This is an optimization exercise on Yosys and OpenROAD, whose aim is a short achievable clock period and few clock cycles, not a production implementation.
The RTL was checked by simulation tests, not by an equivalence proof against the original design.
The series may have gaps, and a smaller design here may also do less where the tests do not look.
Power and IR drop assume default switching activity.

### Metal layers overlaid, run 1

Drawn at 1 px/um. Only two layers are drawn.
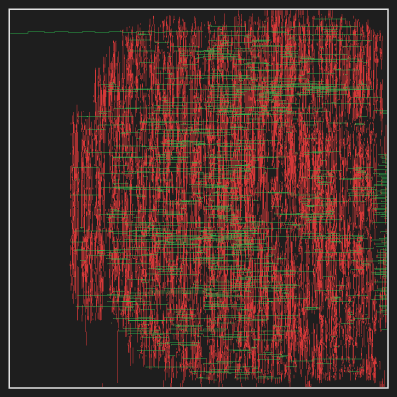
### Routing congestion map, run 1

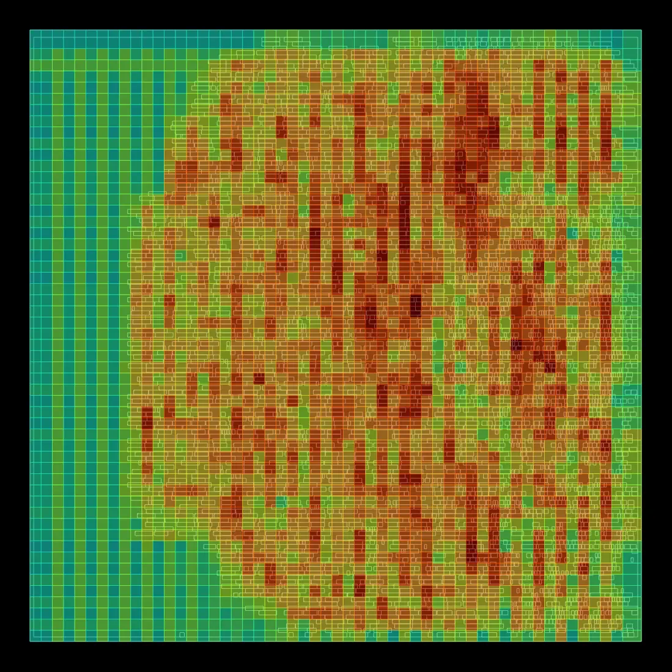
### Metal 2, run 1

Drawn at 1 px/um.
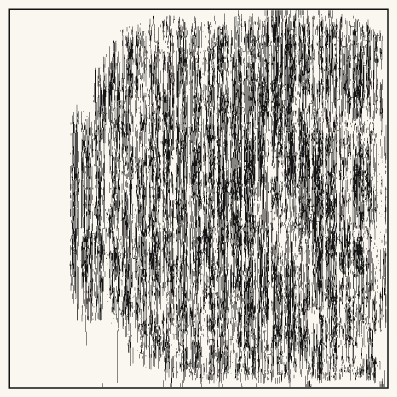
[design/flow/config.mk]
export PLATFORM = sky130hd
export DESIGN_NAME = mips
export DESIGN_NICKNAME = mips
export VERILOG_FILES = /design/flow/design.v
export SDC_FILE = /design/flow/constraint.sdc
export NUM_CORES = 4
export LEC_CHECK = 0
export CAP_MARGIN = 20
export CORE_MARGIN = 2
export CORE_UTILIZATION = 40
export SETUP_SLACK_MARGIN = 0.2
export SLEW_MARGIN = 20
[design/flow/constraint.sdc]
create_clock -name core_clock -period 9.0 [get_ports {clk}]
set_input_delay 1.8000 -clock core_clock [delete_from_list [all_inputs] [get_ports {clk}]]
set_output_delay 1.8000 -clock core_clock [all_outputs]
set_load 0.01 [all_outputs]
[design/flow/design.v]
module regfile(input         clk, 
               input         we, 
               input  [4:0]  ra1, ra2, wa, 
               input  [31:0] wd, 
               output [31:0] rd1, rd2);
  reg [31:0] rf[31:0];
  always @(posedge clk)
    if (we) rf[wa] <= wd;	
  assign rd1 = (ra1 != 0) ? rf[ra1] : 0;
  assign rd2 = (ra2 != 0) ? rf[ra2] : 0;
endmodule
module alu(input      [31:0] a, b, 
           input      [3:0]  alucont, 
           output reg [31:0] result,
           output            zero);
  wire [31:0] a2, b2, sum, slt;
  assign a2 = alucont[3] ? ~a:a;
  assign b2 = alucont[2] ? ~b:b; 
  assign sum = a2 + b2 + alucont[3] + alucont[2];
  assign slt = sum[31];
  always@(*)
    case(alucont[1:0])
      2'b00: result <= a2 & b2;
      2'b01: result <= a2 | b2;
      2'b10: result <= sum;
      2'b11: result <= slt;
    endcase
  assign zero = (result == 32'b0);
endmodule
module adder(input [31:0] a, b,
             output [31:0] y);
  assign y = a + b;
endmodule
module sl2(input  [31:0] a,
           output [31:0] y);
  assign y = {a[29:0], 2'b00};
endmodule
module sign_zero_ext(input      [15:0] a,
                     input             signext,
                     output reg [31:0] y);
   always @(*)
	begin
	   if (signext)  y <= {{16{a[15]}}, a[15:0]};
	   else          y <= {16'b0, a[15:0]};
	end
endmodule
module byte_addr(	input			[31:0] 	addr_in,
						input			 			loadbyte,
						output reg 	[31:0]	addr_out);
	always @(*)
	begin		
		if(loadbyte)
			addr_out <= {addr_in[31:2], 2'b00};
		else
			addr_out <= addr_in;
	end
endmodule
module word_to_byte(input		 [31:0] a,
						  input		 [1:0]  whichbyte,
						  input				  loadbyte,
						  output reg [31:0] y);
	always @(*)
	begin
		if(loadbyte)	
			case(whichbyte[1:0])
				2'b00: y <= {24'b0, a[7:0]};
				2'b01: y <= {24'b0, a[15:8]};
				2'b10: y <= {24'b0, a[23:16]};
				2'b11: y <= {24'b0, a[31:24]};
			endcase
		else				
			y <= a[31:0];
	end
endmodule
module shift_left_16(input      [31:0] a,
		               input         		shiftl16,
                     output reg [31:0] y);
   always @(*)
	begin
	   if (shiftl16) y = {a[15:0],16'b0};
	   else          y = a[31:0];
	end
endmodule
module flopr #(parameter WIDTH = 8)
              (input                  clk, reset,
               input      [WIDTH-1:0] d, 
               output reg [WIDTH-1:0] q);
  always @(posedge clk, posedge reset)
    if (reset) q <= 0;
    else       q <= d;
endmodule
module flopenr #(parameter WIDTH = 8)
                (input                  clk, reset,
                 input                  en,
                 input      [WIDTH-1:0] d, 
                 output reg [WIDTH-1:0] q);
  always @(posedge clk, posedge reset)
    if      (reset) q <= 0;
    else if (en)    q <= d;
endmodule
module mux2 #(parameter WIDTH = 8)
             (input  [WIDTH-1:0] d0, d1, 
              input              s, 
              output [WIDTH-1:0] y);
  assign y = s ? d1 : d0; 
endmodule
module mips(input         clk, reset,
            output [31:0] pc,
            input  [31:0] instr,
            output        memwrite,
            output [31:0] memaddr,
            output [31:0] memwritedata,
            input  [31:0] memreaddata);
  wire        signext, shiftl16, memtoreg, branch;
  wire        pcsrc, zero;
  wire        alusrc, regdst, regwrite, jump;
  wire 		  loadbyte; 
  wire [3:0]  alucontrol;
  wire [31:0] aluout;
  controller c(.op         (instr[31:26]), 
			      .funct      (instr[5:0]), 
					.zero       (zero),
               .signext    (signext), 
               .shiftl16   (shiftl16), 
               .memtoreg   (memtoreg), 
					.memwrite   (memwrite), 
					.pcsrc      (pcsrc),
               .alusrc     (alusrc), 
					.regdst     (regdst), 
					.regwrite   (regwrite),
					.loadbyte   (loadbyte),
					.jump       (jump),
               .alucontrol (alucontrol));
  datapath dp( .clk        (clk), 
			      .reset      (reset), 
					.signext    (signext), 
					.shiftl16   (shiftl16), 
					.memtoreg   (memtoreg), 
					.pcsrc      (pcsrc),
               .alusrc     (alusrc), 
					.regdst     (regdst), 
					.regwrite   (regwrite),
					.loadbyte   (loadbyte),
					.jump       (jump),
               .alucontrol (alucontrol),
               .zero       (zero), 
					.pc         (pc), 
					.instr      (instr),
               .aluout     (aluout), 
					.writedata  (memwritedata), 
					.readdata   (memreaddata));
	byte_addr ba(.addr_in(aluout),
					 .loadbyte(loadbyte),
					 .addr_out(memaddr));
endmodule
module controller(input  [5:0] op, funct,
                  input        zero,
                  output       signext,
                  output       shiftl16,
                  output       memtoreg, memwrite,
                  output       pcsrc, alusrc,
                  output       regdst, regwrite,
						output		 loadbyte,
                  output       jump,
                  output [3:0] alucontrol);
  wire [2:0] aluop;
  wire       branch;
  maindec md( .op    (op), 
			     .signext   (signext), 
			     .shiftl16  (shiftl16), 
			     .memtoreg  (memtoreg), 
				  .memwrite  (memwrite), 
				  .branch    (branch),
              .alusrc    (alusrc), 
				  .regdst    (regdst), 
				  .regwrite  (regwrite),
				  .loadbyte  (loadbyte), 
				  .jump      (jump),
              .aluop     (aluop));
  aludec  ad( .funct      (funct), 
			     .aluop      (aluop), 
				  .alucontrol (alucontrol));
  assign pcsrc = branch & zero;
endmodule
module maindec(input  [5:0] op,
               output       signext,
               output       shiftl16,
               output       memtoreg, memwrite,
               output       branch, alusrc,
               output       regdst, regwrite,
					output		 loadbyte,
               output       jump,
               output [2:0] aluop);
  reg [13:0] controls;
  assign {signext, shiftl16, regwrite, regdst, 
			 alusrc, branch, memwrite,
          memtoreg, loadbyte, jump, aluop} = controls;
  always @(*)
    case(op)
      6'b000000: controls <= 13'b0011000000100;  
      6'b100011: controls <= 13'b1010100100000;  
		6'b100100: controls <= 13'b1010100110000;  
      6'b101011: controls <= 13'b1000101000000;  
      6'b000100: controls <= 13'b1000010000001;  
      6'b001000, 
      6'b001001: controls <= 13'b1010100000000;  
      6'b001101: controls <= 13'b0010100000010;  
		6'b001100: controls <= 13'b0010100000011;  
      6'b001111: controls <= 13'b0110100000000;  
      6'b000010: controls <= 13'b0000000001000;  
      default:   controls <= 13'bxxxxxxxxxxxxx;  
    endcase
endmodule
module aludec(input      [5:0] funct,
              input      [2:0] aluop,
              output reg [3:0] alucontrol);
  always @(*)
    case(aluop)
      3'b000: alucontrol <= 4'b0010;   
      3'b001: alucontrol <= 4'b0110;   
      3'b010: alucontrol <= 4'b0001;   
		3'b011: alucontrol <= 4'b0000;   
      3'b100:  
				case(funct)             
					6'b100000,
					6'b100001: alucontrol <= 4'b0010;  
					6'b100010, 
					6'b100011: alucontrol <= 4'b0110;  
					6'b100100: alucontrol <= 4'b0000;  
					6'b100101: alucontrol <= 4'b0001;  
					6'b101010: alucontrol <= 4'b0111;  
					6'b100111: alucontrol <= 4'b1100;  
					default:   alucontrol <= 4'bxxxx;  
				endcase
		default: alucontrol <= 4'bxxxx;  
    endcase
endmodule
module datapath(input         clk, reset,
                input         signext,
                input         shiftl16,
                input         memtoreg, pcsrc,
                input         alusrc, regdst,
                input         regwrite, jump,
					 input			loadbyte,
                input  [3:0]  alucontrol,
                output        zero,
                output [31:0] pc,
                input  [31:0] instr,
                output [31:0] aluout, writedata,
                input  [31:0] readdata);
  wire [4:0]  writereg;
  wire [31:0] pcnext, pcnextbr, pcplus4, pcbranch;
  wire [31:0] signimm, signimmsh, shiftedimm;
  wire [31:0] srca, srcb;
  wire [31:0] result;
  wire [31:0] memdata;
  wire        shift;
  flopr #(32) pcreg (.clk   (clk), 
			            .reset (reset), 
						   .d     (pcnext), 
						   .q     (pc));
  adder       pcadd1 (.a (pc), 
			             .b (32'b100), 
						 	 .y (pcplus4));
  sl2         immsh (.a (signimm), 
			            .y (signimmsh));
  adder       pcadd2 (.a (pcplus4), 
			             .b (signimmsh), 
							 .y (pcbranch));
  mux2 #(32)  pcbrmux(.d0  (pcplus4), 
			             .d1  (pcbranch), 
							 .s   (pcsrc), 
							 .y   (pcnextbr));
  mux2 #(32)  pcmux (.d0   (pcnextbr), 
			            .d1   ({pcplus4[31:28], instr[25:0], 2'b00}), 
                     .s    (jump), 
							.y    (pcnext));
  regfile     rf(.clk     (clk), 
			        .we      (regwrite), 
					  .ra1     (instr[25:21]),
					  .ra2     (instr[20:16]), 
					  .wa      (writereg),
                 .wd      (result), 
					  .rd1     (srca), 
					  .rd2     (writedata));
  mux2 #(5)   wrmux(.d0  (instr[20:16]), 
			           .d1  (instr[15:11]), 
						  .s   (regdst), 
						  .y   (writereg));
  mux2 #(32)  resmux(.d0 (aluout), 
			            .d1 (memdata), 
							.s  (memtoreg), 
							.y  (result));
  sign_zero_ext  sze(.a       (instr[15:0]), 
			            .signext (signext),
			            .y       (signimm[31:0]));
  word_to_byte	  wtb(.a			  (readdata),
							.loadbyte  (loadbyte),
							.whichbyte (aluout[1:0]),
							.y			  (memdata));	
  shift_left_16 sl16(.a         (signimm[31:0]), 
			            .shiftl16  (shiftl16),
			            .y         (shiftedimm[31:0]));
  mux2 #(32)  srcbmux(.d0 (writedata), 
			             .d1 (shiftedimm[31:0]), 
							 .s  (alusrc), 
							 .y  (srcb));
  alu         alu( .a       (srca), 
			          .b       (srcb), 
						 .alucont (alucontrol),
						 .result  (aluout), 
						 .zero    (zero));
endmodule
[design/flow/run.sh]
#!/bin/bash
# synth_recipe.tcl (not shown) runs the flow's synth.tcl, then flattens the netlist and writes it again
# the make line also repeats each setting of config.mk as NAME=value (left out here)
make -C /OpenROAD-flow-scripts/flow DESIGN_CONFIG=/design/flow/config.mk WORK_HOME=/design/flow/orfs CLKGATE_MAP_FILE= SYNTH_SCRIPT=/design/flow/synth_recipe.tcl finish
==> results.json, run 1 <==
{
  "ys.flop_type": "edfxtp_1",
  "grt_pass1_vias": 35800,
  "holdPathStages": 2,
  "cts_made_buffers": 107,
  "power.leakage_nw": 23.6,
  "clock_latency_ns": 0.76,
  "syn_inst": 3322,
  "final_max_slew_viol_count": 0,
  "endpoint_kind": "output port",
  "p_per_area_nw_per_um2": 244,
  "fmax_mhz": 115,
  "grt_pass1_wl_um": 262000,
  "placed_area_um2": 63600,
  "ys.warnings.count": 9,
  "numPortBuffers": 160,
  "required_ns": 7.20,
  "p_total_mw": 16.6,
  "r2r_cells": 25,
  "stdcell_area_um2": 68100,
  "grt.total_usage_pct": 26.1,
  "syn_avg_cell_area_um2": 16.8,
  "drt-pass1-iter-count": 6,
  "ctsHoldBuffers": 0,
  "die_area_um2": 142000,
  "grt-ovfl-total": 0,
  "clock-root-buffer": "clkbuf_16",
  "ys_seq_area_share_pct": 56.5,
  "ys_async_sr_fraction_pct": 2.85,
  "cts_sinks": 1054,
  "core_area_um2": 138000,
  "io_pins": 163,
  "cp.arrival_ns": 6.92,
  "timing.hold.ws_ns": 0.601,
  "ys_types": 81,
  "skew_ns": 0.0669,
  "synth_edf_count": 1024,
  "cts_tree": "built",
  "antenna_found_initial": 4,
  "maxCapViolations": 0,
  "path_clk_slew_ns": 0.06,
  "postRouteAntennaNets": 0,
  "synth.cell_area_um2": 55700,
  "drc": 0,
  "final_common_cell": "edfxtp_1",
  "grt_max_degree": 52,
  "worstMarginPinSlew_ns": 1.17,
  "path_class": "input port to output port",
  "finalCritPeriodShare_pct": 96.9,
  "antennaDiodeCount": 0,
  "use_met3_pct": 3.99,
  "rsz0062_at_grt": "true",
  "maxSlewHeadroom_pct": 21.6,
  "cts.htree.levels": 3,
  "tns_ns": 0,
  "period_needed_ns": 8.72,
  "cts.path.max_buffers": 3,
  "outcome": "timing/DRC/antenna clean",
  "dp_hpwl_um": 123000,
  "rows": 136,
  "start_util_pct": 40.4,
  "ys_seq_elements": 1054,
  "dieHeight_um": 377,
  "die_w_um": 377,
  "cp-start-kind": "input port",
  "worst-path-max-fanout": 23,
  "syn_to_final_growth_pct": 22.2,
  "setup_viol": 0,
  "final_cell_mix": "edfxtp_1 (1024), mux4_2 (634), buf_4 (473), nand2_1 (178), nor2_1 (153)",
  "via_per_inst": 6.23,
  "drtIter0Drc": 4568,
  "drive_above_1_share_pct": 37.8,
  "fin_nets": 4098,
  "finalHoldViolCount": 0,
  "hp-class": "flip-flop to flip-flop",
  "gp_congestion": 0.939,
  "ir_worst_vdd_uv": 179
}
Testbench counts for the RTL of run 1, summed over its fixed seeds: cycles 59,620.
-- 'Metal layers overlaid' (at the start) --
green -> metal 3  # wire length 16900 um
red -> metal 2  # wire length 89.1 mm

-- 'Routing congestion map' (at the start) --
Core Util, Final: 49.4%
M1 GR Usage: 35.8%
average wire per standard cell: 32.2 um
Most Crowded Layer GR: met2

-- 'Metal 2' (at the start) --
nets with wire on the layer = 3637
longest straight run = 120 um
wire length on this layer = 89.1 mm
main direction = vertical
vias: 36000
met2 usage: 42.6%
final WL: 186000 um

==> run 1: final cells by class <==
| cell class | count | area (um^2) |
|---|---|---|
| clock buffers | 128 | 2760 |
| clock inverters | 67 | 688 |
| fillers | 11500 | 69800 |
| inverters | 97 | 369 |
| multi-input cells | 1935 | 23700 |
| flip-flops and latches | 1054 | 31500 |
| well taps | 1794 | 2240 |
| repair buffers | 712 | 6780 |
==> run 1: worst paths after layout <==
check                                           end  slack (ns)                startpoint
max                                     memaddr[11]        0.28                 instr[27]
min                        dp.pcreg.q[31]$_DFF_PP0_        0.60  dp.pcreg.q[31]$_DFF_PP0_
max reg2reg                 dp.pcreg.q[6]$_DFF_PP0_        2.40  dp.rf.rf[7][7]$_DFFE_PP_
min reg2reg                dp.pcreg.q[31]$_DFF_PP0_        0.60  dp.pcreg.q[31]$_DFF_PP0_
max in group asynchronous   dp.pcreg.q[2]$_DFF_PP0_        6.86                     reset
min in group asynchronous  dp.pcreg.q[27]$_DFF_PP0_        1.43                     reset
==> run 1: layer usage <==
| layer | share of wire (%) | wire [um] |
|---|---|---|
| met1 | 40 | 74100 |
| met2 | 48 | 89100 |
| met3 | 9.1 | 16900 |
| met4 | 3.3 | 6230 |
| met5 | 0.0070 | 13 |
==> run 1: power by group <==
group	switching (mW)	internal, mW	total (mW)
Sequential	0.131	6.76	6.89
Clock	1.95	2.48	4.43
Combinational	3.15	2.14	5.30
Total	5.23	11.4	16.6
==> run 1: worst max-delay path, stage by stage <==
cell,delay [ns]
clkdlybuf4s50_1,0.56
or4b_1,0.48
o211ai_1,0.28
a211oi_2,0.17
and4_4,0.28
buf_12,0.18
xor2_2,0.20
ha_1,0.29
ha_1,0.33
a21oi_1,0.14
nor2b_1,0.09
or3_1,0.40
nor3_2,0.17
o31a_1,0.22
o21ai_0,0.12
xor2_1,0.17
a22oi_2,0.28
buf_4,0.21
inv_1,0.05
clkdlybuf4s50_1,0.47
==> run 1: cell families (layout without fill, tap and decap cells) <==
group / after synthesis / count (layout) / synth area share, %
and+or+nand+nor: 578 / 578 / 4.77
buffers and inverters: 334 / 1004 / 2.35
xor gates and xnor gates: 144 / 144 / 2.26
AOI/OAI and AO/OA: 395 / 395 / 4.53
adders and majority gates: 126 / 126 / 2.85
DFF: 1054 / 1054 / 56.5
muxes: 690 / 690 / 26.7
other: 1 / 2 / 0.00673
==> run 1: cells in the mapped netlist (13+ instances only) <==
library cell  count  area, um^2
clkbuf_1        142         533
nand3_1          42         210
o21a_1           16         120
o22ai_1          15        93.8
o21ai_0          61         305
inv_1            96         360
o211ai_1         14         105
edfxtp_1       1024       30700
ha_1            123        1540
nand2b_1         13        81.3
buf_1            73         274
dfrtp_1          30         751
nor2b_1          14        87.6
xor2_1           60         526
nand2_1         182         683
a211oi_1         22         165
a21o_1           18         135
and3_1           35         219
mux4_2          634       14300
xnor2_1          84         736
buf_2            14        70.1
a21oi_1         148         741
mux2i_1          45         450
nor2_1          185         694
a22o_1           21         184
nor3_1           47         235
==> run 1: flip-flops by register name, summed over array words and instances (netlist names) <==
| signal | count |
|---|---|
| dp.rf.rf | 1024 |
| dp.pcreg.q | 30 |
==> run 1: metrics by stage <==
stage               worst slack (ns)  instances
floorplan                      0.243       3323
detailed placement            -0.394       5549
finish                         0.279       5787
global placement              -0.439       5548
CTS                         0.000702       5768
global route                  0.0812       5787
==> run 1: what timing repair did <==
item / 4_1_cts / 5_1_grt
setup buffers: 22 / 18
setup endpoints to repair: 16 / 32
resized for setup: 37 / 101
pin swaps: 6 / 20
gates cloned: 2 / 1
==> run 2: a larger rewrite; changed files in full <==
==> design/flow/design.v <==
module regfile(input         clk,
               input         we,
               input  [4:0]  ra1, ra2, wa,
               input  [31:0] wd,
               output [31:0] rd1, rd2);
  reg [31:0] rf[31:1];
  always @(posedge clk)
    if (we && wa != 5'd0) rf[wa] <= wd;
  assign rd1 = (ra1 != 5'd0) ? rf[ra1] : 32'b0;
  assign rd2 = (ra2 != 5'd0) ? rf[ra2] : 32'b0;
endmodule
module loadsel(input      [31:0] a,
               input             lbu,
               input      [1:0]  off,
               output reg [31:0] y);
  always @(*)
    if (lbu)
      case (off)
        2'b00: y = {24'b0, a[7:0]};
        2'b01: y = {24'b0, a[15:8]};
        2'b10: y = {24'b0, a[23:16]};
        2'b11: y = {24'b0, a[31:24]};
      endcase
    else
      y = a;
endmodule
module mips(input         clk, reset,
            output [31:0] pc,
            input  [31:0] instr,
            output        memwrite,
            output [31:0] memaddr,
            output [31:0] memwritedata,
            input  [31:0] memreaddata);
  reg  [31:0] pc_r;
  wire [31:0] pcplus4 = pc_r + 32'd4;
  wire        if_j    = (instr[31:26] == 6'b000010);
  reg         d_v;
  reg  [31:0] d_ir;
  reg  [31:0] d_pc4;
  reg         e_v;           
  reg         e_we;          
  reg         e_ld;          
  reg         e_lbu;
  reg         e_sw;
  reg         e_beq;
  reg         e_sub;
  reg         e_sel_sum, e_sel_and, e_sel_or, e_sel_nor, e_sel_slt;
  reg  [4:0]  e_wr;
  reg  [31:0] e_a, e_b, e_sd;
  reg         e_fa, e_fb, e_fsd;
  reg  [31:0] e_bt;
  reg         m_we, m_ld, m_lbu, m_sw;
  reg  [4:0]  m_wr;
  reg  [31:0] m_res;
  reg  [1:0]  m_alo;
  reg  [31:0] m_sd;
  reg         w_we;
  reg  [4:0]  w_wr;
  reg  [31:0] w_res;
  wire [5:0] op    = d_ir[31:26];
  wire [5:0] funct = d_ir[5:0];
  wire [4:0] rs    = d_ir[25:21];
  wire [4:0] rt    = d_ir[20:16];
  wire [4:0] rd    = d_ir[15:11];
  wire isR    = (op == 6'b000000);
  wire isLW   = (op == 6'b100011);
  wire isLBU  = (op == 6'b100100);
  wire isSW   = (op == 6'b101011);
  wire isBEQ  = (op == 6'b000100);
  wire isADDI = (op == 6'b001000) | (op == 6'b001001);
  wire isORI  = (op == 6'b001101);
  wire isANDI = (op == 6'b001100);
  wire isLUI  = (op == 6'b001111);
  wire fAND = (funct == 6'b100100);
  wire fOR  = (funct == 6'b100101);
  wire fNOR = (funct == 6'b100111);
  wire fSLT = (funct == 6'b101010);
  wire fSUB = (funct == 6'b100010) | (funct == 6'b100011);
  wire       d_regw = isR | isLW | isLBU | isADDI | isORI | isANDI | isLUI;
  wire [4:0] d_wr   = isR ? rd : rt;
  wire       d_we   = d_v & d_regw & (d_wr != 5'd0);
  wire       d_ld   = isLW | isLBU;
  wire       use_rt = isR | isSW | isBEQ;
  wire       alusrc = ~(isR | isBEQ);
  wire [31:0] simm = {{16{d_ir[15]}}, d_ir[15:0]};
  wire [31:0] imm  = isLUI ? {d_ir[15:0], 16'b0} :
                     (isORI | isANDI) ? {16'b0, d_ir[15:0]} : simm;
  wire [31:0] rf_a, rf_b;
  regfile rf(.clk(clk), .we(w_we), .ra1(rs), .ra2(rt), .wa(w_wr),
             .wd(w_res), .rd1(rf_a), .rd2(rf_b));
  wire [31:0] m_lddata;
  loadsel ls(.a(memreaddata), .lbu(m_lbu), .off(m_res[1:0]), .y(m_lddata));
  wire [31:0] m_val = m_ld ? m_lddata : m_res;
  wire a_m = m_we & (m_wr == rs);
  wire a_w = w_we & (w_wr == rs);
  wire b_m = m_we & (m_wr == rt);
  wire b_w = w_we & (w_wr == rt);
  wire [31:0] va = a_m ? m_val : a_w ? w_res : rf_a;
  wire [31:0] vb = b_m ? m_val : b_w ? w_res : rf_b;
  wire a_e = e_we & (e_wr == rs);
  wire b_e = e_we & (e_wr == rt);
  wire taken = e_beq & (ex_a == ex_b);
  wire stall = d_v & e_ld & (a_e | (b_e & use_rt));
  wire [31:0] ex_a  = e_fa  ? m_res : e_a;
  wire [31:0] ex_b  = e_fb  ? m_res : e_b;
  wire [31:0] ex_sd = e_fsd ? m_res : e_sd;
  wire [31:0] sum = ex_a + (e_sub ? ~ex_b : ex_b) + {31'b0, e_sub};
  wire [31:0] aor = ex_a | ex_b;
  wire [31:0] res = ({32{e_sel_sum}} & sum) |
                    ({32{e_sel_and}} & (ex_a & ex_b)) |
                    ({32{e_sel_or}}  & aor) |
                    ({32{e_sel_nor}} & ~aor) |
                    {31'b0, e_sel_slt & sum[31]};
  always @(posedge clk, posedge reset)
    if (reset) begin
      pc_r <= 32'b0;
      d_v  <= 1'b0;
      e_v <= 1'b0; e_we <= 1'b0; e_ld <= 1'b0; e_sw <= 1'b0; e_beq <= 1'b0;
      e_fa <= 1'b0; e_fb <= 1'b0; e_fsd <= 1'b0;
      m_we <= 1'b0; m_ld <= 1'b0; m_sw <= 1'b0;
      w_we <= 1'b0;
    end else begin
      if (taken)       pc_r <= e_bt;
      else if (!stall) pc_r <= if_j ? {pcplus4[31:28], instr[25:0], 2'b00} : pcplus4;
      if (taken)       d_v <= 1'b0;
      else if (!stall) d_v <= 1'b1;
      if (taken | stall) begin
        e_v <= 1'b0; e_we <= 1'b0; e_ld <= 1'b0; e_sw <= 1'b0; e_beq <= 1'b0;
        e_fa <= 1'b0; e_fb <= 1'b0; e_fsd <= 1'b0;
      end else begin
        e_v   <= d_v;
        e_we  <= d_we;
        e_ld  <= d_v & d_ld;
        e_sw  <= d_v & isSW;
        e_beq <= d_v & isBEQ;
        e_fa  <= d_v & a_e;
        e_fb  <= d_v & b_e & ~alusrc;
        e_fsd <= d_v & b_e;
      end
      m_we <= e_we;
      m_ld <= e_ld;
      m_sw <= e_sw;
      w_we <= m_we;
    end
  always @(posedge clk) begin
    if (!taken & !stall) begin
      d_ir  <= instr;
      d_pc4 <= pcplus4;
    end
    e_lbu     <= isLBU;
    e_sub     <= isR & (fSUB | fSLT);
    e_sel_sum <= isR ? ~(fAND | fOR | fNOR | fSLT) : ~(isORI | isANDI);
    e_sel_and <= (isR & fAND) | isANDI;
    e_sel_or  <= (isR & fOR) | isORI;
    e_sel_nor <= isR & fNOR;
    e_sel_slt <= isR & fSLT;
    e_wr      <= d_wr;
    e_a       <= va;
    e_b       <= alusrc ? imm : vb;
    e_sd      <= vb;
    e_bt      <= d_pc4 + {simm[29:0], 2'b00};
    m_lbu <= e_lbu;
    m_wr  <= e_wr;
    m_res <= res;
    m_alo <= res[1:0] & {2{~e_lbu}};
    m_sd  <= ex_sd;
    w_wr  <= m_wr;
    w_res <= m_val;
  end
  assign pc           = pc_r;
  assign memwrite     = m_sw;
  assign memaddr      = {m_res[31:2], m_alo};
  assign memwritedata = m_sd;
endmodule
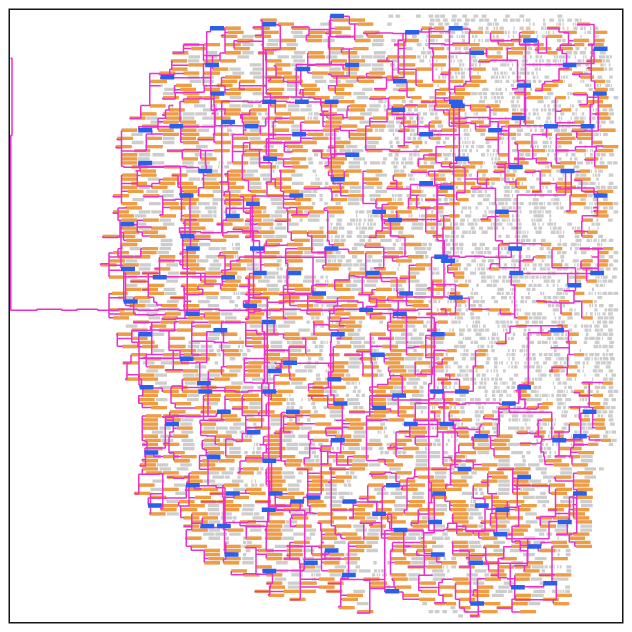
*Routed clock nets over the placement, run 2*
Drawn at 1.5 px/um.
orange -> flip-flops  # count 1359
magenta -> clock wires  # length 17100 um
blue -> clock drivers  # count 146
flops lie = widely spread

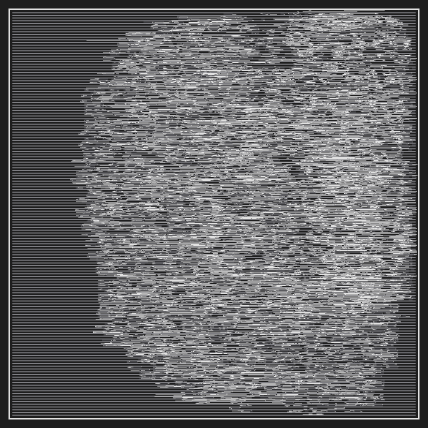
*The metal 1 layer, run 2*
Drawn at 1 px/um. Supply wires on this layer in gray. Cells faint in the background.
main direction = horizontal
nets with wire on the layer = 4203
share of all routed wire = 41%
wire length on this layer = 81.7 mm
longest straight run = 85.1 um

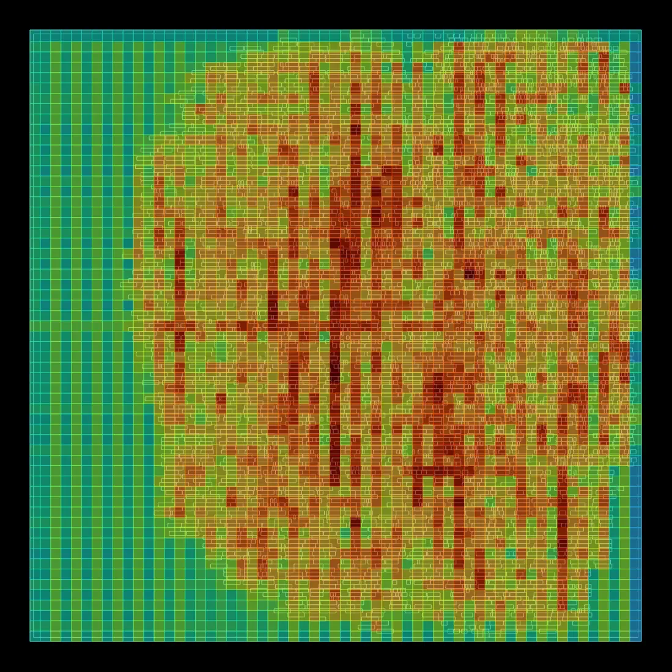
*Routing congestion map, run 2*
Global Route met3 Usage: 4.14%
average wire per standard cell: 30.2 um
met2 usage: 37.5%

==> run 2 against run 1 <==
- die area grew 17%
- highest routed layer unchanged
- still clean on timing, DRC and antenna
- hold slack lost 0.26 ns
- worst setup slack gained 4.3 ns
==> results.json, run 2 <==
{
  "outcome": "timing/DRC/antenna clean",
  "cp-start-kind": "flip-flop",
  "tns_ns": 0,
  "hp-class": "flip-flop to flip-flop",
  "endpoint_kind": "flip-flop",
  "rows": 148,
  "synth-xor-area-share_pct": 2.25,
  "synth_edf_count": 1056,
  "dieHeight_um": 408,
  "period_needed_ns": 4.46,
  "yosysMostFrequentCell": "edfxtp_1",
  "drive_above_1_share_pct": 23.9,
  "antenna_found_initial": 2,
  "synth_top_family_by_area": "multiplexers",
  "syn_to_final_growth_pct": 13.8,
  "multiInputGateArea_um2": 25800,
  "n_fill_cell": 14000,
  "io_pins": 163,
  "worst_path_max_delay_cell": "buf_4",
  "final_max_slew_viol_count": 0,
  "postCtsSetupBuffers": 0,
  "worst-path-max-fanout": 51,
  "grt.total_usage_pct": 23.5,
  "ys.flop_type": "edfxtp_1",
  "synth-compound-area-share_pct": 6.98,
  "start_util_pct": 40.2,
  "ys.warnings.count": 3,
  "final_common_cell": "edfxtp_1",
  "stdcell_area_um2": 74300,
  "r2r_cells": 14,
  "ctsHoldBuffers": 0,
  "ys_async_sr_fraction_pct": 3.24,
  "synth-simple-area-share_pct": 3.82,
  "die_area_um2": 166000,
  "r2r_start": "e_fb$_DFF_PP0_",
  "worstMarginPinSlew_ns": 1.18,
  "critical_path.most_common_cell": "xnor2_1",
  "grt_pass1_wl_um": 285000,
  "grt_max_degree": 119,
  "syn_avg_cell_area_um2": 15.8,
  "cts.htree.levels": 4,
  "synthAdderAreaFrac_pct": 2.44,
  "largest_reg_flops": 992,
  "skew_ns": 0.0354,
  "rrSetupSlack_ns": 4.54,
  "setup_viol": 0,
  "required_ns": 9.62,
  "post_cts_resize_count": 0,
  "drtIter0Drc": 4270,
  "cts_tree": "built",
  "path_clk_slew_ns": 0.06,
  "synth.cell_area_um2": 65300,
  "hp-start": "d_pc4[0]$_DFFE_PP_",
  "cts_sinks": 1359,
  "synth.area.top_cells": "edfxtp_1 (49%), mux4_2 (19%), dfxtp_1 (7.9%), mux2i_1 (2.7%), ha_1 (2.4%)",
  "fin_nets": 4434,
  "maxCapViolations": 0,
  "synth_mux_area_share_pct": 23.6,
  "core_area_um2": 162000,
  "grt_pass1_vias": 40000,
  "power.leakage_nw": 25.2,
  "maxSlewHeadroom_pct": 21.3,
  "rsz0062_at_grt": "false",
  "fin_util_pct": 45.7,
  "r2r_end": "m_res[28]$_DFF_P_",
  "top_register": "rf.rf",
  "drc": 0,
  "cts.path.max_buffers": 3,
  "numPortBuffers": 162,
  "holdPathStages": 0,
  "cp.arrival_ns": 5.08,
  "clock-root-buffer": "clkbuf_16",
  "cp_cell_sequence": "buf_4 > mux2i_1 > xnor2_1 > ha_1 > nor2b_1 > o31a_1 > or3_1 > a31o_1 > a31oi_1 > o21ai_2 > a21boi_1 > o31ai_1 > xnor2_1 > o21ai_1",
  "grt-ovfl-total": 0,
  "gp_congestion": 0.899,
  "fmax_mhz": 224,
  "syn_inst": 4142,
  "placed_area_um2": 69500,
  "finalHoldViolCount": 0,
  "final_cell_mix": "edfxtp_1 (1056), mux4_2 (551), a21oi_1 (231), dfxtp_1 (228), nor2_1 (197)",
  "synth_common_cells": "edfxtp_1 (1056), mux4_2 (551), dfxtp_1 (259)",
  "cts_made_buffers": 146,
  "synth_top_area_share_pct": 48.6,
  "slowest_delay_ns": 0.64,
  "via_per_inst": 6.04,
  "finalCritPeriodShare_pct": 49.6,
  "die_w_um": 408,
  "drt-total-wl_um": 197000,
  "ys_types": 84,
  "ir_worst_vdd_uv": 214,
  "dp_hpwl_um": 120000,
  "synth_area_leader_cell": "edfxtp_1",
  "num_vias": 39500
}
Testbench counts for the RTL of run 2, summed over its fixed seeds: cycles 65,056.
## run 2: metal layers
metal	global-route usage (%)	routed length, um
met2	37.5	93500
met4	8.95	7230
met3	4.14	14900
met1	32.1	81700
met5	0	11
## run 2: worst max-delay path by stage
| stage | from | to | slack [ns] |
|---|---|---|---|
| floorplan | e_fb$_DFF_PP0_ | flip-flop | 3.45 |
| global placement | e_fb$_DFF_PP0_ | e_fb$_DFF_PP0_ | 4.62 |
| detailed placement | e_fb$_DFF_PP0_ | e_fb$_DFF_PP0_ | 4.57 |
| CTS | e_fb$_DFF_PP0_ | e_fb$_DFF_PP0_ | 4.54 |
| global route | e_fb$_DFF_PP0_ | m_res[28]$_DFF_P_ | 4.26 |
| finish | e_fb$_DFF_PP0_ | m_res[28]$_DFF_P_ | 4.54 |
## run 2: critical path: cells and delay by family, from the launching register on
family	cells	cell delay (ns)
mux	1	0.39
simple gates	2	0.50
flops	1	0.34
xor+xnor	2	0.28
compound gates	7	1.78
fa+ha+maj	1	0.35
buf+inv	1	0.64
## run 2: kinds of logic after synthesis
group | count (synthesis)
xor+xnor | 168
flops | 1359
mux | 838
buf+inv | 445
fa+ha+maj | 126
compound gates | 684
simple gates | 522
## run 2: metrics by stage
step / instances / worst slack [ns] / hold WS, ns
CTS: 6537 / 4.54 / 0.345
floorplan: 4142 / 3.45 / 0.323
global placement: 6269 / 4.62 / 0.325
global route: 6538 / 4.26 / 0.354
detailed placement: 6269 / 4.57 / 0.333
finish: 6538 / 4.54 / 0.342
## run 2: layout make-up
class	count	share of cell area (%)
flip-flops and latches	1359	51.3
repair buffers	239	3.11
clock buffers	194	5.37
well taps	2175	3.67
clock inverters	74	0.986
inverters	158	0.799
multi-input cells	2338	34.8
diodes	1	0.00337
## run 2: report_power, final
part	internal (mW)	switching, mW
Sequential	7.81	1.01
Clock	3.45	2.55
Combinational	1.26	1.41
==> run 3: changes to the inputs <==
--- a/design/flow/design.v
+++ b/design/flow/design.v
@@ -51,2 +51,4 @@
   reg  [31:0] e_bt;
+  reg         e_off0;        
+  reg         e_off1;        
   reg         m_we, m_ld, m_lbu, m_sw;
@@ -101,3 +103,6 @@
   wire b_e = e_we & (e_wr == rt);
-  wire taken = e_beq & (ex_a == ex_b);
+  wire eq     = e_beq & (ex_a == ex_b);
+  wire d_isj  = (op == 6'b000010);
+  wire taken  = eq & ~e_off0 & ~(e_off1 & ~d_isj);
+  wire squash = eq & ~e_off0;
   wire stall = d_v & e_ld & (a_e | (b_e & use_rt));
@@ -126,3 +131,3 @@
       else if (!stall) d_v <= 1'b1;
-      if (taken | stall) begin
+      if (squash | stall) begin
         e_v <= 1'b0; e_we <= 1'b0; e_ld <= 1'b0; e_sw <= 1'b0; e_beq <= 1'b0;
@@ -161,2 +166,4 @@
     e_bt      <= d_pc4 + {simm[29:0], 2'b00};
+    e_off0    <= (d_ir[15:0] == 16'd0);
+    e_off1    <= (d_ir[15:0] == 16'd1);
     m_lbu <= e_lbu;
--- a/design/flow/config.mk
+++ b/design/flow/config.mk
@@ -7,6 +7,7 @@
 export LEC_CHECK = 0
+export ABC_CLOCK_PERIOD_IN_PS = 2500
 export CAP_MARGIN = 20
 export CORE_MARGIN = 2
-export CORE_UTILIZATION = 40
-export SETUP_SLACK_MARGIN = 0.2
+export CORE_UTILIZATION = 55
+export SETUP_SLACK_MARGIN = 5
 export SLEW_MARGIN = 20
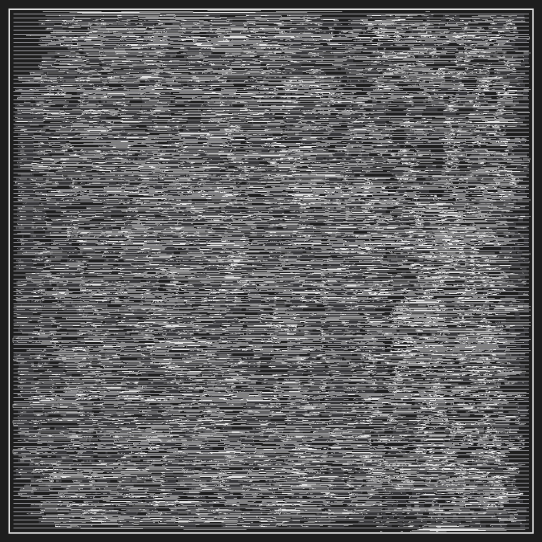
*The metal 1 layer, run 3*
Drawn at 1.5 px/um. Supply wires on this layer in gray. Cells faint in the background.
nets with wire on the layer = 4245
longest straight run = 124 um
M1 GR Usage: 47.6%
final WL: 202000 um
vias: 40000

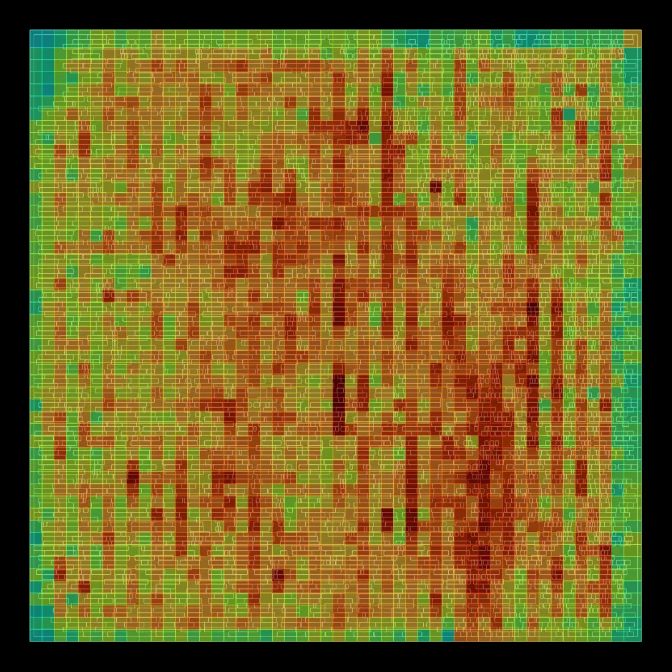
*Routing congestion map, run 3*
average wire per standard cell: 33.9 um
met2 usage: 52.4%
Global Route met3 Usage: 5.89%
All-Layer GR Usage: 33.4%
Core Util, Final: 62.7%

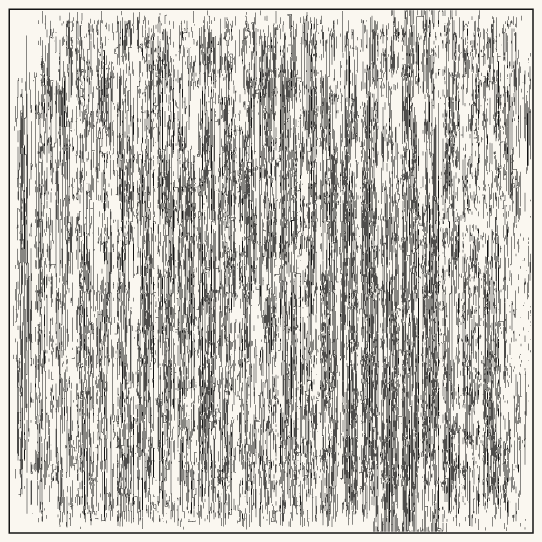
*Metal 2, run 3*
Drawn at 1.5 px/um.
longest straight run = 171 um
nets with wire on the layer = 3856
wire length on this layer = 95.3 mm
share of all routed wire = 47%

==> run 3 against run 2 <==
- synthesized cell count up 0.27%
- maximum frequency up 15%
- first-iteration DRC count up 15%
- non-clock buffer count up 29
- clock power down 1%
- critical path type unchanged
- critical endpoint is now e_b[26]$_DFF_P_
- still clean
- sequential share of layout area up 0.37 points
- worst setup slack better by 0.58 ns
==> results.json, run 3 <==
{
  "final_common_cell": "edfxtp_1",
  "clock_latency_ns": 0.77,
  "synth_top_area_share_pct": 48.7,
  "clock-root-buffer": "clkbuf_16",
  "grt_pass1_wl_um": 287000,
  "top_register": "rf.rf",
  "grt_pass1_vias": 39400,
  "die_w_um": 348,
  "ys.warnings.count": 3,
  "cts.path.max_buffers": 3,
  "ys.flop_type": "edfxtp_1",
  "fmax_mhz": 258,
  "cts.htree.levels": 4,
  "grt_max_degree": 124,
  "yosysMostFrequentCell": "edfxtp_1",
  "p_total_mw": 17.0,
  "antenna_found_initial": 4,
  "outcome": "timing/DRC/antenna clean",
  "fin_nets": 4479,
  "period_needed_ns": 3.88,
  "grt-ovfl-total": 0,
  "ys_types": 79,
  "cts_sinks": 1361,
  "cts_made_buffers": 147,
  "synth_area_leader_cell": "edfxtp_1",
  "io_pins": 163,
  "setup_viol": 0,
  "syn_inst": 4153,
  "finalHoldViolCount": 0,
  "cp.arrival_ns": 4.50,
  "start_util_pct": 55.3,
  "placed_area_um2": 68600,
  "via_per_inst": 6.72,
  "final_max_slew_viol_count": 0,
  "synth.area.top_cells": "edfxtp_1 (49%), mux4_2 (19%), dfxtp_1 (8.0%), mux2i_1 (3.3%), ha_1 (2.4%)",
  "ys_async_sr_fraction_pct": 3.23,
  "gp_congestion": 0.918,
  "required_ns": 9.62,
  "ir_worst_vdd_uv": 214,
  "p_per_area_nw_per_um2": 231,
  "skew_ns": 0.0279,
  "power.leakage_nw": 25.6,
  "rsz0062_at_grt": "true",
  "drtIter0Drc": 4895,
  "cp-start-kind": "flip-flop",
  "maxSlewHeadroom_pct": 19.3,
  "dieHeight_um": 348,
  "cts_tree": "built",
  "syn_to_final_growth_pct": 13.3,
  "stdcell_area_um2": 73800,
  "synth_common_cells": "edfxtp_1 (1056), mux4_2 (552), dfxtp_1 (261)",
  "path_clk_slew_ns": 0.06,
  "core_area_um2": 118000,
  "synth.cell_area_um2": 65100,
  "hp-class": "flip-flop to flip-flop",
  "numPortBuffers": 162,
  "synth_edf_count": 1056,
  "worst-path-max-fanout": 109,
  "maxCapViolations": 0,
  "drive_above_1_share_pct": 24.5,
  "endpoint_kind": "flip-flop",
  "dp_hpwl_um": 120000,
  "worstMarginPinSlew_ns": 1.20,
  "finalCritPeriodShare_pct": 43.1,
  "die_area_um2": 121000,
  "path_class": "flip-flop to flip-flop",
  "rows": 126,
  "largest_reg_flops": 992,
  "final_cell_mix": "edfxtp_1 (1056), mux4_2 (552), a21oi_1 (251), dfxtp_1 (229), mux2i_1 (209)",
  "ys_seq_area_share_pct": 58.4,
  "syn_avg_cell_area_um2": 15.7,
  "postRouteAntennaNets": 0,
  "ys_seq_elements": 1361,
  "drc": 0,
  "drt-pass1-iter-count": 6,
  "tns_ns": 0
}
Testbench counts for the RTL of run 3, summed over its fixed seeds: cycles 63,626.
run 3: kinds of logic after synthesis:
logic type | share of synthesized area, %
multiplexers | 23.8
XOR/XNOR | 2.35
AO/OA/AOI/OAI | 6.25
flip-flops | 58.4
AND/OR/NAND/NOR | 4.24
adder cells (fa/ha/maj) | 2.44
buffers and inverters | 2.50
run 3: where the power goes:
part	total, mW	switching [mW]	leakage, nW	internal, mW
logic	2.42	1.32	10.9	1.10
clock network	5.91	2.52	2.31	3.39
registers	8.69	0.937	12.4	7.75
run 3: path summary, 6_finish.rpt:
check,slack (ns),depth (start not counted),to,start
setup / recovery,5.12,9,e_b[26]$_DFF_P_,flip-flop
hold / removal,0.35,0,e_bt[0]$_DFF_P_,d_pc4[0]$_DFFE_PP_
setup reg to reg,5.12,9,e_b[26]$_DFF_P_,flip-flop
hold reg to reg,0.35,0,e_bt[0]$_DFF_P_,d_pc4[0]$_DFFE_PP_
max in group asynchronous,6.88,3,e_fa$_DFF_PP0_,reset
min in group asynchronous,1.55,3,e_sw$_DFF_PP0_,reset
run 3: through the flow:
step / setup WS (ns) / hold slack [ns] / instances
after floorplan: 5.00 / 0.323 / 4153
after global placement: 4.50 / 0.327 / 5654
after detailed placement: 4.41 / 0.329 / 5655
after CTS: 4.94 / 0.349 / 5931
after global routing: 4.94 / 0.354 / 5943
final: 5.12 / 0.348 / 5944
run 3: area by class of cell:
cell class | count | area, um^2
inverter | 131 | 492
multi-input combinational | 2378 | 25900
antenna | 1 | 2.50
clock inverter | 71 | 582
fill | 8649 | 44000
clock buffer | 198 | 4110
sequential | 1361 | 38100
timing repair buffer | 268 | 2690
tap | 1536 | 1920
run 3: what timing repair did:
| item | in CTS | in global routing |
|---|---|---|
| resized for setup | 29 | 23 |
| buffers inserted | 7 | 11 |
| pin swaps | 1 | 3 |
| gates cloned | 0 | 1 |
| endpoints found under the hold margin | 0 | 0 |
| hold buffers | 0 | 0 |
| endpoints found under the setup margin | 161 | 100 |
run 3: worst max-delay path: stages, from the launching register on:
cell	delay (ns)
dfxtp_4	0.70
buf_12	0.53
mux4_2	0.41
mux4_2	0.49
mux2i_1	0.30
nor2_1	0.09
a211oi_2	0.57
a21oi_1	0.19
nand2_1	0.14
o21ai_0	0.08
run 3: routing by layer:
metal | track usage [%] | wire length, um | vias to the layer above | part of all wire (%)
li1 | - | - | 16800 | -
met1 | 47.6 | 81300 | 20800 | 40
met2 | 52.4 | 95300 | 1965 | 47
met3 | 5.89 | 17900 | 352 | 8.9
met4 | 11.5 | 7130 | 4 | 3.5
met5 | 0 | 27 | - | 0.013
==> run 4: a larger rewrite; changed files in full <==
removed: design/flow/run.sh
==> design/flow/design.v <==
module regfile(input         clk,
               input         we,
               input  [4:0]  ra1, ra2, wa,
               input  [31:0] wd,
               output [31:0] rd1, rd2);
  reg [31:0] rf[31:1];
  always @(posedge clk)
    if (we && wa != 5'd0) rf[wa] <= wd;
  assign rd1 = (ra1 != 5'd0) ? rf[ra1] : 32'b0;
  assign rd2 = (ra2 != 5'd0) ? rf[ra2] : 32'b0;
endmodule
module loadsel(input      [31:0] a,
               input             lbu,
               input      [1:0]  off,
               output reg [31:0] y);
  always @(*)
    if (lbu)
      case (off)
        2'b00: y = {24'b0, a[7:0]};
        2'b01: y = {24'b0, a[15:8]};
        2'b10: y = {24'b0, a[23:16]};
        2'b11: y = {24'b0, a[31:24]};
      endcase
    else
      y = a;
endmodule
module mips(input         clk, reset,
            output [31:0] pc,
            input  [31:0] instr,
            output        memwrite,
            output [31:0] memaddr,
            output [31:0] memwritedata,
            input  [31:0] memreaddata);
  reg  [31:0] pc_r;          
  wire [31:0] pc4  = pc_r + 32'd4;
  wire        if_j = (instr[31:26] == 6'b000010);
  wire [31:0] jt   = {pc4[31:28], instr[25:0], 2'b00};
  reg         d_v;
  reg  [31:0] d_ir;
  reg  [31:0] d_pc4;
  reg         e_we;          
  reg         e_ld;          
  reg         e_lbu;
  reg         e_sw;
  reg         e_beq;
  reg         e_sel_add, e_sel_sub, e_sel_and, e_sel_or, e_sel_nor, e_sel_slt;
  reg  [4:0]  e_wr;
  reg  [31:0] e_a, e_b, e_sd;
  reg  [31:0] e_bt;
  reg         e_off0;        
  reg         e_off1;        
  reg         m_we, m_ld, m_lbu, m_sw;
  reg  [4:0]  m_wr;
  reg  [31:0] m_res;
  reg  [31:0] m_addr;
  reg  [31:0] m_sd;
  reg         w_we;
  reg  [4:0]  w_wr;
  reg  [31:0] w_res;
  wire [5:0] op    = d_ir[31:26];
  wire [5:0] funct = d_ir[5:0];
  wire [4:0] rs    = d_ir[25:21];
  wire [4:0] rt    = d_ir[20:16];
  wire [4:0] rd    = d_ir[15:11];
  wire isR    = (op == 6'b000000);
  wire isLW   = (op == 6'b100011);
  wire isLBU  = (op == 6'b100100);
  wire isSW   = (op == 6'b101011);
  wire isBEQ  = (op == 6'b000100);
  wire isJ    = (op == 6'b000010);
  wire isADDI = (op == 6'b001000) | (op == 6'b001001);
  wire isORI  = (op == 6'b001101);
  wire isANDI = (op == 6'b001100);
  wire isLUI  = (op == 6'b001111);
  wire fAND = (funct == 6'b100100);
  wire fOR  = (funct == 6'b100101);
  wire fNOR = (funct == 6'b100111);
  wire fSLT = (funct == 6'b101010);
  wire fSUB = (funct == 6'b100010) | (funct == 6'b100011);
  wire       d_regw = isR | isLW | isLBU | isADDI | isORI | isANDI | isLUI;
  wire [4:0] d_wr   = isR ? rd : rt;
  wire       d_we   = d_v & d_regw & (d_wr != 5'd0);
  wire       d_ld   = isLW | isLBU;
  wire       use_rt = isR | isSW | isBEQ;
  wire       alusrc = ~(isR | isBEQ);
  wire [31:0] simm = {{16{d_ir[15]}}, d_ir[15:0]};
  wire        d_bz = isBEQ & (rs == rt);               
  wire [31:0] d_bt = d_pc4 + {simm[29:0], 2'b00};
  wire [31:0] imm  = isLUI ? {d_ir[15:0], 16'b0} :
                     (isORI | isANDI) ? {16'b0, d_ir[15:0]} : simm;
  wire [31:0] rf_a, rf_b;
  regfile rf(.clk(clk), .we(w_we), .ra1(rs), .ra2(rt), .wa(w_wr),
             .wd(w_res), .rd1(rf_a), .rd2(rf_b));
  wire [31:0] m_lddata;
  loadsel ls(.a(memreaddata), .lbu(m_lbu), .off(m_res[1:0]), .y(m_lddata));
  wire [31:0] m_val = m_ld ? m_lddata : m_res;
  wire a_m = m_we & (m_wr == rs);
  wire a_w = w_we & (w_wr == rs);
  wire b_m = m_we & (m_wr == rt);
  wire b_w = w_we & (w_wr == rt);
  wire [31:0] va = a_m ? m_val : a_w ? w_res : rf_a;
  wire [31:0] vb = b_m ? m_val : b_w ? w_res : rf_b;
  wire a_e = e_we & (e_wr == rs);
  wire b_e = e_we & (e_wr == rt);
  wire [31:0] sum  = e_a + e_b;
  wire [31:0] diff = e_a - e_b;
  wire [31:0] aor  = e_a | e_b;
  wire [31:0] res  = ({32{e_sel_add}} & sum) |
                     ({32{e_sel_sub}} & diff) |
                     ({32{e_sel_and}} & (e_a & e_b)) |
                     ({32{e_sel_or}}  & aor) |
                     ({32{e_sel_nor}} & ~aor) |
                     {31'b0, e_sel_slt & diff[31]};
  wire eq     = e_beq & (e_a == e_b);
  wire taken  = eq & ~e_off0 & ~(e_off1 & ~isJ);
  wire squash = eq & ~e_off0;
  wire stall  = d_v & e_ld & ~d_bz & (a_e | (b_e & use_rt));
  wire idtake = d_v & d_bz & (d_ir[15:0] != 16'd0) & ~squash;
  wire        jsel    = if_j & ~taken & ~idtake & ~stall;
  wire [31:0] pc_seq  = taken ? e_bt : idtake ? d_bt : stall ? pc_r : pc4;
  always @(posedge clk, posedge reset)
    if (reset) begin
      pc_r  <= 32'b0;
      d_v   <= 1'b0;
      e_we <= 1'b0; e_ld <= 1'b0; e_sw <= 1'b0; e_beq <= 1'b0;
      m_we <= 1'b0; m_ld <= 1'b0; m_sw <= 1'b0;
      w_we <= 1'b0;
    end else begin
      pc_r  <= jsel ? jt  : pc_seq;
      if (taken | idtake) d_v <= 1'b0;
      else if (!stall)    d_v <= 1'b1;
      if (squash | stall) begin
        e_we <= 1'b0; e_ld <= 1'b0; e_sw <= 1'b0; e_beq <= 1'b0;
      end else begin
        e_we  <= d_we;
        e_ld  <= d_v & d_ld;
        e_sw  <= d_v & isSW;
        e_beq <= d_v & isBEQ & ~d_bz;
      end
      m_we <= e_we;
      m_ld <= e_ld;
      m_sw <= e_sw;
      w_we <= m_we;
    end
  always @(posedge clk) begin
    if (!stall) begin
      d_ir  <= instr;
      d_pc4 <= pc4;
    end
    e_lbu     <= isLBU;
    e_sel_add <= isR ? (funct[5:1] == 5'b10000) : ~(isORI | isANDI);
    e_sel_sub <= isR & fSUB;
    e_sel_and <= (isR & fAND) | isANDI;
    e_sel_or  <= (isR & fOR) | isORI;
    e_sel_nor <= isR & fNOR;
    e_sel_slt <= isR & fSLT;
    e_wr      <= d_wr;
    e_a       <= a_e ? res : va;
    e_b       <= (b_e & ~alusrc) ? res : alusrc ? imm : vb;
    e_sd      <= b_e ? res : vb;
    e_bt      <= d_bt;
    e_off0    <= (d_ir[15:0] == 16'd0);
    e_off1    <= (d_ir[15:0] == 16'd1);
    m_lbu  <= e_lbu;
    m_wr   <= e_wr;
    m_res  <= res;
    m_addr <= {sum[31:2], sum[1:0] & {2{~e_lbu}}};
    m_sd   <= e_sd;
    w_wr  <= m_wr;
    w_res <= m_val;
  end
  assign pc           = pc_r;
  assign memwrite     = m_sw;
  assign memaddr      = m_addr;
  assign memwritedata = m_sd;
endmodule
==> design/flow/flow/run.sh <==
#!/bin/bash
set -euo pipefail
bash standard.sh \
  SETUP_SLACK_MARGIN=6.5 \
  "BUFFER_PORTS_ARGS=-buffer_cell sky130_fd_sc_hd__buf_4" \
  MATCH_CELL_FOOTPRINT=0 \
  finish > make_finish.log 2>&1
==> design/flow/standard.sh <==
#!/bin/bash
# synth_recipe.tcl (not shown) runs the flow's synth.tcl, then flattens the netlist and writes it again
# the make line also repeats each setting of config.mk as NAME=value (left out here)
make -C /OpenROAD-flow-scripts/flow DESIGN_CONFIG=/design/flow/config.mk WORK_HOME=/design/flow/orfs CLKGATE_MAP_FILE= SYNTH_SCRIPT=/design/flow/synth_recipe.tcl "${@:-finish}"
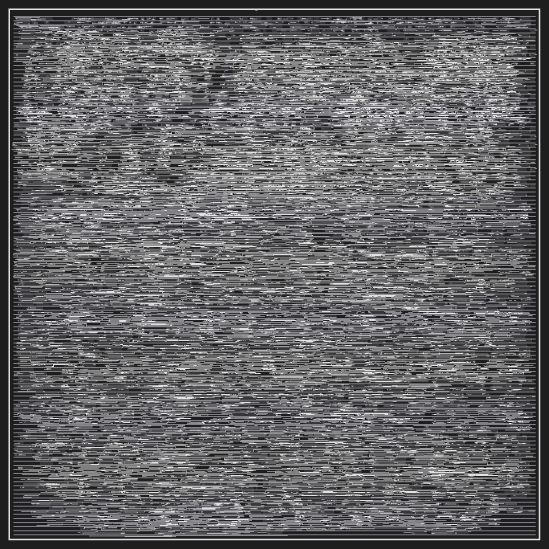
*The metal 1 layer, run 4*
Drawn at 1.5 px/um. Supply wires on this layer in gray. Cells faint in the background.
longest straight run = 82.8 um
nets with wire on the layer = 4994
wire length on this layer = 88.2 mm
main direction = horizontal
share of all routed wire = 37%

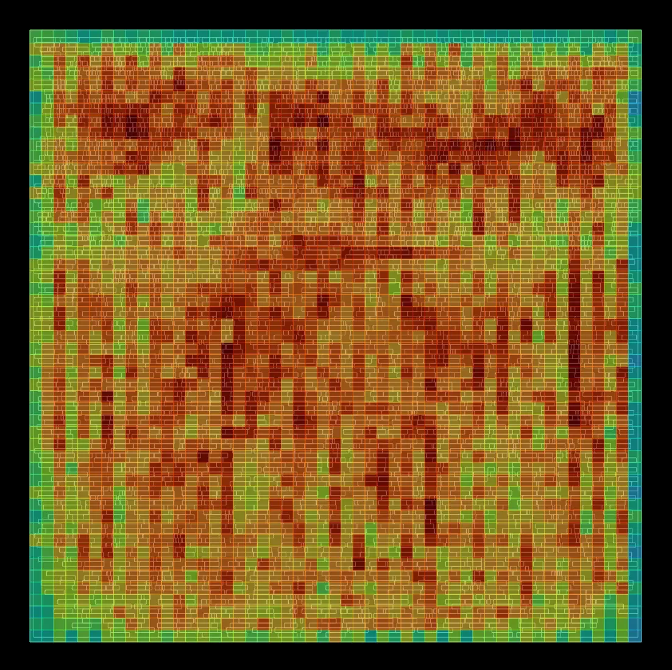
*Routing congestion map, run 4*
Core Util, Final: 70.8%
M1 GR Usage: 51.7%

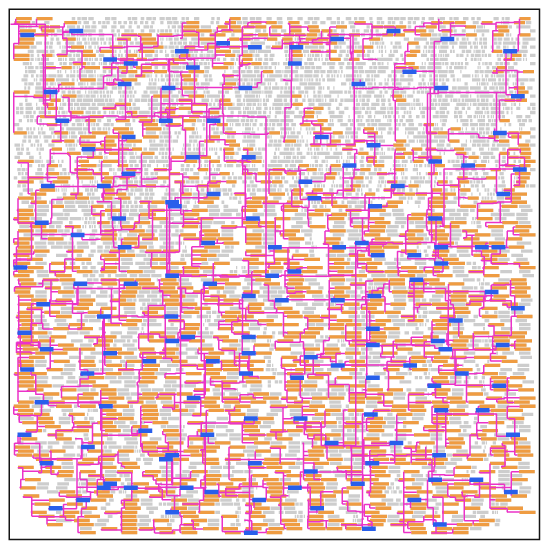
*Routed clock nets over the placement, run 4*
Drawn at 1.5 px/um.
magenta -> clock wires  # length 16800 um
blue -> clock drivers  # count 147
orange -> flip-flops  # count 1388
routed clock nets = 148

==> run 4 against run 3 <==
- synthesized area grew 2.6%
- global-route usage grew 4.6 points
- power up 13%
- sequential share of layout area shrank 6.1 points
- wire length rose by 19%
- worst setup slack better by 0.47 ns
- final area increased by 15%
- sequential cell count is 27 higher
- combinational power rose by 81%
- hold slack got worse by 0.027 ns
==> results.json, run 4 <==
{
  "outcome": "timing/DRC/antenna clean",
  "fin_cells": 6799,
  "cts.path.max_buffers": 3,
  "ys.warnings.count": 3,
  "num_vias": 47300,
  "worst-path-max-fanout": 3,
  "place_inst": 6026,
  "ir_worst_vdd_uv": 214,
  "stdcell_area_um2": 85100,
  "combPwrFrac_pct": 22.8,
  "p_per_area_nw_per_um2": 226,
  "start_util_pct": 55.6,
  "ys_types": 92,
  "synth.cell_area_um2": 66800,
  "synth_top_area_share_pct": 47.5,
  "drc": 0,
  "rows": 127,
  "drt-pass1-iter-count": 6,
  "drtIter0Drc": 6751,
  "worstMarginPinSlew_ns": 1.14,
  "dp_hpwl_um": 123000,
  "power_frac_seq_pct": 44.8,
  "synth_common_cells": "edfxtp_1 (1056), mux4_2 (541), dfxtp_1 (291)",
  "cp-start-kind": "flip-flop",
  "syn_inst": 4492,
  "p_total_mw": 19.2,
  "dieHeight_um": 353,
  "io_pins": 163,
  "tns_ns": 0,
  "final_max_slew_viol_count": 0,
  "clock-root-buffer": "clkbuf_16",
  "maxSlewHeadroom_pct": 24.2,
  "skew_ns": 0.0161,
  "cts_sinks": 1388,
  "grt.total_usage_pct": 38.0,
  "grt_pass1_vias": 46200,
  "numPortBuffers": 162,
  "clock_latency_ns": 0.81,
  "top_register": "rf.rf",
  "ys_seq_elements": 1388,
  "antenna_found_initial": 5,
  "required_ns": 9.69,
  "final_common_cell": "edfxtp_1",
  "wire_per_inst_um": 35.3,
  "cts_tree": "built",
  "postRouteAntennaNets": 0,
  "cp.arrival_ns": 4.10,
  "switching_share_pct": 29.4,
  "final_cell_mix": "edfxtp_1 (1056), mux4_2 (541), buf_4 (358), buf_6 (226), nor2_1 (212)",
  "netSwitchingPower_mw": 5.64,
  "die_area_um2": 124000,
  "p_clk_share_pct": 32.4,
  "finalHoldViolCount": 0,
  "grt_pass1_wl_um": 335000,
  "ys_seq_area_share_pct": 57.7,
  "path_class": "flip-flop to flip-flop",
  "placed_area_um2": 70300,
  "syn_avg_cell_area_um2": 14.9,
  "core_area_um2": 120000,
  "rsz0062_at_grt": "true",
  "fin_nets": 5266,
  "yosysMostFrequentCell": "edfxtp_1",
  "via_per_inst": 6.95,
  "endpoint_kind": "flip-flop",
  "ys_async_sr_fraction_pct": 2.95,
  "grt-ovfl-total": 0,
  "die_w_um": 353
}
Testbench counts for the RTL of run 4, summed over its fixed seeds: cycles 62,901.
==> run 4: cell types whose count changed after synthesis, sizes merged, moves of 25 or more <==
cell | before | now
dfxtp | 261 | 291
xnor2 | 102 | 77
buf | 97 | 124
o21ai | 113 | 173
mux2i | 217 | 134
nand2 | 147 | 193
a221o | 5 | 35
nor2 | 210 | 267
a211oi | 107 | 133
mux2 | 79 | 35
a21o | 37 | 69
==> run 4: cells by family after synthesis <==
kind of cell    count (synthesis)  share of synthesized area [%]
flops                        1388                           57.7
compound gates                907                           9.05
simple gates                  744                           5.24
mux                           710                           20.8
buf+inv                       477                           2.94
xor+xnor                      137                           1.80
fa+ha+maj                     129                           2.45
==> run 4: final cells by class <==
cell class | instances | area share [%]
repair buffers | 745 | 10.1
flip-flops and latches | 1388 | 45.5
repair inverters | 4 | 0.0588
multi-input cells | 2636 | 35.5
inverters | 149 | 0.717
clock buffers | 189 | 4.76
clock inverters | 76 | 0.964
well taps | 1612 | 2.37
==> run 4: per-stage QoR <==
stage                     setup slack (ns)  hold WS, ns
after global placement                4.51        0.314
after detailed placement              4.47        0.312
after floorplan                       5.74        0.310
after CTS                             5.65        0.324
after global routing                  5.51        0.327
final                                 5.59        0.322
==> run 4: per-layer routing <==
layer	global-route usage (%)	share of wire, %	vias up
met5	0	0.068	-
met4	19.7	6.2	6
met3	8.47	11	687
met2	57.8	46	3141
met1	51.7	37	24300
li1	-	-	19100
==> run 4: worst paths after layout <==
| path | startpoint | end | slack (ns) | cells after the start |
|---|---|---|---|---|
| worst max-delay path | d_pc4[2]$_DFFE_PN_ | pc_r[30]$_DFFE_PP0P_ | 5.59 | 12 |
| worst min-delay path | e_sd[31]$_DFF_P_ | m_sd[31]$_DFF_P_ | 0.32 | 0 |
| worst max register to register | d_pc4[2]$_DFFE_PN_ | pc_r[30]$_DFFE_PP0P_ | 5.59 | 12 |
| worst min register to register | e_sd[31]$_DFF_P_ | m_sd[31]$_DFF_P_ | 0.32 | 0 |
| max in group asynchronous | reset | pc_r[8]$_DFFE_PP0P_ | 7.30 | 3 |
| min in group asynchronous | reset | pc_r[28]$_DFFE_PP0P_ | 1.18 | 3 |
==> run 4: power by group through the flow <==
| stage | clock [mW] | combinational, mW | sequential [mW] |
|---|---|---|---|
| 2_1_floorplan | 0 | 1.88 | 8.51 |
| 3_3_place_gp | 0 | 2.92 | 8.70 |
| 3_5_place_dp | 0 | 2.93 | 8.72 |
| 4_1_cts | 6.26 | 3.93 | 8.57 |
| 5_1_grt | 6.51 | 4.57 | 8.66 |
| 6_report | 6.23 | 4.38 | 8.60 |
==> run 4: critical path, stage by stage (launching register included) <==
cell and delay [ns]:
edfxtp_1 0.43, ha_4 0.20, fa_2 0.36, a21oi_2 0.15, nor2b_2 0.06, a311o_1 0.30, a221o_1 0.36, a21oi_4 0.23
o22ai_4 0.12, a311o_1 0.41, a221o_1 0.33, xor2_1 0.17, o21a_1 0.17
==> run 4: timing repair <==
| action | 4_1_cts | 5_1_grt |
|---|---|---|
| gates resized for setup | 820 | 281 |
| gates cloned | 64 | 7 |
| setup endpoints to repair | 730 | 1039 |
| buffers inserted | 344 | 93 |
| pin swaps | 209 | 140 |
==> run 5: changes to the inputs <==
--- a/design/flow/design.v
+++ b/design/flow/design.v
@@ -34,3 +34,8 @@
   reg  [31:0] pc_r;          
-  wire [31:0] pc4  = pc_r + 32'd4;
+  reg  [31:0] pcb_r;         
+  reg         pcb_j;
+  wire [31:0] pcb4 = pcb_r + 32'd4;
+  wire [31:0] pcb8 = pcb_r + 32'd8;
+  wire [31:0] pc4  = pcb_j ? pcb4 : pcb_r;      
+  wire [31:0] pc8  = pcb_j ? pcb8 : pcb4;       
   wire        if_j = (instr[31:26] == 6'b000010);
@@ -40,2 +45,3 @@
   reg  [31:0] d_pc4;
+  reg  [13:0] d_hip, d_him;  
   reg         e_we;          
@@ -87,3 +93,6 @@
   wire        d_bz = isBEQ & (rs == rt);               
-  wire [31:0] d_bt = d_pc4 + {simm[29:0], 2'b00};
+  wire [18:0] btlo = {1'b0, d_pc4[17:0]} + {1'b0, d_ir[15:0], 2'b00};
+  wire        bneg = d_ir[15];
+  wire [13:0] bthi = (btlo[18] == bneg) ? d_pc4[31:18] : bneg ? d_him : d_hip;
+  wire [31:0] d_bt = {bthi, btlo[17:0]};
   wire [31:0] imm  = isLUI ? {d_ir[15:0], 16'b0} :
@@ -96,2 +105,4 @@
   wire [31:0] m_val = m_ld ? m_lddata : m_res;
+  wire a_e = e_we & (e_wr == rs);
+  wire b_e = e_we & (e_wr == rt);
   wire a_m = m_we & (m_wr == rs);
@@ -100,6 +111,6 @@
   wire b_w = w_we & (w_wr == rt);
-  wire [31:0] va = a_m ? m_val : a_w ? w_res : rf_a;
-  wire [31:0] vb = b_m ? m_val : b_w ? w_res : rf_b;
-  wire a_e = e_we & (e_wr == rs);
-  wire b_e = e_we & (e_wr == rt);
+  wire [31:0] va_old = a_m ? m_res : a_w ? w_res : rf_a;    
+  wire [31:0] vb_old = b_m ? m_res : b_w ? w_res : rf_b;
+  wire        a_ld   = a_m & m_ld;
+  wire        b_ld   = b_m & m_ld;
   wire [31:0] sum  = e_a + e_b;
@@ -107,5 +118,3 @@
   wire [31:0] aor  = e_a | e_b;
-  wire [31:0] res  = ({32{e_sel_add}} & sum) |
-                     ({32{e_sel_sub}} & diff) |
-                     ({32{e_sel_and}} & (e_a & e_b)) |
+  wire [31:0] lres = ({32{e_sel_and}} & (e_a & e_b)) |
                      ({32{e_sel_or}}  & aor) |
@@ -113,2 +122,19 @@
                      {31'b0, e_sel_slt & diff[31]};
+  wire [31:0] res  = ({32{e_sel_add}} & sum) | ({32{e_sel_sub}} & diff) | lres;
+  wire        sa_add = a_e & e_sel_add, sa_sub = a_e & e_sel_sub;
+  wire        sa_ld  = ~a_e & a_ld, sa_old = ~a_e & ~a_ld;
+  wire        bx_e   = b_e & ~alusrc;
+  wire        sb_add = bx_e & e_sel_add, sb_sub = bx_e & e_sel_sub;
+  wire        sb_ld  = ~alusrc & ~b_e & b_ld, sb_old = ~alusrc & ~b_e & ~b_ld;
+  wire        sd_add = b_e & e_sel_add, sd_sub = b_e & e_sel_sub;
+  wire        sd_ld  = ~b_e & b_ld, sd_old = ~b_e & ~b_ld;
+  wire [31:0] nx_a  = ({32{sa_add}} & sum) | ({32{sa_sub}} & diff) |
+                      ({32{a_e}} & lres) | ({32{sa_ld}} & m_lddata) |
+                      ({32{sa_old}} & va_old);
+  wire [31:0] nx_b  = ({32{sb_add}} & sum) | ({32{sb_sub}} & diff) |
+                      ({32{bx_e}} & lres) | ({32{sb_ld}} & m_lddata) |
+                      ({32{sb_old}} & vb_old) | ({32{alusrc}} & imm);
+  wire [31:0] nx_sd = ({32{sd_add}} & sum) | ({32{sd_sub}} & diff) |
+                      ({32{b_e}} & lres) | ({32{sd_ld}} & m_lddata) |
+                      ({32{sd_old}} & vb_old);
   wire eq     = e_beq & (e_a == e_b);
@@ -119,3 +145,4 @@
   wire        jsel    = if_j & ~taken & ~idtake & ~stall;
-  wire [31:0] pc_seq  = taken ? e_bt : idtake ? d_bt : stall ? pc_r : pc4;
+  wire        redir   = taken | idtake;
+  wire [31:0] rtgt    = taken ? e_bt : d_bt;
   always @(posedge clk, posedge reset)
@@ -123,2 +150,4 @@
       pc_r  <= 32'b0;
+      pcb_r <= 32'b0;
+      pcb_j <= 1'b1;
       d_v   <= 1'b0;
@@ -128,3 +157,5 @@
     end else begin
-      pc_r  <= jsel ? jt  : pc_seq;
+      pc_r  <= jsel ? jt : redir ? rtgt : stall ? pc_r  : pc4;
+      pcb_r <= jsel ? jt : redir ? rtgt : stall ? pcb_r : pc8;
+      pcb_j <= jsel | redir | (stall & pcb_j);
       if (taken | idtake) d_v <= 1'b0;
@@ -148,2 +179,4 @@
       d_pc4 <= pc4;
+      d_hip <= pc4[31:18] + 14'd1;
+      d_him <= pc4[31:18] - 14'd1;
     end
@@ -157,5 +190,5 @@
     e_wr      <= d_wr;
-    e_a       <= a_e ? res : va;
-    e_b       <= (b_e & ~alusrc) ? res : alusrc ? imm : vb;
-    e_sd      <= b_e ? res : vb;
+    e_a       <= nx_a;
+    e_b       <= nx_b;
+    e_sd      <= nx_sd;
     e_bt      <= d_bt;
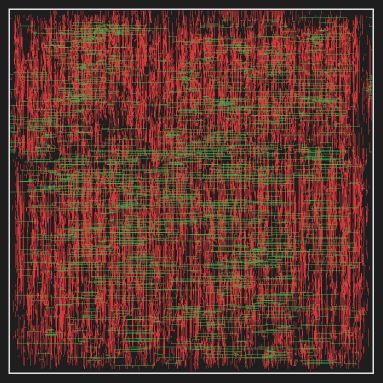
*Metal layers overlaid, run 5*
Drawn at 1 px/um. Only two layers are drawn.
green -> metal 3  # wire length 28.2 mm
red -> metal 2  # wire length 118 mm
final WL: 260000 um
average wire per standard cell: 34.8 um
All-Layer GR Usage: 39.0%
vias: 52500

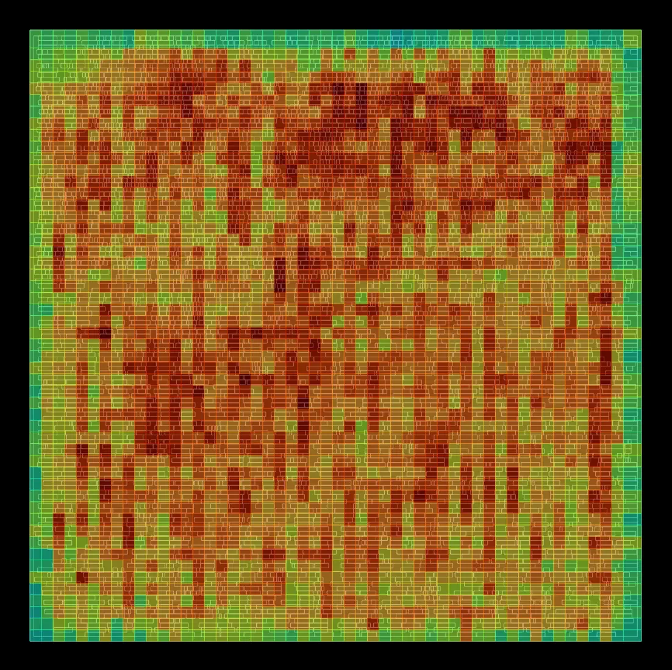
*Routing congestion map, run 5*
Core Util, Final: 72.4%
M1 GR Usage: 53.7%
met2 usage: 59.2%
Global Route met3 Usage: 7.67%

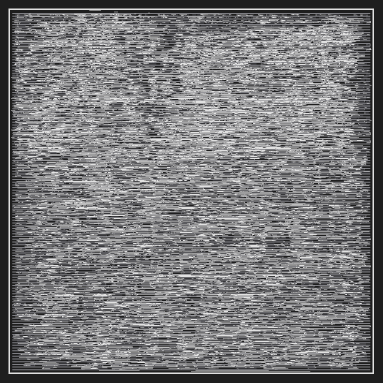
*The metal 1 layer, run 5*
Drawn at 1 px/um. Supply wires on this layer in gray. Cells faint in the background.
wire length on this layer = 97.0 mm
main direction = horizontal

==> run 5 against run 4 <==
- still clean
- die area up 5.8%
- clock power grew 6.3%
- combinational power increased by 19%
- via count is 11% higher
- first-iteration DRC count up 11%
- wire length increased by 8.7%
- hold slack worse by 0.0019 ns
- largest power group unchanged
- maximum frequency increased by 3.0%
==> results.json, run 5 <==
{
  "outcome": "timing/DRC/antenna clean",
  "hp-class": "flip-flop to flip-flop",
  "combPwrFrac_pct": 25.0,
  "ys_types": 93,
  "die_w_um": 363,
  "endpoint_kind": "flip-flop",
  "ys.flop_type": "edfxtp_1",
  "start_util_pct": 55.5,
  "core_area_um2": 128000,
  "cts_made_buffers": 154,
  "r2r_start": "e_a[7]$_DFF_P_",
  "grt_pass1_wl_um": 363000,
  "yosysMostFrequentCell": "edfxtp_1",
  "worstMarginPinSlew_ns": 1.21,
  "cts.path.max_buffers": 3,
  "postRouteAntennaNets": 0,
  "fin_cells": 7492,
  "gp_congestion": 0.973,
  "worst_path_max_delay_cell": "or4_4",
  "ir_worst_vdd_uv": 219,
  "ys_async_sr_fraction_pct": 5.11,
  "syn_to_final_growth_pct": 30.5,
  "syn_inst": 4940,
  "grt-ovfl-total": 0,
  "path_clk_slew_ns": 0.06,
  "final_common_cell": "edfxtp_1",
  "maxCapViolations": 0,
  "finalHoldViolCount": 0,
  "top_register": "rf.rf",
  "netSwitchingPower_mw": 6.27,
  "cp.arrival_ns": 3.98,
  "cts.htree.levels": 4,
  "power_frac_seq_pct": 43.4,
  "cp-startpoint": "e_a[7]$_DFF_P_",
  "grt_max_degree": 75,
  "cts_tree": "built",
  "cp-start-kind": "flip-flop",
  "required_ns": 9.68,
  "p_int_mw": 14.6,
  "numPortBuffers": 162,
  "rsz0062_at_grt": "true",
  "drtIter0Drc": 7492,
  "dp_hpwl_um": 140000,
  "final_max_slew_viol_count": 0,
  "synth_area_leader_cell": "edfxtp_1",
  "ys.warnings.count": 3,
  "synth_top_area_share_pct": 46.0,
  "cts_sinks": 1448,
  "synth.cell_area_um2": 70700,
  "die_area_um2": 131000,
  "ys_seq_elements": 1448,
  "synth_common_cells": "edfxtp_1 (1083), mux4_2 (532), dfxtp_1 (291)",
  "clock-root-buffer": "clkbuf_16",
  "period_needed_ns": 3.31,
  "path_class": "flip-flop to flip-flop",
  "setup_viol": 0,
  "dieHeight_um": 363,
  "via_per_inst": 7.01,
  "largest_reg_flops": 992,
  "place_inst": 6503,
  "drc": 0,
  "ys_seq_area_share_pct": 56.9,
  "antenna_found_initial": 7,
  "worst-path-max-fanout": 8,
  "final_cell_mix": "edfxtp_1 (1083), mux4_2 (532), buf_4 (489), buf_6 (314), clkbuf_16 (200)",
  "grt_pass1_vias": 50600,
  "p_per_area_nw_per_um2": 227,
  "synth.area.top_cells": "edfxtp_1 (46%), mux4_2 (17%), dfxtp_1 (8.2%), dfrtp_1 (2.6%), mux2i_1 (2.3%)",
  "critical_path.most_common_cell": "buf_12",
  "drt-pass1-iter-count": 8,
  "switching_share_pct": 30.0,
  "timing.hold.ws_ns": 0.320,
  "maxSlewHeadroom_pct": 18.2,
  "cp_cell_sequence": "inv_4 > ha_4 > buf_12 > nor4_4 > nand2_1 > or4_4 > o21ai_4 > buf_12 > nor2_4 > buf_12 > a22oi_2 > o31ai_1 > or3_1",
  "fmax_mhz": 302,
  "drive_above_1_share_pct": 44.8,
  "slowest_delay_ns": 0.65,
  "hp-start": "e_sd[11]$_DFF_P_",
  "power.leakage_nw": 32.9,
  "fin_nets": 5885,
  "finalCritPeriodShare_pct": 36.7,
  "tns_ns": 0,
  "synth_edf_count": 1083,
  "clock_latency_ns": 0.81,
  "rows": 131,
  "io_pins": 163,
  "p_clk_share_pct": 31.7,
  "skew_ns": 0.0412,
  "syn_avg_cell_area_um2": 14.3
}
Testbench counts for the RTL of run 5, summed over its fixed seeds: cycles 62,901.
run 5: cell types whose count changed after synthesis, moves of 28 or more:
| cell | before | now |
|---|---|---|
| o21ai_1 | 61 | 8 |
| o21ai_0 | 112 | 178 |
| a21oi_1 | 240 | 268 |
| mux2i_1 | 134 | 163 |
| nand2_1 | 191 | 234 |
| clkbuf_1 | 204 | 235 |
| dfrtp_1 | 41 | 73 |
| nor3_1 | 26 | 57 |
run 5: timing repair:
item / in CTS / in global routing
gates cloned: 70 / 2
pin swaps: 308 / 224
buffers inserted: 435 / 195
hold buffers: 0 / 0
setup endpoints to repair: 770 / 747
resized for setup: 995 / 375
run 5: final timing paths:
check	to	slack, ns	cells after the start
max in group asynchronous	pcb_r[11]$_DFFE_PP0P_	7.13	3
min in group asynchronous	pcb_r[0]$_DFFE_PP0P_	1.24	3
min reg2reg	m_sd[11]$_DFF_P_	0.32	0
min	m_sd[11]$_DFF_P_	0.32	0
max reg2reg	pcb_r[24]$_DFFE_PP0P_	5.69	13
max	pcb_r[24]$_DFFE_PP0P_	5.69	13
run 5: per-layer routing:
layer	global-route usage, %	share of wire [%]
met1	53.7	37
met2	59.2	45
met3	7.67	11
met4	20.8	6.4
met5	0.407	0.042
run 5: layout make-up:
class,instances,area (um^2)
diodes,1,2.50
clock buffers,203,4250
clock inverters,82,990
fillers,8089,35200
inverters,161,698
multi-input cells,2975,33400
flip-flops and latches,1448,40400
well taps,1662,2080
repair buffers,953,10400
repair inverters,7,98.8
run 5: worst max-delay path: cells and delay by family, from the launching register on:
kind | cells | cell delay, ns
flops | 1 | 0.40
fa+ha+maj | 1 | 0.26
buf+inv | 4 | 0.57
compound gates | 3 | 0.51
simple gates | 5 | 1.39
run 5: cell families (layout without fill, tap and decap cells):
group	Yosys count	in the layout	synth area share (%)
AO/OA/AOI/OAI	1078	1081	10.4
AND/OR/NAND/NOR	897	902	6.11
buffers and inverters	525	1406	2.97
adder cells (fa/ha/maj)	119	119	2.14
multiplexers	719	719	19.6
other	0	1	0
flip-flops	1448	1448	56.9
XOR/XNOR	154	154	1.91
run 5: power groups by stage:
| stage | combinational [mW] | sequential (mW) | clock [mW] |
|---|---|---|---|
| floorplan | 2.26 | 8.91 | 0 |
| global placement | 3.41 | 9.13 | 0 |
| detailed placement | 3.42 | 9.15 | 0 |
| CTS | 4.61 | 9.04 | 6.66 |
| global route | 5.45 | 9.14 | 6.93 |
| finish | 5.22 | 9.07 | 6.62 |
run 5: stage by stage:
| stage | power, mW | util [%] | setup slack (ns) | cell area, um^2 |
|---|---|---|---|---|
| after floorplan | 11.2 | - | 5.88 | 72300 |
| after global placement | 12.5 | 58.7 | 4.66 | 74800 |
| after detailed placement | 12.6 | 58.7 | 4.58 | 74900 |
| after CTS | 20.3 | 70.0 | 5.76 | 89200 |
| after global routing | 21.5 | 72.4 | 5.66 | 92300 |
| final | 20.9 | 72.4 | 5.69 | 92300 |
==> run 6: changes to the inputs <==
--- a/design/flow/design.v
+++ b/design/flow/design.v
@@ -45,3 +45,3 @@
   reg  [31:0] d_pc4;
-  reg  [13:0] d_hip, d_him;  
+  reg  [23:0] d_pch1;        
   reg         e_we;          
@@ -54,2 +54,3 @@
   reg  [31:0] e_a, e_b, e_sd;
+  reg         e_fsd;         
   reg  [31:0] e_bt;
@@ -89,10 +90,8 @@
   wire       d_ld   = isLW | isLBU;
-  wire       use_rt = isR | isSW | isBEQ;
+  wire       use_rt = isR | isBEQ;      
   wire       alusrc = ~(isR | isBEQ);
   wire [31:0] simm = {{16{d_ir[15]}}, d_ir[15:0]};
-  wire        d_bz = isBEQ & (rs == rt);               
-  wire [18:0] btlo = {1'b0, d_pc4[17:0]} + {1'b0, d_ir[15:0], 2'b00};
-  wire        bneg = d_ir[15];
-  wire [13:0] bthi = (btlo[18] == bneg) ? d_pc4[31:18] : bneg ? d_him : d_hip;
-  wire [31:0] d_bt = {bthi, btlo[17:0]};
+  wire        d_bz = isBEQ & (rs == rt) & (d_ir[15:6] == 10'd0) & (d_ir[5:0] != 6'd0);
+  wire [8:0]  sblo = {1'b0, d_pc4[7:0]} + {1'b0, d_ir[5:0], 2'b00};
+  wire [31:0] d_sbt = {sblo[8] ? d_pch1 : d_pc4[31:8], sblo[7:0]};
   wire [31:0] imm  = isLUI ? {d_ir[15:0], 16'b0} :
@@ -128,4 +127,3 @@
   wire        sb_ld  = ~alusrc & ~b_e & b_ld, sb_old = ~alusrc & ~b_e & ~b_ld;
-  wire        sd_add = b_e & e_sel_add, sd_sub = b_e & e_sel_sub;
-  wire        sd_ld  = ~b_e & b_ld, sd_old = ~b_e & ~b_ld;
+  wire        sd_ld  = b_ld;
   wire [31:0] nx_a  = ({32{sa_add}} & sum) | ({32{sa_sub}} & diff) |
@@ -136,5 +134,3 @@
                       ({32{sb_old}} & vb_old) | ({32{alusrc}} & imm);
-  wire [31:0] nx_sd = ({32{sd_add}} & sum) | ({32{sd_sub}} & diff) |
-                      ({32{b_e}} & lres) | ({32{sd_ld}} & m_lddata) |
-                      ({32{sd_old}} & vb_old);
+  wire [31:0] nx_sd = sd_ld ? m_lddata : vb_old;    
   wire eq     = e_beq & (e_a == e_b);
@@ -143,6 +139,6 @@
   wire stall  = d_v & e_ld & ~d_bz & (a_e | (b_e & use_rt));
-  wire idtake = d_v & d_bz & (d_ir[15:0] != 16'd0) & ~squash;
+  wire idtake = d_v & d_bz & ~squash;
   wire        jsel    = if_j & ~taken & ~idtake & ~stall;
   wire        redir   = taken | idtake;
-  wire [31:0] rtgt    = taken ? e_bt : d_bt;
+  wire [31:0] rtgt    = taken ? e_bt : d_sbt;
   always @(posedge clk, posedge reset)
@@ -179,4 +175,3 @@
       d_pc4 <= pc4;
-      d_hip <= pc4[31:18] + 14'd1;
-      d_him <= pc4[31:18] - 14'd1;
+      d_pch1 <= pc4[31:8] + 24'd1;
     end
@@ -193,3 +188,4 @@
     e_sd      <= nx_sd;
-    e_bt      <= d_bt;
+    e_fsd     <= b_e;
+    e_bt      <= d_pc4 + {simm[29:0], 2'b00};
     e_off0    <= (d_ir[15:0] == 16'd0);
@@ -200,3 +196,3 @@
     m_addr <= {sum[31:2], sum[1:0] & {2{~e_lbu}}};
-    m_sd   <= e_sd;
+    m_sd   <= e_fsd ? m_val : e_sd;
     w_wr  <= m_wr;
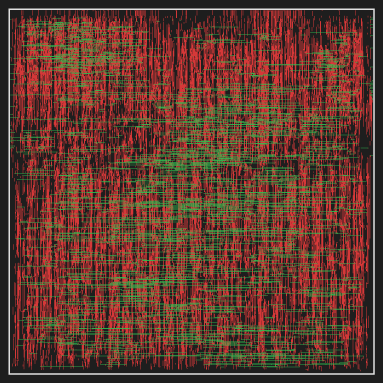
*Metal layers overlaid, run 6*
Drawn at 1 px/um. Only two layers are drawn.
green -> metal 3  # wire length 35.5 mm
red -> metal 2  # wire length 122 mm
All-Layer GR Usage: 40.8%
final WL: 276000 um
average wire per standard cell: 36.6 um
vias: 53500

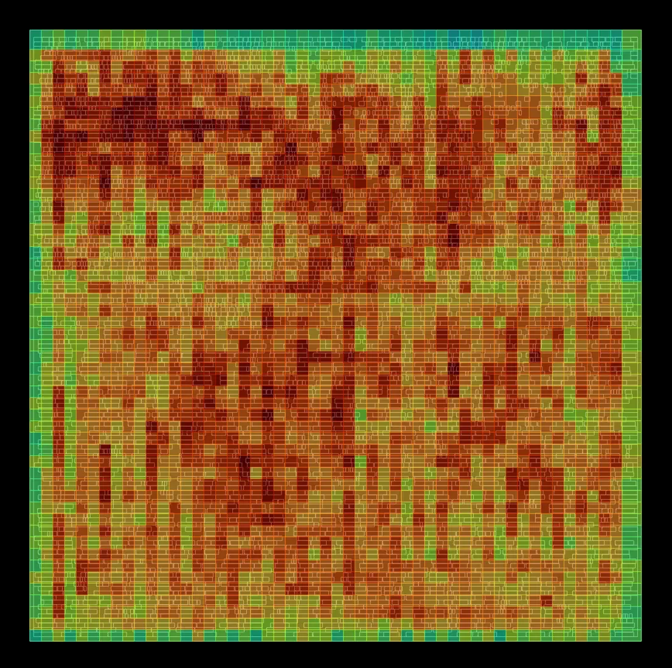
*Routing congestion map, run 6*
met2 usage: 60.7%
M1 GR Usage: 55.1%

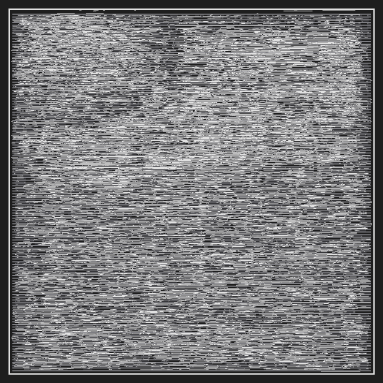
*The metal 1 layer, run 6*
Drawn at 1 px/um. Supply wires on this layer in gray. Cells faint in the background.
nets with wire on the layer = 5605
share of all routed wire = 36%
wire length on this layer = 99.3 mm

==> run 6 against run 5 <==
- critical path type unchanged
- first-iteration DRC count is 1.3% higher
- largest power group unchanged
- combinational power fell by 4.6%
- register-to-register slack worse by 0.46 ns
==> results.json, run 6 <==
{
  "antenna_found_initial": 11,
  "cts.path.max_buffers": 3,
  "die_w_um": 363,
  "setup_slack_ns": 5.23,
  "hp-start": "e_sw$_DFF_PP0_",
  "worst-path-max-fanout": 8,
  "synth_top_area_share_pct": 45.7,
  "drc": 0,
  "cp_cell_sequence": "inv_2 > ha_4 > or4_4 > or4_4 > nor4b_4 > clkbuf_16 > a21o_4 > nor3_4 > buf_12 > a221oi_4 > o21ai_2 > buf_4 > o22a_1",
  "final_max_slew_viol_count": 0,
  "dp_hpwl_um": 145000,
  "grt_max_degree": 63,
  "routedLengthMet1_um": 99300,
  "numPortBuffers": 162,
  "postRouteAntennaNets": 0,
  "final_common_cell": "edfxtp_1",
  "fin_nets": 5932,
  "grt-ovfl-total": 0,
  "netSwitchingPower_mw": 6.33,
  "tns_ns": 0,
  "drive_above_1_share_pct": 44.9,
  "cp.arrival_ns": 4.45,
  "drtIter0Drc": 7587,
  "power.leakage_nw": 33.5,
  "critical_path.top_delay_family": "simple AND/OR/NAND/NOR gates",
  "cp-startpoint": "e_a[11]$_DFF_P_",
  "cts_sinks": 1446,
  "switching_share_pct": 30.8,
  "drt-pass1-iter-count": 9,
  "maxSlewHeadroom_pct": 17.9,
  "via_per_inst": 7.11,
  "p_per_area_nw_per_um2": 221,
  "worst_path_max_delay_cell": "or4_4",
  "synth-simple-area-share_pct": 6.12,
  "ys.warnings.count": 3,
  "synth-compound-area-share_pct": 9.57,
  "fmax_mhz": 265,
  "wl_met2_um": 122000,
  "final_cell_mix": "edfxtp_1 (1080), mux4_2 (550), buf_4 (502), nor2_1 (268), buf_6 (245)",
  "stdcell_area_um2": 93200,
  "yosysMostFrequentCell": "edfxtp_1",
  "worstMarginPinSlew_ns": 1.22,
  "finalCritPeriodShare_pct": 41.9,
  "slowest_delay_ns": 0.61,
  "die_area_um2": 132000,
  "cts.htree.levels": 4,
  "clock_latency_ns": 0.81,
  "io_pins": 163,
  "synth.area.top_cells": "edfxtp_1 (46%), mux4_2 (17%), dfxtp_1 (8.2%), dfrtp_1 (2.6%), mux2i_1 (2.4%)",
  "gp_congestion": 0.958,
  "rrSetupSlack_ns": 5.23,
  "path_clk_slew_ns": 0.06,
  "core_area_um2": 128000,
  "dieHeight_um": 363,
  "start_util_pct": 55.6,
  "period_needed_ns": 3.77,
  "combPwrFrac_pct": 24.2,
  "endpoint_kind": "flip-flop",
  "synth_area_leader_cell": "edfxtp_1",
  "synthAdderAreaFrac_pct": 2.34,
  "path_class": "flip-flop to flip-flop",
  "syn_to_final_growth_pct": 31.3,
  "ys_types": 92,
  "power_frac_seq_pct": 44.1,
  "grt_pass1_vias": 50800,
  "synth_mux_area_share_pct": 20.7,
  "wl_met3_um": 35500,
  "synth_edf_count": 1080,
  "ys_async_sr_fraction_pct": 5.12,
  "ys.flop_type": "edfxtp_1",
  "cts_made_buffers": 156,
  "crit_buf_inv": 4,
  "synth_common_cells": "edfxtp_1 (1080), mux4_2 (550), nor2_1 (353)",
  "hp-class": "flip-flop to flip-flop",
  "finalHoldViolCount": 0,
  "rows": 131,
  "ys_seq_elements": 1446,
  "setup_viol": 0,
  "ir_worst_vdd_uv": 197,
  "largest_reg_flops": 992,
  "synth.cell_area_um2": 71000,
  "cp-start-kind": "flip-flop",
  "r2r_start": "e_a[11]$_DFF_P_",
  "top_register": "rf.rf",
  "skew_ns": 0.0289,
  "synth-xor-area-share_pct": 1.95,
  "rsz0062_at_grt": "true",
  "p_int_mw": 14.2,
  "outcome": "timing/DRC/antenna clean",
  "maxCapViolations": 0,
  "critical_path.most_common_cell": "or4_4",
  "cts_tree": "built",
  "dr.max_layer_used": "met5",
  "syn_avg_cell_area_um2": 14.3,
  "p_total_mw": 20.6,
  "grt_pass1_wl_um": 376000,
  "clock-root-buffer": "clkbuf_16",
  "pre_cts_ws_ns": 4.28,
  "syn_inst": 4972,
  "required_ns": 9.68,
  "ys_seq_area_share_pct": 56.5,
  "synth_top_family_by_area": "multiplexers",
  "p_clk_share_pct": 31.6,
  "placed_area_um2": 75000
}
Testbench counts for the RTL of run 6, summed over its fixed seeds: cycles 62,865.
run 6: cell types whose count changed in the layout (fill, tap and decap cells not counted), sizes merged, moves of 19 or more:
cell,before,now
mux2,24,51
nor2,265,357
a21oi,268,304
inv,161,180
a22o,39,8
a211oi,125,103
a221oi,41,67
a22oi,37,17
run 6: power by group through the flow:
stage | sequential [mW] | clock (mW) | combinational [mW]
2_1_floorplan | 8.86 | 0 | 2.18
3_3_place_gp | 9.12 | 0 | 3.36
3_5_place_dp | 9.12 | 0 | 3.40
4_1_cts | 9.02 | 6.52 | 4.43
5_1_grt | 9.14 | 6.80 | 5.20
6_report | 9.08 | 6.51 | 4.98
run 6: per-layer routing:
metal  vias to the layer above  GRT usage (%)
li1                      21300              -
met1                     27300           55.1
met2                      4022           60.7
met3                       917           10.7
met4                         8           22.3
met5                         -              0
run 6: path summary, 6_finish.rpt:
path	end	cells after the start
worst max-delay path	pc_r[18]$_DFFE_PP0P_	13
min in group asynchronous	pcb_r[21]$_DFFE_PP0P_	2
worst min register to register	m_sw$_DFF_PP0_	0
max in group asynchronous	pcb_r[9]$_DFFE_PP0P_	3
worst min-delay path	m_sw$_DFF_PP0_	0
worst max register to register	pc_r[18]$_DFFE_PP0P_	13
run 6: timing repair:
| item | 4_1_cts | 5_1_grt |
|---|---|---|
| buffers inserted | 395 | 210 |
| hold buffers | 0 | 0 |
| resized for setup | 976 | 431 |
| pin swaps | 237 | 209 |
| endpoints found under the setup margin | 852 | 747 |
| cloned | 74 | 10 |
run 6: layout make-up:
class,instances,area [um^2]
sequential,1446,40400
multi-input combinational,3010,34200
timing repair buffer,942,10700
tap,1662,2080
clock inverter,84,800
clock buffer,207,4360
timing repair inverter,2,22.5
antenna,1,2.50
fill,8061,34600
inverter,177,706
run 6: kinds of logic after synthesis:
| family | after synthesis |
|---|---|
| flops | 1446 |
| compound gates | 1012 |
| simple gates | 930 |
| mux | 772 |
| buf+inv | 523 |
| xor+xnor | 158 |
| fa+ha+maj | 131 |
run 6: per-stage QoR:
| stage | hold WS [ns] | cells | util [%] |
|---|---|---|---|
| final | 0.349 | 7531 | 72.9 |
| after global placement | 0.333 | 6548 | 58.6 |
| after CTS | 0.351 | 7309 | 69.9 |
| after detailed placement | 0.338 | 6549 | 58.6 |
| after global routing | 0.352 | 7530 | 72.9 |
| after floorplan | 0.331 | 4972 | - |
==> run 7: changes to the inputs <==
--- a/design/flow/design.v
+++ b/design/flow/design.v
@@ -136,9 +136,9 @@
   wire eq     = e_beq & (e_a == e_b);
-  wire taken  = eq & ~e_off0 & ~(e_off1 & ~isJ);
+  wire taken  = eq & ~e_off0 & ~(e_off1 & d_v & ~isJ & ~d_bz);
   wire squash = eq & ~e_off0;
   wire stall  = d_v & e_ld & ~d_bz & (a_e | (b_e & use_rt));
-  wire idtake = d_v & d_bz & ~squash;
-  wire        jsel    = if_j & ~taken & ~idtake & ~stall;
-  wire        redir   = taken | idtake;
-  wire [31:0] rtgt    = taken ? e_bt : d_sbt;
+  wire idtake = d_v & d_bz;    
+  wire        jsel    = if_j & ~idtake & ~stall;
+  wire [31:0] pc_id   = jsel ? jt : idtake ? d_sbt : stall ? pc_r  : pc4;
+  wire [31:0] pcb_id  = jsel ? jt : idtake ? d_sbt : stall ? pcb_r : pc8;
   always @(posedge clk, posedge reset)
@@ -153,5 +153,5 @@
     end else begin
-      pc_r  <= jsel ? jt : redir ? rtgt : stall ? pc_r  : pc4;
-      pcb_r <= jsel ? jt : redir ? rtgt : stall ? pcb_r : pc8;
-      pcb_j <= jsel | redir | (stall & pcb_j);
+      pc_r  <= taken ? e_bt : pc_id;
+      pcb_r <= taken ? e_bt : pcb_id;
+      pcb_j <= taken | jsel | idtake | (stall & pcb_j);
       if (taken | idtake) d_v <= 1'b0;
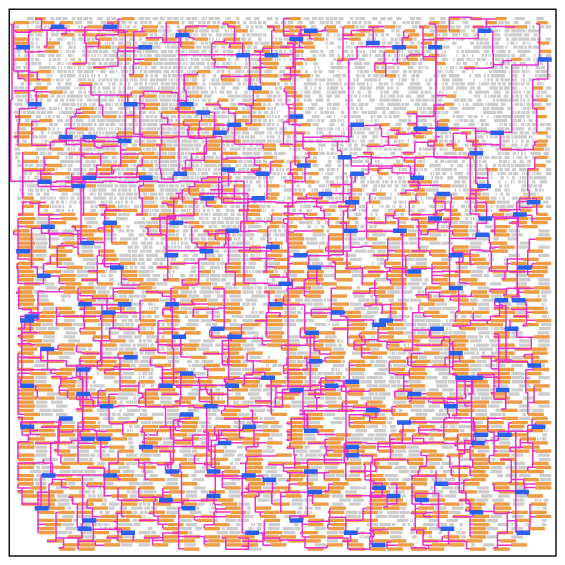
*Routed clock nets over the placement, run 7*
Drawn at 1.5 px/um.
orange -> flip-flops  # count 1446
blue -> clock drivers  # count 156
magenta -> clock wires  # length 17800 um
routed clock nets = 157
flops lie = widely spread
clk_skew: 0.0298 ns
clock share of power: 31.9%
clock distribution power: 6.57 mW
clock latency on the worst-skew pair: 0.81 ns

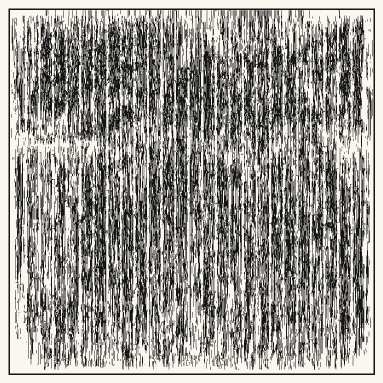
*Metal 2, run 7*
Drawn at 1 px/um.
longest straight run = 160 um
share of all routed wire = 45%
wire length on this layer = 123 mm
met2 usage: 60.8%
final WL: 271000 um
vias: 53500

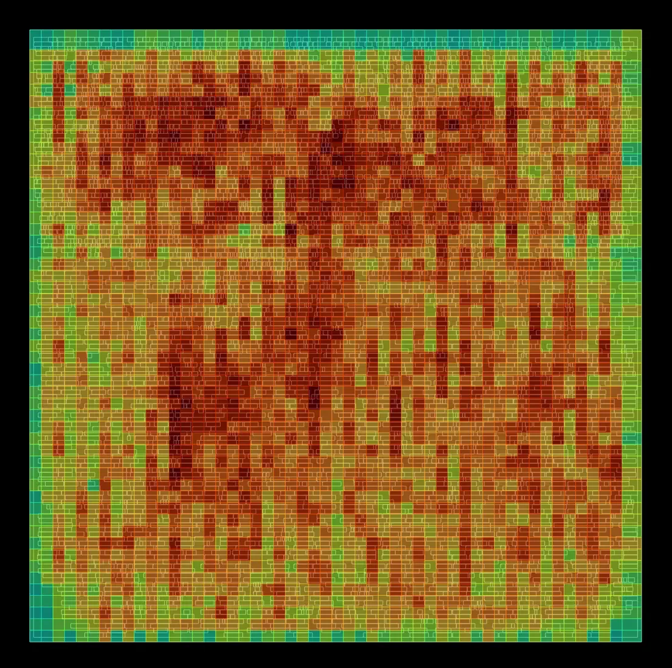
*Routing congestion map, run 7*
M1 GR Usage: 54.7%
All-Layer GR Usage: 39.8%
average wire per standard cell: 35.8 um
Global Route met3 Usage: 8.04%
Core Util, Final: 73.2%

==> run 7 against run 6 <==
- critical path depth rose by 2
- synthesized area barely moved
- highest routed layer is now met4
- final area rose by 0.33%
- still clean on timing, DRC and antenna
- sequential power fell by 0.6%
- critical endpoint is now e_a[21]$_DFF_P_
- global-route usage fell by 0.95 points
- wire length fell by 1.9%
- power barely moved
- synthesized cell count rose by 0.20%
- clock power rose by 0.9%
- maximum frequency rose by 13%
==> results.json, run 7 <==
{
  "grt_pass1_vias": 50400,
  "yosysMostFrequentCell": "edfxtp_1",
  "gp_congestion": 0.961,
  "critical_path.top_delay_family": "compound AO/OA/AOI/OAI gates",
  "tns_ns": 0,
  "maxCapViolations": 0,
  "largest_reg_flops": 992,
  "place_inst": 6557,
  "synth-compound-area-share_pct": 9.32,
  "postRouteAntennaNets": 0,
  "drc": 0,
  "combPwrFrac_pct": 24.2,
  "cts_tree": "built",
  "cts_sinks": 1446,
  "worst-path-max-fanout": 4,
  "finalHoldViolCount": 0,
  "required_ns": 9.68,
  "dp_hpwl_um": 145000,
  "io_pins": 163,
  "synth_edf_count": 1080,
  "die_area_um2": 132000,
  "antenna_found_initial": 4,
  "worst_path_max_delay_cell": "dfxtp_4",
  "drtIter0Drc": 8190,
  "endpoint_kind": "flip-flop",
  "final_max_slew_viol_count": 0,
  "final_cell_mix": "edfxtp_1 (1080), mux4_2 (550), buf_4 (482), buf_6 (287), nor2_1 (261)",
  "ys_seq_area_share_pct": 56.5,
  "path_class": "flip-flop to flip-flop",
  "fmax_mhz": 300,
  "ys_types": 92,
  "synth.cell_area_um2": 71100,
  "worstMarginPinSlew_ns": 1.19,
  "switching_share_pct": 30.3,
  "grt-ovfl-total": 0,
  "syn_avg_cell_area_um2": 14.3,
  "grt_max_degree": 70,
  "cp_cell_sequence": "inv_4 > ha_4 > o21ba_4 > or4_4 > and4_4 > o211ai_1 > buf_4 > buf_6 > buf_6 > buf_6 > nand3_4 > a311oi_2 > a41oi_4 > buf_12 > a21o_1",
  "rows": 131,
  "rsz0062_at_grt": "true",
  "synth_top_family_by_area": "multiplexers",
  "fin_nets": 5954,
  "p_per_area_nw_per_um2": 220,
  "setup_viol": 0,
  "start_util_pct": 55.6,
  "synthAdderAreaFrac_pct": 2.34,
  "hp-class": "flip-flop to flip-flop",
  "syn_inst": 4982,
  "synth_area_leader_cell": "edfxtp_1",
  "cts.path.max_buffers": 3,
  "critical_path.most_common_cell": "buf_6",
  "ys.warnings.count": 3,
  "ctsHoldBuffers": 0,
  "fin_cells": 7556,
  "via_per_inst": 7.08,
  "period_needed_ns": 3.33,
  "synth-xor-area-share_pct": 1.95,
  "cts_made_buffers": 156,
  "synth_top_area_share_pct": 45.6,
  "outcome": "timing/DRC/antenna clean",
  "drt-pass1-iter-count": 8,
  "synth-simple-area-share_pct": 6.24,
  "p_int_mw": 14.3,
  "netSwitchingPower_mw": 6.24
}
Testbench counts for the RTL of run 7, summed over its fixed seeds: cycles 62,865.
run 7: metal layers:
metal	GRT usage (%)	vias up	part of all wire, %
met5	0	-	0
met4	20.6	0	6.4
met3	8.04	830	12
met2	60.8	4086	45
met1	54.7	27300	36
li1	-	21300	-
run 7: worst paths after layout:
check,to,cells past startpoint,slack [ns],from
worst min register to register,m_wr[4]$_DFF_P_,0,0.38,e_wr[4]$_DFF_P_
worst max-delay path,e_a[21]$_DFF_P_,15,5.67,e_a[1]$_DFF_P_
min in group asynchronous,pc_r[5]$_DFFE_PP0P_,2,0.92,reset
worst min-delay path,m_wr[4]$_DFF_P_,0,0.38,e_wr[4]$_DFF_P_
max in group asynchronous,pcb_j$_DFF_PP1_,4,7.14,reset
worst max register to register,e_a[21]$_DFF_P_,15,5.67,e_a[1]$_DFF_P_
run 7: final cells by class:
cell class,count,area (um^2)
tap,1662,2080
multi-input combinational,3004,34100
antenna,4,10.0
inverter,180,712
clock buffer,192,4170
clock inverter,99,1010
fill,8027,34300
timing repair inverter,3,52.6
timing repair buffer,966,11000
sequential,1446,40300
run 7: cells by family after synthesis:
kind of cell    after synthesis
simple gates                936
compound gates             1001
fa+ha+maj                   131
mux                         771
buf+inv                     539
xor+xnor                    158
flops                      1446
run 7: per-stage QoR:
stage               power, mW  area (um^2)  util [%]  worst slack [ns]  hold WS (ns)
finish                   20.6        93500      73.2              5.67         0.384
detailed placement       12.3        75100      58.7              4.44         0.363
CTS                      20.0        89400      69.9              5.78         0.377
floorplan                10.9        72900         -              5.81         0.331
global placement         12.2        75100      58.7              4.48         0.358
global route             21.1        93500      73.2              5.70         0.398
run 7: timing repair:
| action | in CTS | in global routing |
|---|---|---|
| resized for setup | 1023 | 476 |
| cloned | 60 | 23 |
| pin swaps | 259 | 267 |
| setup buffers | 409 | 211 |
| setup endpoints to repair | 980 | 878 |
run 7: power groups by stage:
stage	combinational [mW]	sequential, mW	clock (mW)
finish	4.99	9.03	6.57
global route	5.19	9.08	6.86
CTS	4.42	8.96	6.59
detailed placement	3.21	9.07	0
global placement	3.19	9.06	0
floorplan	2.10	8.79	0
==> run 8: changes to the inputs <==
--- a/design/flow/design.v
+++ b/design/flow/design.v
@@ -51,3 +51,4 @@
   reg         e_beq;
-  reg         e_sel_add, e_sel_sub, e_sel_and, e_sel_or, e_sel_nor, e_sel_slt;
+  reg         e_sel_ar, e_sel_and, e_sel_or, e_sel_nor, e_sel_slt;
+  reg         e_cin;         
   reg  [4:0]  e_wr;
@@ -114,4 +115,4 @@
   wire        b_ld   = b_m & m_ld;
-  wire [31:0] sum  = e_a + e_b;
-  wire [31:0] diff = e_a - e_b;
+  wire [32:0] sum1 = {e_a, 1'b1} + {e_b, e_cin};
+  wire [31:0] sum  = sum1[32:1];
   wire [31:0] aor  = e_a | e_b;
@@ -120,16 +121,19 @@
                      ({32{e_sel_nor}} & ~aor) |
-                     {31'b0, e_sel_slt & diff[31]};
-  wire [31:0] res  = ({32{e_sel_add}} & sum) | ({32{e_sel_sub}} & diff) | lres;
-  wire        sa_add = a_e & e_sel_add, sa_sub = a_e & e_sel_sub;
+                     {31'b0, e_sel_slt & sum[31]};
+  wire [31:0] res  = ({32{e_sel_ar}} & sum) | lres;
+  wire        d_sub  = isR & (fSUB | fSLT);
+  wire [31:0] bn     = {32{d_sub}};
+  wire        sa_ar  = a_e & e_sel_ar;
   wire        sa_ld  = ~a_e & a_ld, sa_old = ~a_e & ~a_ld;
   wire        bx_e   = b_e & ~alusrc;
-  wire        sb_add = bx_e & e_sel_add, sb_sub = bx_e & e_sel_sub;
+  wire        sbp_ar = bx_e & e_sel_ar & ~d_sub, sbn_ar = bx_e & e_sel_ar & d_sub;
+  wire        sb_lg  = bx_e & ~e_sel_ar;
   wire        sb_ld  = ~alusrc & ~b_e & b_ld, sb_old = ~alusrc & ~b_e & ~b_ld;
   wire        sd_ld  = b_ld;
-  wire [31:0] nx_a  = ({32{sa_add}} & sum) | ({32{sa_sub}} & diff) |
+  wire [31:0] nx_a  = ({32{sa_ar}} & sum) |
                       ({32{a_e}} & lres) | ({32{sa_ld}} & m_lddata) |
                       ({32{sa_old}} & va_old);
-  wire [31:0] nx_b  = ({32{sb_add}} & sum) | ({32{sb_sub}} & diff) |
-                      ({32{bx_e}} & lres) | ({32{sb_ld}} & m_lddata) |
-                      ({32{sb_old}} & vb_old) | ({32{alusrc}} & imm);
+  wire [31:0] nx_b  = ({32{sbp_ar}} & sum) | ({32{sbn_ar}} & ~sum) |
+                      ({32{sb_lg}} & (lres ^ bn)) | ({32{sb_ld}} & (m_lddata ^ bn)) |
+                      ({32{sb_old}} & (vb_old ^ bn)) | ({32{alusrc}} & imm);
   wire [31:0] nx_sd = sd_ld ? m_lddata : vb_old;    
@@ -178,4 +182,4 @@
     e_lbu     <= isLBU;
-    e_sel_add <= isR ? (funct[5:1] == 5'b10000) : ~(isORI | isANDI);
-    e_sel_sub <= isR & fSUB;
+    e_sel_ar  <= isR ? (funct[5:1] == 5'b10000) | fSUB : ~(isORI | isANDI);
+    e_cin     <= d_sub;
     e_sel_and <= (isR & fAND) | isANDI;
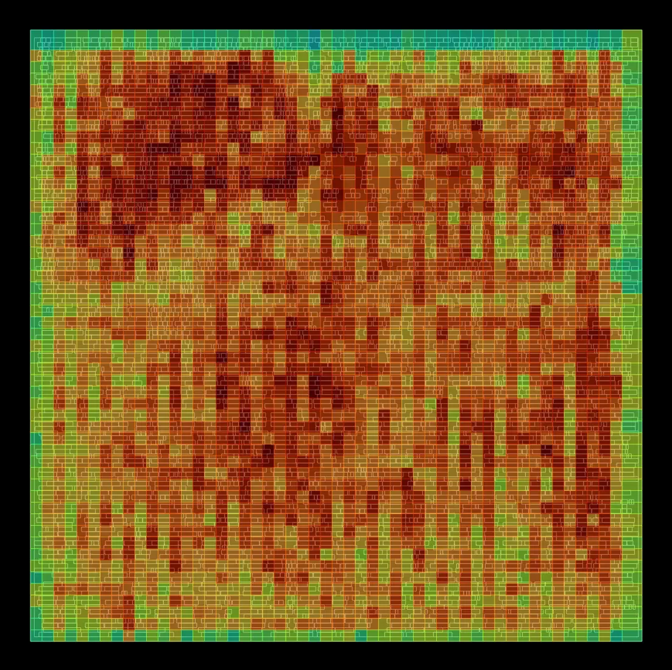
*Routing congestion map, run 8*
Core Util, Final: 74.7%
M1 GR Usage: 55.9%
met2 usage: 65.1%

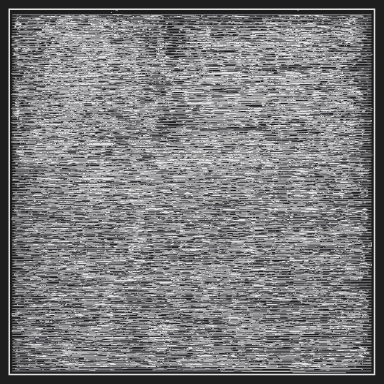
*The metal 1 layer, run 8*
Drawn at 1 px/um. Supply wires on this layer in gray. Cells faint in the background.
main direction = horizontal
wire length on this layer = 101 mm
longest straight run = 93.4 um
vias: 55100
final WL: 290000 um

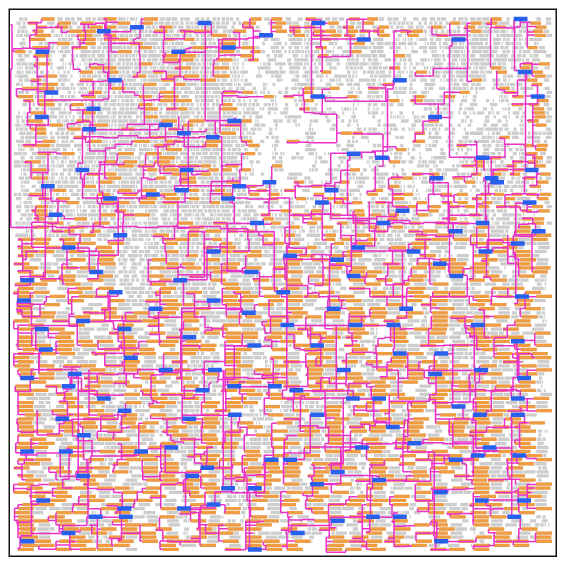
*Routed clock nets over the placement, run 8*
Drawn at 1.5 px/um.
blue -> clock drivers  # count 156
orange -> flip-flops  # count 1446
magenta -> clock wires  # length 18200 um
routed clock nets = 157

==> run 8 against run 7 <==
- hold slack lost 0.032 ns
- critical path depth shrank 14
- combinational power grew 3%
- final area rose by 2.3%
- critical endpoint is now pc[12]
- die area grew 0.14%
- register-to-register slack gained 0.13 ns
- largest cell class unchanged
- still clean
==> results.json, run 8 <==
{
  "path_class": "flip-flop to output port",
  "hp-class": "flip-flop to flip-flop",
  "synth_edf_count": 1080,
  "dp_hpwl_um": 146000,
  "ys_seq_elements": 1446,
  "required_ns": 7.20,
  "rows": 131,
  "ys_seq_area_share_pct": 56.4,
  "multiInputGateArea_um2": 35000,
  "tns_ns": 0,
  "die_area_um2": 132000,
  "cp-start-kind": "flip-flop",
  "synth_area_leader_cell": "edfxtp_1",
  "drtIter0Drc": 8601,
  "place_inst": 6644,
  "cts_sinks": 1446,
  "grt-ovfl-total": 0,
  "ctsHoldBuffers": 0,
  "cts.path.max_buffers": 3,
  "postRouteAntennaNets": 0,
  "worst-path-max-fanout": 2,
  "endpoint_kind": "output port",
  "synth_top_area_share_pct": 45.6,
  "cts_made_buffers": 156,
  "grt_pass1_vias": 51900,
  "p_int_mw": 14.5,
  "clock_latency_ns": 0.83,
  "start_util_pct": 55.6,
  "cts_tree": "built",
  "ys_async_sr_fraction_pct": 5.12,
  "seq_area_um2": 40300,
  "cp.arrival_ns": 1.45,
  "netSwitchingPower_mw": 6.50,
  "outcome": "timing/DRC/antenna clean",
  "critical_path.top_delay_family": "flip-flops",
  "largest_reg_flops": 992,
  "grt.total_usage_pct": 42.4,
  "slowest_delay_ns": 0.47,
  "n_fill_cell": 7616,
  "dieHeight_um": 364,
  "syn_avg_cell_area_um2": 14.2,
  "rsz0062_at_grt": "true",
  "cp-startpoint": "pc_r[12]$_DFFE_PP0P_",
  "syn_inst": 4997,
  "skew_ns": 0.0416,
  "yosysMostFrequentCell": "edfxtp_1",
  "finalCritPeriodShare_pct": 36.2,
  "worstMarginPinSlew_ns": 1.13,
  "final_cell_mix": "edfxtp_1 (1080), buf_4 (509), mux4_2 (497), nor2_1 (288), buf_6 (276)",
  "maxSlewHeadroom_pct": 24.4,
  "antenna_found_initial": 12,
  "p_clk_share_pct": 31.9,
  "switching_share_pct": 31.0,
  "fin_nets": 6012,
  "wire_per_inst_um": 37.6,
  "p_per_area_nw_per_um2": 219,
  "final_common_cell": "edfxtp_1",
  "drc": 0,
  "cts.htree.levels": 4,
  "io_pins": 163,
  "drt-pass1-iter-count": 7,
  "setup_viol": 0,
  "cp_cell_sequence": "buf_6",
  "clock-root-buffer": "clkbuf_16",
  "via_per_inst": 7.14,
  "power.leakage_nw": 34.6,
  "ys.warnings.count": 3,
  "synth.area.top_cells": "edfxtp_1 (46%), mux4_2 (15%), dfxtp_1 (8.2%), mux2i_1 (2.8%), dfrtp_1 (2.6%)",
  "hp-start": "e_sw$_DFF_PP0_",
  "die_w_um": 364,
  "drive_above_1_share_pct": 47.1,
  "syn_to_final_growth_pct": 34.4,
  "grt_pass1_wl_um": 391000,
  "grt_max_degree": 91,
  "synth.cell_area_um2": 71200,
  "final_max_slew_viol_count": 0,
  "crit_buf_inv": 1,
  "ir_worst_vdd_uv": 228,
  "ys_types": 108,
  "power_frac_seq_pct": 43.6,
  "path_clk_slew_ns": 0.07,
  "core_area_um2": 128000,
  "numPortBuffers": 162,
  "top_register": "rf.rf",
  "gp_congestion": 0.959,
  "ys.flop_type": "edfxtp_1",
  "worst_path_max_delay_cell": "dfrtp_2",
  "finalHoldViolCount": 0,
  "maxCapViolations": 0,
  "fmax_mhz": 307,
  "combPwrFrac_pct": 24.5,
  "synth_common_cells": "edfxtp_1 (1080), mux4_2 (481), nor2_1 (370)",
  "fin_cells": 7709,
  "period_needed_ns": 3.25
}
Testbench counts for the RTL of run 8, summed over its fixed seeds: cycles 62,865.
-- run 8: changes by cell type after synthesis, sizes merged, moves of 16 or more --
| cell | delta |
|---|---|
| a21oi | -79 |
| buf | +53 |
| a21o | +51 |
| clkbuf | -48 |
| mux4 | -44 |
| mux2i | +38 |
| ha | -31 |
| nor2 | +28 |
| inv | -27 |
| nor2b | +24 |
| a211oi | +23 |
| o21a | -17 |
| a2111oi | +16 |
-- run 8: worst reg2reg max path, stage by stage (launching register included) --
cell       delay [ns]
dfxtp_4          0.37
buf_12           0.14
buf_4            0.18
mux4_2           0.35
mux2i_1          0.09
mux2_2           0.35
a2111oi_4        0.59
a211o_2          0.28
nor2_1           0.08
o311ai_1         0.22
o21ai_1          0.10
a211o_1          0.31
-- run 8: final timing paths --
check                                       end  slack (ns)  cells after the start
max reg2reg                     e_b[20]$_DFF_P_        5.80                     11
max in group asynchronous        m_ld$_DFF_PP0_        6.65                      3
min in group asynchronous  pc_r[28]$_DFFE_PP0P_        1.10                      2
min                              m_sw$_DFF_PP0_        0.35                      0
min reg2reg                      m_sw$_DFF_PP0_        0.35                      0
max                                      pc[12]        5.75                      1
-- run 8: final cells by class --
class / instances / area share (%)
inverters: 152 / 0.641
repair buffers: 1038 / 12.8
multi-input cells: 3048 / 36.6
flip-flops and latches: 1446 / 42.2
well taps: 1729 / 2.26
diodes: 3 / 0.00785
repair inverters: 5 / 0.0889
clock inverters: 91 / 1.16
clock buffers: 197 / 4.32
-- run 8: logic make-up (layout without fill, tap and decap cells) --
group                      after synthesis  after routing  synth area share [%]
xor gates and xnor gates               176            176                  2.17
AOI/OAI and AO/OA                     1026           1027                  9.97
and+or+nand+nor                        968            980                  6.48
muxes                                  766            766                  19.9
adders and majority gates               99             99                  1.76
buffers and inverters                  516           1483                  3.32
DFF                                   1446           1446                  56.4
other                                    0              3                     0
-- run 8: through the flow --
stage / worst slack (ns) / power, mW / hold WS [ns] / instance area (um^2) / util (%)
after floorplan: 5.80 / 11.0 / 0.331 / 72600 / -
after global placement: 4.40 / 12.4 / 0.347 / 74900 / 58.5
after detailed placement: 4.31 / 12.4 / 0.341 / 74900 / 58.5
after CTS: 5.75 / 20.3 / 0.352 / 91800 / 71.7
after global routing: 5.73 / 21.4 / 0.363 / 95600 / 74.7
final: 5.75 / 21.0 / 0.351 / 95700 / 74.7
-- run 8: routing by layer --
metal | share of wire, % | track usage [%]
met5 | 0.023 | 0
met2 | 45 | 65.1
met1 | 35 | 55.9
met3 | 13 | 10.4
met4 | 7.2 | 23.4
-- run 8: power groups by stage --
stage / Sequential (mW) / Clock [mW] / Combinational, mW
finish: 9.15 / 6.69 / 5.14
detailed placement: 9.15 / 0 / 3.30
CTS: 9.06 / 6.68 / 4.52
global placement: 9.14 / 0 / 3.28
global route: 9.19 / 6.95 / 5.30
floorplan: 8.99 / 0 / 1.99
-- run 8: repair_timing --
item                                    CTS  global route
resized for setup                      1252           484
setup endpoints to repair               674           971
setup buffers                           466           185
pin swaps                               369           268
endpoints found under the hold margin     0             0
cloned                                  112            11
==> run 9: changes to the inputs <==
--- a/design/flow/config.mk
+++ b/design/flow/config.mk
@@ -10,3 +10,3 @@
 export CORE_MARGIN = 2
-export CORE_UTILIZATION = 55
+export CORE_UTILIZATION = 70
 export SETUP_SLACK_MARGIN = 5
==> run 9 against run 8 <==
- the flow now stops in 5_1_grt
- synthesized area stayed put
- synthesized cell count stayed put
==> results.json, run 9 <==
{
  "error_line": "[ERROR GRT-0116] Global routing finished with congestion. Check the congestion regions in the DRC Viewer.",
  "ys.flop_type": "edfxtp_1",
  "place_inst": 6261,
  "grt-ovfl-total": 383,
  "cts.htree.levels": 4,
  "synth_area_leader_cell": "edfxtp_1",
  "rows": 116,
  "dieHeight_um": 323,
  "synth_edf_count": 1080,
  "synth.cell_area_um2": 71200,
  "ys_types": 108,
  "dp_hpwl_um": 144000,
  "synth_top_area_share_pct": 45.6,
  "cts.path.max_buffers": 3,
  "ys_seq_area_share_pct": 56.4,
  "cts_made_buffers": 147,
  "grt_pass1_wl_um": 581000,
  "grt_max_degree": 83,
  "ys_async_sr_fraction_pct": 5.12,
  "clock-root-buffer": "clkbuf_16",
  "ys.warnings.count": 3,
  "grt_pass1_vias": 72700,
  "ctsHoldBuffers": 0,
  "ys_seq_elements": 1446,
  "gp_congestion": 1.01,
  "synth_common_cells": "edfxtp_1 (1080), mux4_2 (481), nor2_1 (370)",
  "yosysMostFrequentCell": "edfxtp_1",
  "die_w_um": 323,
  "syn_inst": 4997,
  "pre_cts_ws_ns": 4.17,
  "stop_stage": "5_1_grt",
  "start_util_pct": 70.8,
  "grt.total_usage_pct": 79.8,
  "syn_avg_cell_area_um2": 14.2,
  "outcome": "aborted with a tool error",
  "io_pins": 163,
  "numPortBuffers": 162,
  "synth.area.top_cells": "edfxtp_1 (46%), mux4_2 (15%), dfxtp_1 (8.2%), mux2i_1 (2.8%), dfrtp_1 (2.6%)",
  "cts_sinks": 1446
}
==> run 9: cell counts after synthesis <==
Identical to the previous run, type by type.
==> run 9: cells by family after synthesis <==
family	count (synthesis)	synth area share, %
flip-flops	1446	56.4
AO/OA/AOI/OAI	1026	9.97
AND/OR/NAND/NOR	968	6.48
multiplexers	766	19.9
buffers and inverters	516	3.32
XOR/XNOR	176	2.17
adder cells (fa/ha/maj)	99	1.76
==> run 9: power by group through the flow <==
stage	registers (mW)	logic (mW)	clock network, mW
floorplan	8.99	1.99	0
global placement	9.27	2.99	0
detailed placement	9.32	3.05	0
CTS	9.25	4.25	6.17
==> run 9: per-layer routing <==
| metal | global-route usage, % | overflow |
|---|---|---|
| met4 | 75.3 | 145 |
| met5 | 38.9 | 0 |
| met2 | 93.0 | 187 |
| met3 | 68.0 | 26 |
| met1 | 81.8 | 25 |
==> run 9: how the worst max path moves through the flow <==
stage                              start                    end  cells past startpoint
global placement               flip-flop        e_b[17]$_DFF_P_                      8
CTS                 pc_r[15]$_DFFE_PP0P_                 pc[15]                      1
detailed placement             flip-flop        e_b[17]$_DFF_P_                      8
floorplan                      instr[30]  pcb_r[28]$_DFFE_PP0P_                      9
==> run 9: repair_timing <==
item                                   4_1_cts
pin swaps                                  289
gates resized for setup                   1152
setup endpoints to repair                  619
gates cloned                               107
endpoints found under the hold margin        0
buffers inserted                           431
==> run 9: metrics by stage <==
stage | hold slack, ns | utilization (%) | total power, mW | instance area (um^2)
after global placement | 0.334 | 74.0 | 12.3 | 74300
after floorplan | 0.331 | - | 11.0 | 72600
after detailed placement | 0.338 | 74.0 | 12.4 | 74300
after CTS | 0.348 | 89.5 | 19.7 | 89900
==> run 10: changes to the inputs <==
--- a/design/flow/design.v
+++ b/design/flow/design.v
@@ -45,3 +45,3 @@
   reg  [31:0] d_pc4;
-  reg  [23:0] d_pch1;        
+  reg  [24:0] d_pch1;        
   reg         e_we;          
@@ -94,5 +94,5 @@
   wire [31:0] simm = {{16{d_ir[15]}}, d_ir[15:0]};
-  wire        d_bz = isBEQ & (rs == rt) & (d_ir[15:6] == 10'd0) & (d_ir[5:0] != 6'd0);
-  wire [8:0]  sblo = {1'b0, d_pc4[7:0]} + {1'b0, d_ir[5:0], 2'b00};
-  wire [31:0] d_sbt = {sblo[8] ? d_pch1 : d_pc4[31:8], sblo[7:0]};
+  wire        d_bz = isBEQ & (rs == rt) & (d_ir[15:3] == 13'd0) & (d_ir[2:0] != 3'd0);
+  wire [5:0]  sblo = {1'b0, d_pc4[6:2]} + {3'b0, d_ir[2:0]};
+  wire [31:0] d_sbt = {sblo[5] ? d_pch1 : d_pc4[31:7], sblo[4:0], 2'b00};
   wire [31:0] imm  = isLUI ? {d_ir[15:0], 16'b0} :
@@ -179,3 +179,3 @@
       d_pc4 <= pc4;
-      d_pch1 <= pc4[31:8] + 24'd1;
+      d_pch1 <= pc4[31:7] + 25'd1;
     end
--- a/design/flow/config.mk
+++ b/design/flow/config.mk
@@ -10,3 +10,3 @@
 export CORE_MARGIN = 2
-export CORE_UTILIZATION = 70
+export CORE_UTILIZATION = 55
 export SETUP_SLACK_MARGIN = 5
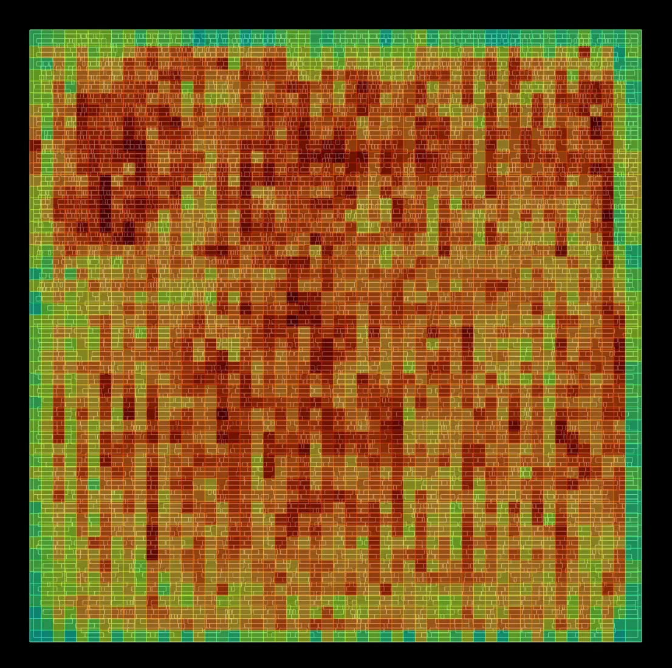
*Routing congestion map, run 10*
M1 GR Usage: 55.5%
Core Util, Final: 73.5%

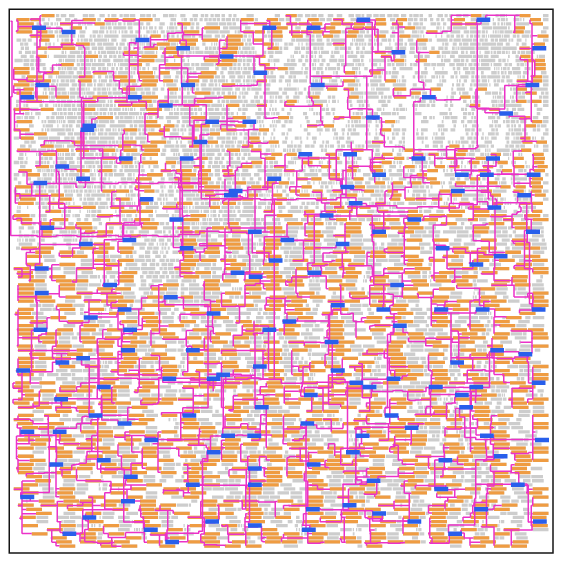
*Routed clock nets over the placement, run 10*
Drawn at 1.5 px/um.
blue -> clock drivers  # count 156
orange -> flip-flops  # count 1447
magenta -> clock wires  # length 18000 um
flops lie = widely spread
routed clock nets = 157

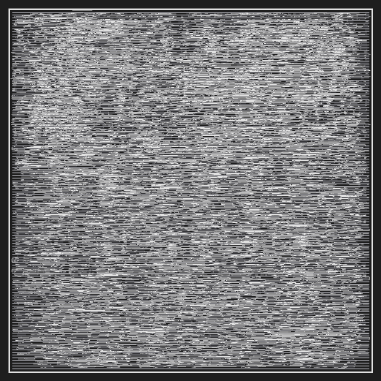
*The metal 1 layer, run 10*
Drawn at 1 px/um. Supply wires on this layer in gray. Cells faint in the background.
longest straight run = 75.0 um
main direction = horizontal
wire length on this layer = 100 mm
vias: 53400
final WL: 277000 um

==> run 10 against run 9 <==
- synthesized cell count shrank 0.82%
- synthesized area fell by 1.3%
- now clean on timing, DRC and antenna
==> results.json, run 10 <==
{
  "outcome": "timing/DRC/antenna clean",
  "fmax_mhz": 293,
  "hp-class": "flip-flop to flip-flop",
  "syn_avg_cell_area_um2": 14.2,
  "p_per_area_nw_per_um2": 215,
  "dp_hpwl_um": 145000,
  "ys.flop_type": "edfxtp_1",
  "ys_seq_area_share_pct": 57.2,
  "largest_reg_flops": 992,
  "grt_max_degree": 65,
  "postRouteAntennaNets": 0,
  "wire_per_inst_um": 36.7,
  "ys_types": 92,
  "via_per_inst": 7.07,
  "cts.path.max_buffers": 3,
  "cts_tree": "built",
  "clock-root-buffer": "clkbuf_16",
  "setup_viol": 0,
  "antenna_found_initial": 3,
  "switching_share_pct": 30.5,
  "finalCritPeriodShare_pct": 37.9,
  "grt_pass1_wl_um": 374000,
  "yosysMostFrequentCell": "edfxtp_1",
  "gp_congestion": 0.974,
  "tns_ns": 0,
  "cts.htree.levels": 4,
  "worstMarginPinSlew_ns": 1.20,
  "fin_cells": 7546,
  "ys_seq_elements": 1447,
  "p_total_mw": 20.1,
  "stdcell_area_um2": 93500,
  "final_cell_mix": "edfxtp_1 (1081), mux4_2 (512), buf_4 (481), nor2_1 (271), buf_6 (261)",
  "rows": 131,
  "synth_common_cells": "edfxtp_1 (1081), mux4_2 (512), nor2_1 (352)",
  "drtIter0Drc": 8600,
  "start_util_pct": 55.2,
  "place_inst": 6547,
  "drive_above_1_share_pct": 45.3,
  "numPortBuffers": 162,
  "final_max_slew_viol_count": 0,
  "cp.arrival_ns": 3.94,
  "ctsHoldBuffers": 0,
  "synth.area.top_cells": "edfxtp_1 (46%), mux4_2 (16%), dfxtp_1 (8.3%), mux2i_1 (2.9%), dfrtp_1 (2.6%)",
  "skew_ns": 0.0328,
  "cp-start-kind": "flip-flop",
  "power_frac_seq_pct": 45.6,
  "cts_sinks": 1447,
  "dieHeight_um": 361,
  "setup_slack_ns": 5.59,
  "synth_edf_count": 1081,
  "synth_top_area_share_pct": 46.2,
  "clock_latency_ns": 0.80,
  "finalHoldViolCount": 0,
  "grt.total_usage_pct": 40.8,
  "synth.cell_area_um2": 70300,
  "final_common_cell": "edfxtp_1",
  "syn_to_final_growth_pct": 33.1,
  "netSwitchingPower_mw": 6.13,
  "syn_inst": 4956,
  "drt-pass1-iter-count": 6,
  "pre_cts_ws_ns": 4.23,
  "path_class": "flip-flop to flip-flop",
  "grt-ovfl-total": 0,
  "fin_nets": 5920,
  "maxSlewHeadroom_pct": 20.2,
  "top_register": "rf.rf",
  "power.leakage_nw": 33.8,
  "p_clk_share_pct": 31.5,
  "io_pins": 163,
  "drc": 0,
  "combPwrFrac_pct": 22.8,
  "ir_worst_vdd_uv": 203,
  "die_area_um2": 131000,
  "required_ns": 9.53,
  "endpoint_kind": "flip-flop",
  "placed_area_um2": 74300,
  "maxCapViolations": 0
}
Testbench counts for the RTL of run 10, summed over its fixed seeds: cycles 62,865.
-- run 10: cell count changes after synthesis, moves of 18 or more --
cell      before  now
buf_1         19   48
a211oi_1     152  121
mux4_2       481  512
o21ai_0      153  194
a21oi_1      231  250
buf_2        109   59
mux4_1        25    0
nand2_1      222  259
clkbuf_1     197  225
nor2_1       370  352
-- run 10: final timing paths --
path / from / cells after the start / slack (ns) / endpoint
worst max-delay path: pcb_r[4]$_DFFE_PP0P_ / 13 / 5.59 / d_pch1[23]$_DFFE_PN_
worst min-delay path: d_pc4[1]$_DFFE_PN_ / 0 / 0.34 / e_bt[1]$_DFF_P_
worst max register to register: pcb_r[4]$_DFFE_PP0P_ / 13 / 5.59 / d_pch1[23]$_DFFE_PN_
worst min register to register: d_pc4[1]$_DFFE_PN_ / 0 / 0.34 / e_bt[1]$_DFF_P_
max in group asynchronous: reset / 3 / 6.67 / m_ld$_DFF_PP0_
min in group asynchronous: reset / 2 / 1.06 / pc_r[1]$_DFFE_PP0P_
-- run 10: what timing repair did --
action / 4_1_cts / 5_1_grt
gates cloned: 89 / 16
pin swaps: 255 / 307
setup endpoints to repair: 921 / 814
resized for setup: 1041 / 528
buffers inserted: 392 / 215
-- run 10: power by group through the flow --
stage | combinational [mW] | clock (mW) | sequential (mW)
floorplan | 1.91 | 0 | 8.99
global placement | 3.10 | 0 | 9.18
detailed placement | 3.12 | 0 | 9.20
CTS | 4.07 | 6.34 | 9.09
global route | 4.78 | 6.62 | 9.21
finish | 4.59 | 6.34 | 9.17
-- run 10: cell type report --
type,count,area [um^2]
Sequential cell,1447,40300
Multi-Input combinational cell,3023,33800
Fill cell,7935,33700
Timing Repair Buffer,972,11400
Clock buffer,202,4220
Tap cell,1662,2080
Clock inverter,83,736
Inverter,141,593
Timing Repair inverter,14,272
Antenna cell,2,5.00
-- run 10: cells by family after synthesis --
| group | share of synthesized area [%] |
|---|---|
| mux | 20.2 |
| fa+ha+maj | 1.78 |
| simple gates | 6.45 |
| flops | 57.2 |
| xor+xnor | 2.20 |
| compound gates | 9.41 |
| buf+inv | 2.83 |
-- run 10: metal layers --
layer / vias up / wire length, um / global-route usage [%]
met5: - / 11 / 0
met4: 2 / 17900 / 20.6
met3: 872 / 34200 / 9.87
met2: 3969 / 124000 / 61.6
met1: 27300 / 100000 / 55.5
li1: 21200 / - / -
-- run 10: worst max-delay path, cell delays in order (launching register included) --
cell	delay (ns)
dfrtp_2	0.44
buf_6	0.12
nand4_4	0.13
buf_4	0.19
nor3_4	0.48
nand2_1	0.24
xor2_1	0.24
inv_1	0.12
nand2_2	0.12
or3_4	0.40
or2_4	0.30
nor2_4	0.15
nand2_2	0.08
xnor2_1	0.12
-- run 10: metrics by stage --
stage	util, %	hold slack (ns)
after global routing	73.5	0.360
after detailed placement	58.4	0.330
after floorplan	-	0.323
final	73.5	0.340
after CTS	70.0	0.342
after global placement	58.4	0.327

port drivers added, routing unchanged:
In the flow no input, the clock included, has a driving cell. The finished layouts below were timed again as built, in two steps. Step 1 sets driving cells, clkbuf_16 on the clock port and buf_2 on the other inputs (assumed; they add their load-dependent delay and slew). Step 2 moves the port delays by t, midway between the first and last clock arrival at a register: inputs arrive t later, outputs are due t later. That takes back most of the time a late clock gives input paths. a / b / c = ideal / step 1 / step 2; a / b = the first two.
run	shift t [ns]	slack for setup (ns)	worst hold slack (ns)	latest minus earliest clock arrival (ns)	slew at the worst register clock pin (ns)
run 1	0.807	0.279 / 0.221 / 0.221	0.601 / 0.601 / 0.601	0.067 / 0.067	0.07 / 0.07
run 2	0.857	4.537 / 4.537 / 4.537	0.342 / 0.342 / 0.342	0.049 / 0.049	0.07 / 0.07
run 3	0.836	5.121 / 5.121 / 4.578	0.348 / 0.348 / 0.348	0.031 / 0.030	0.07 / 0.07
run 4	0.879	5.594 / 5.594 / 5.223	0.322 / 0.322 / 0.322	0.023 / 0.022	0.07 / 0.07
run 5	0.869	5.693 / 5.693 / 4.995	0.320 / 0.320 / 0.320	0.043 / 0.043	0.07 / 0.07
run 6	0.878	5.230 / 5.230 / 5.159	0.349 / 0.349 / 0.349	0.032 / 0.032	0.07 / 0.07
run 7	0.877	5.668 / 5.668 / 5.343	0.384 / 0.384 / 0.384	0.031 / 0.032	0.07 / 0.07
run 8	0.893	5.746 / 5.664 / 5.172	0.351 / 0.351 / 0.351	0.041 / 0.042	0.07 / 0.07
run 10	0.866	5.585 / 5.585 / 5.295	0.340 / 0.340 / 0.340	0.034 / 0.034	0.07 / 0.07
After both steps every run listed still meets setup and hold. The setup slack of run 5, which loses most, moves by 0.000 ns with the drivers and by -0.698 ns with both steps.
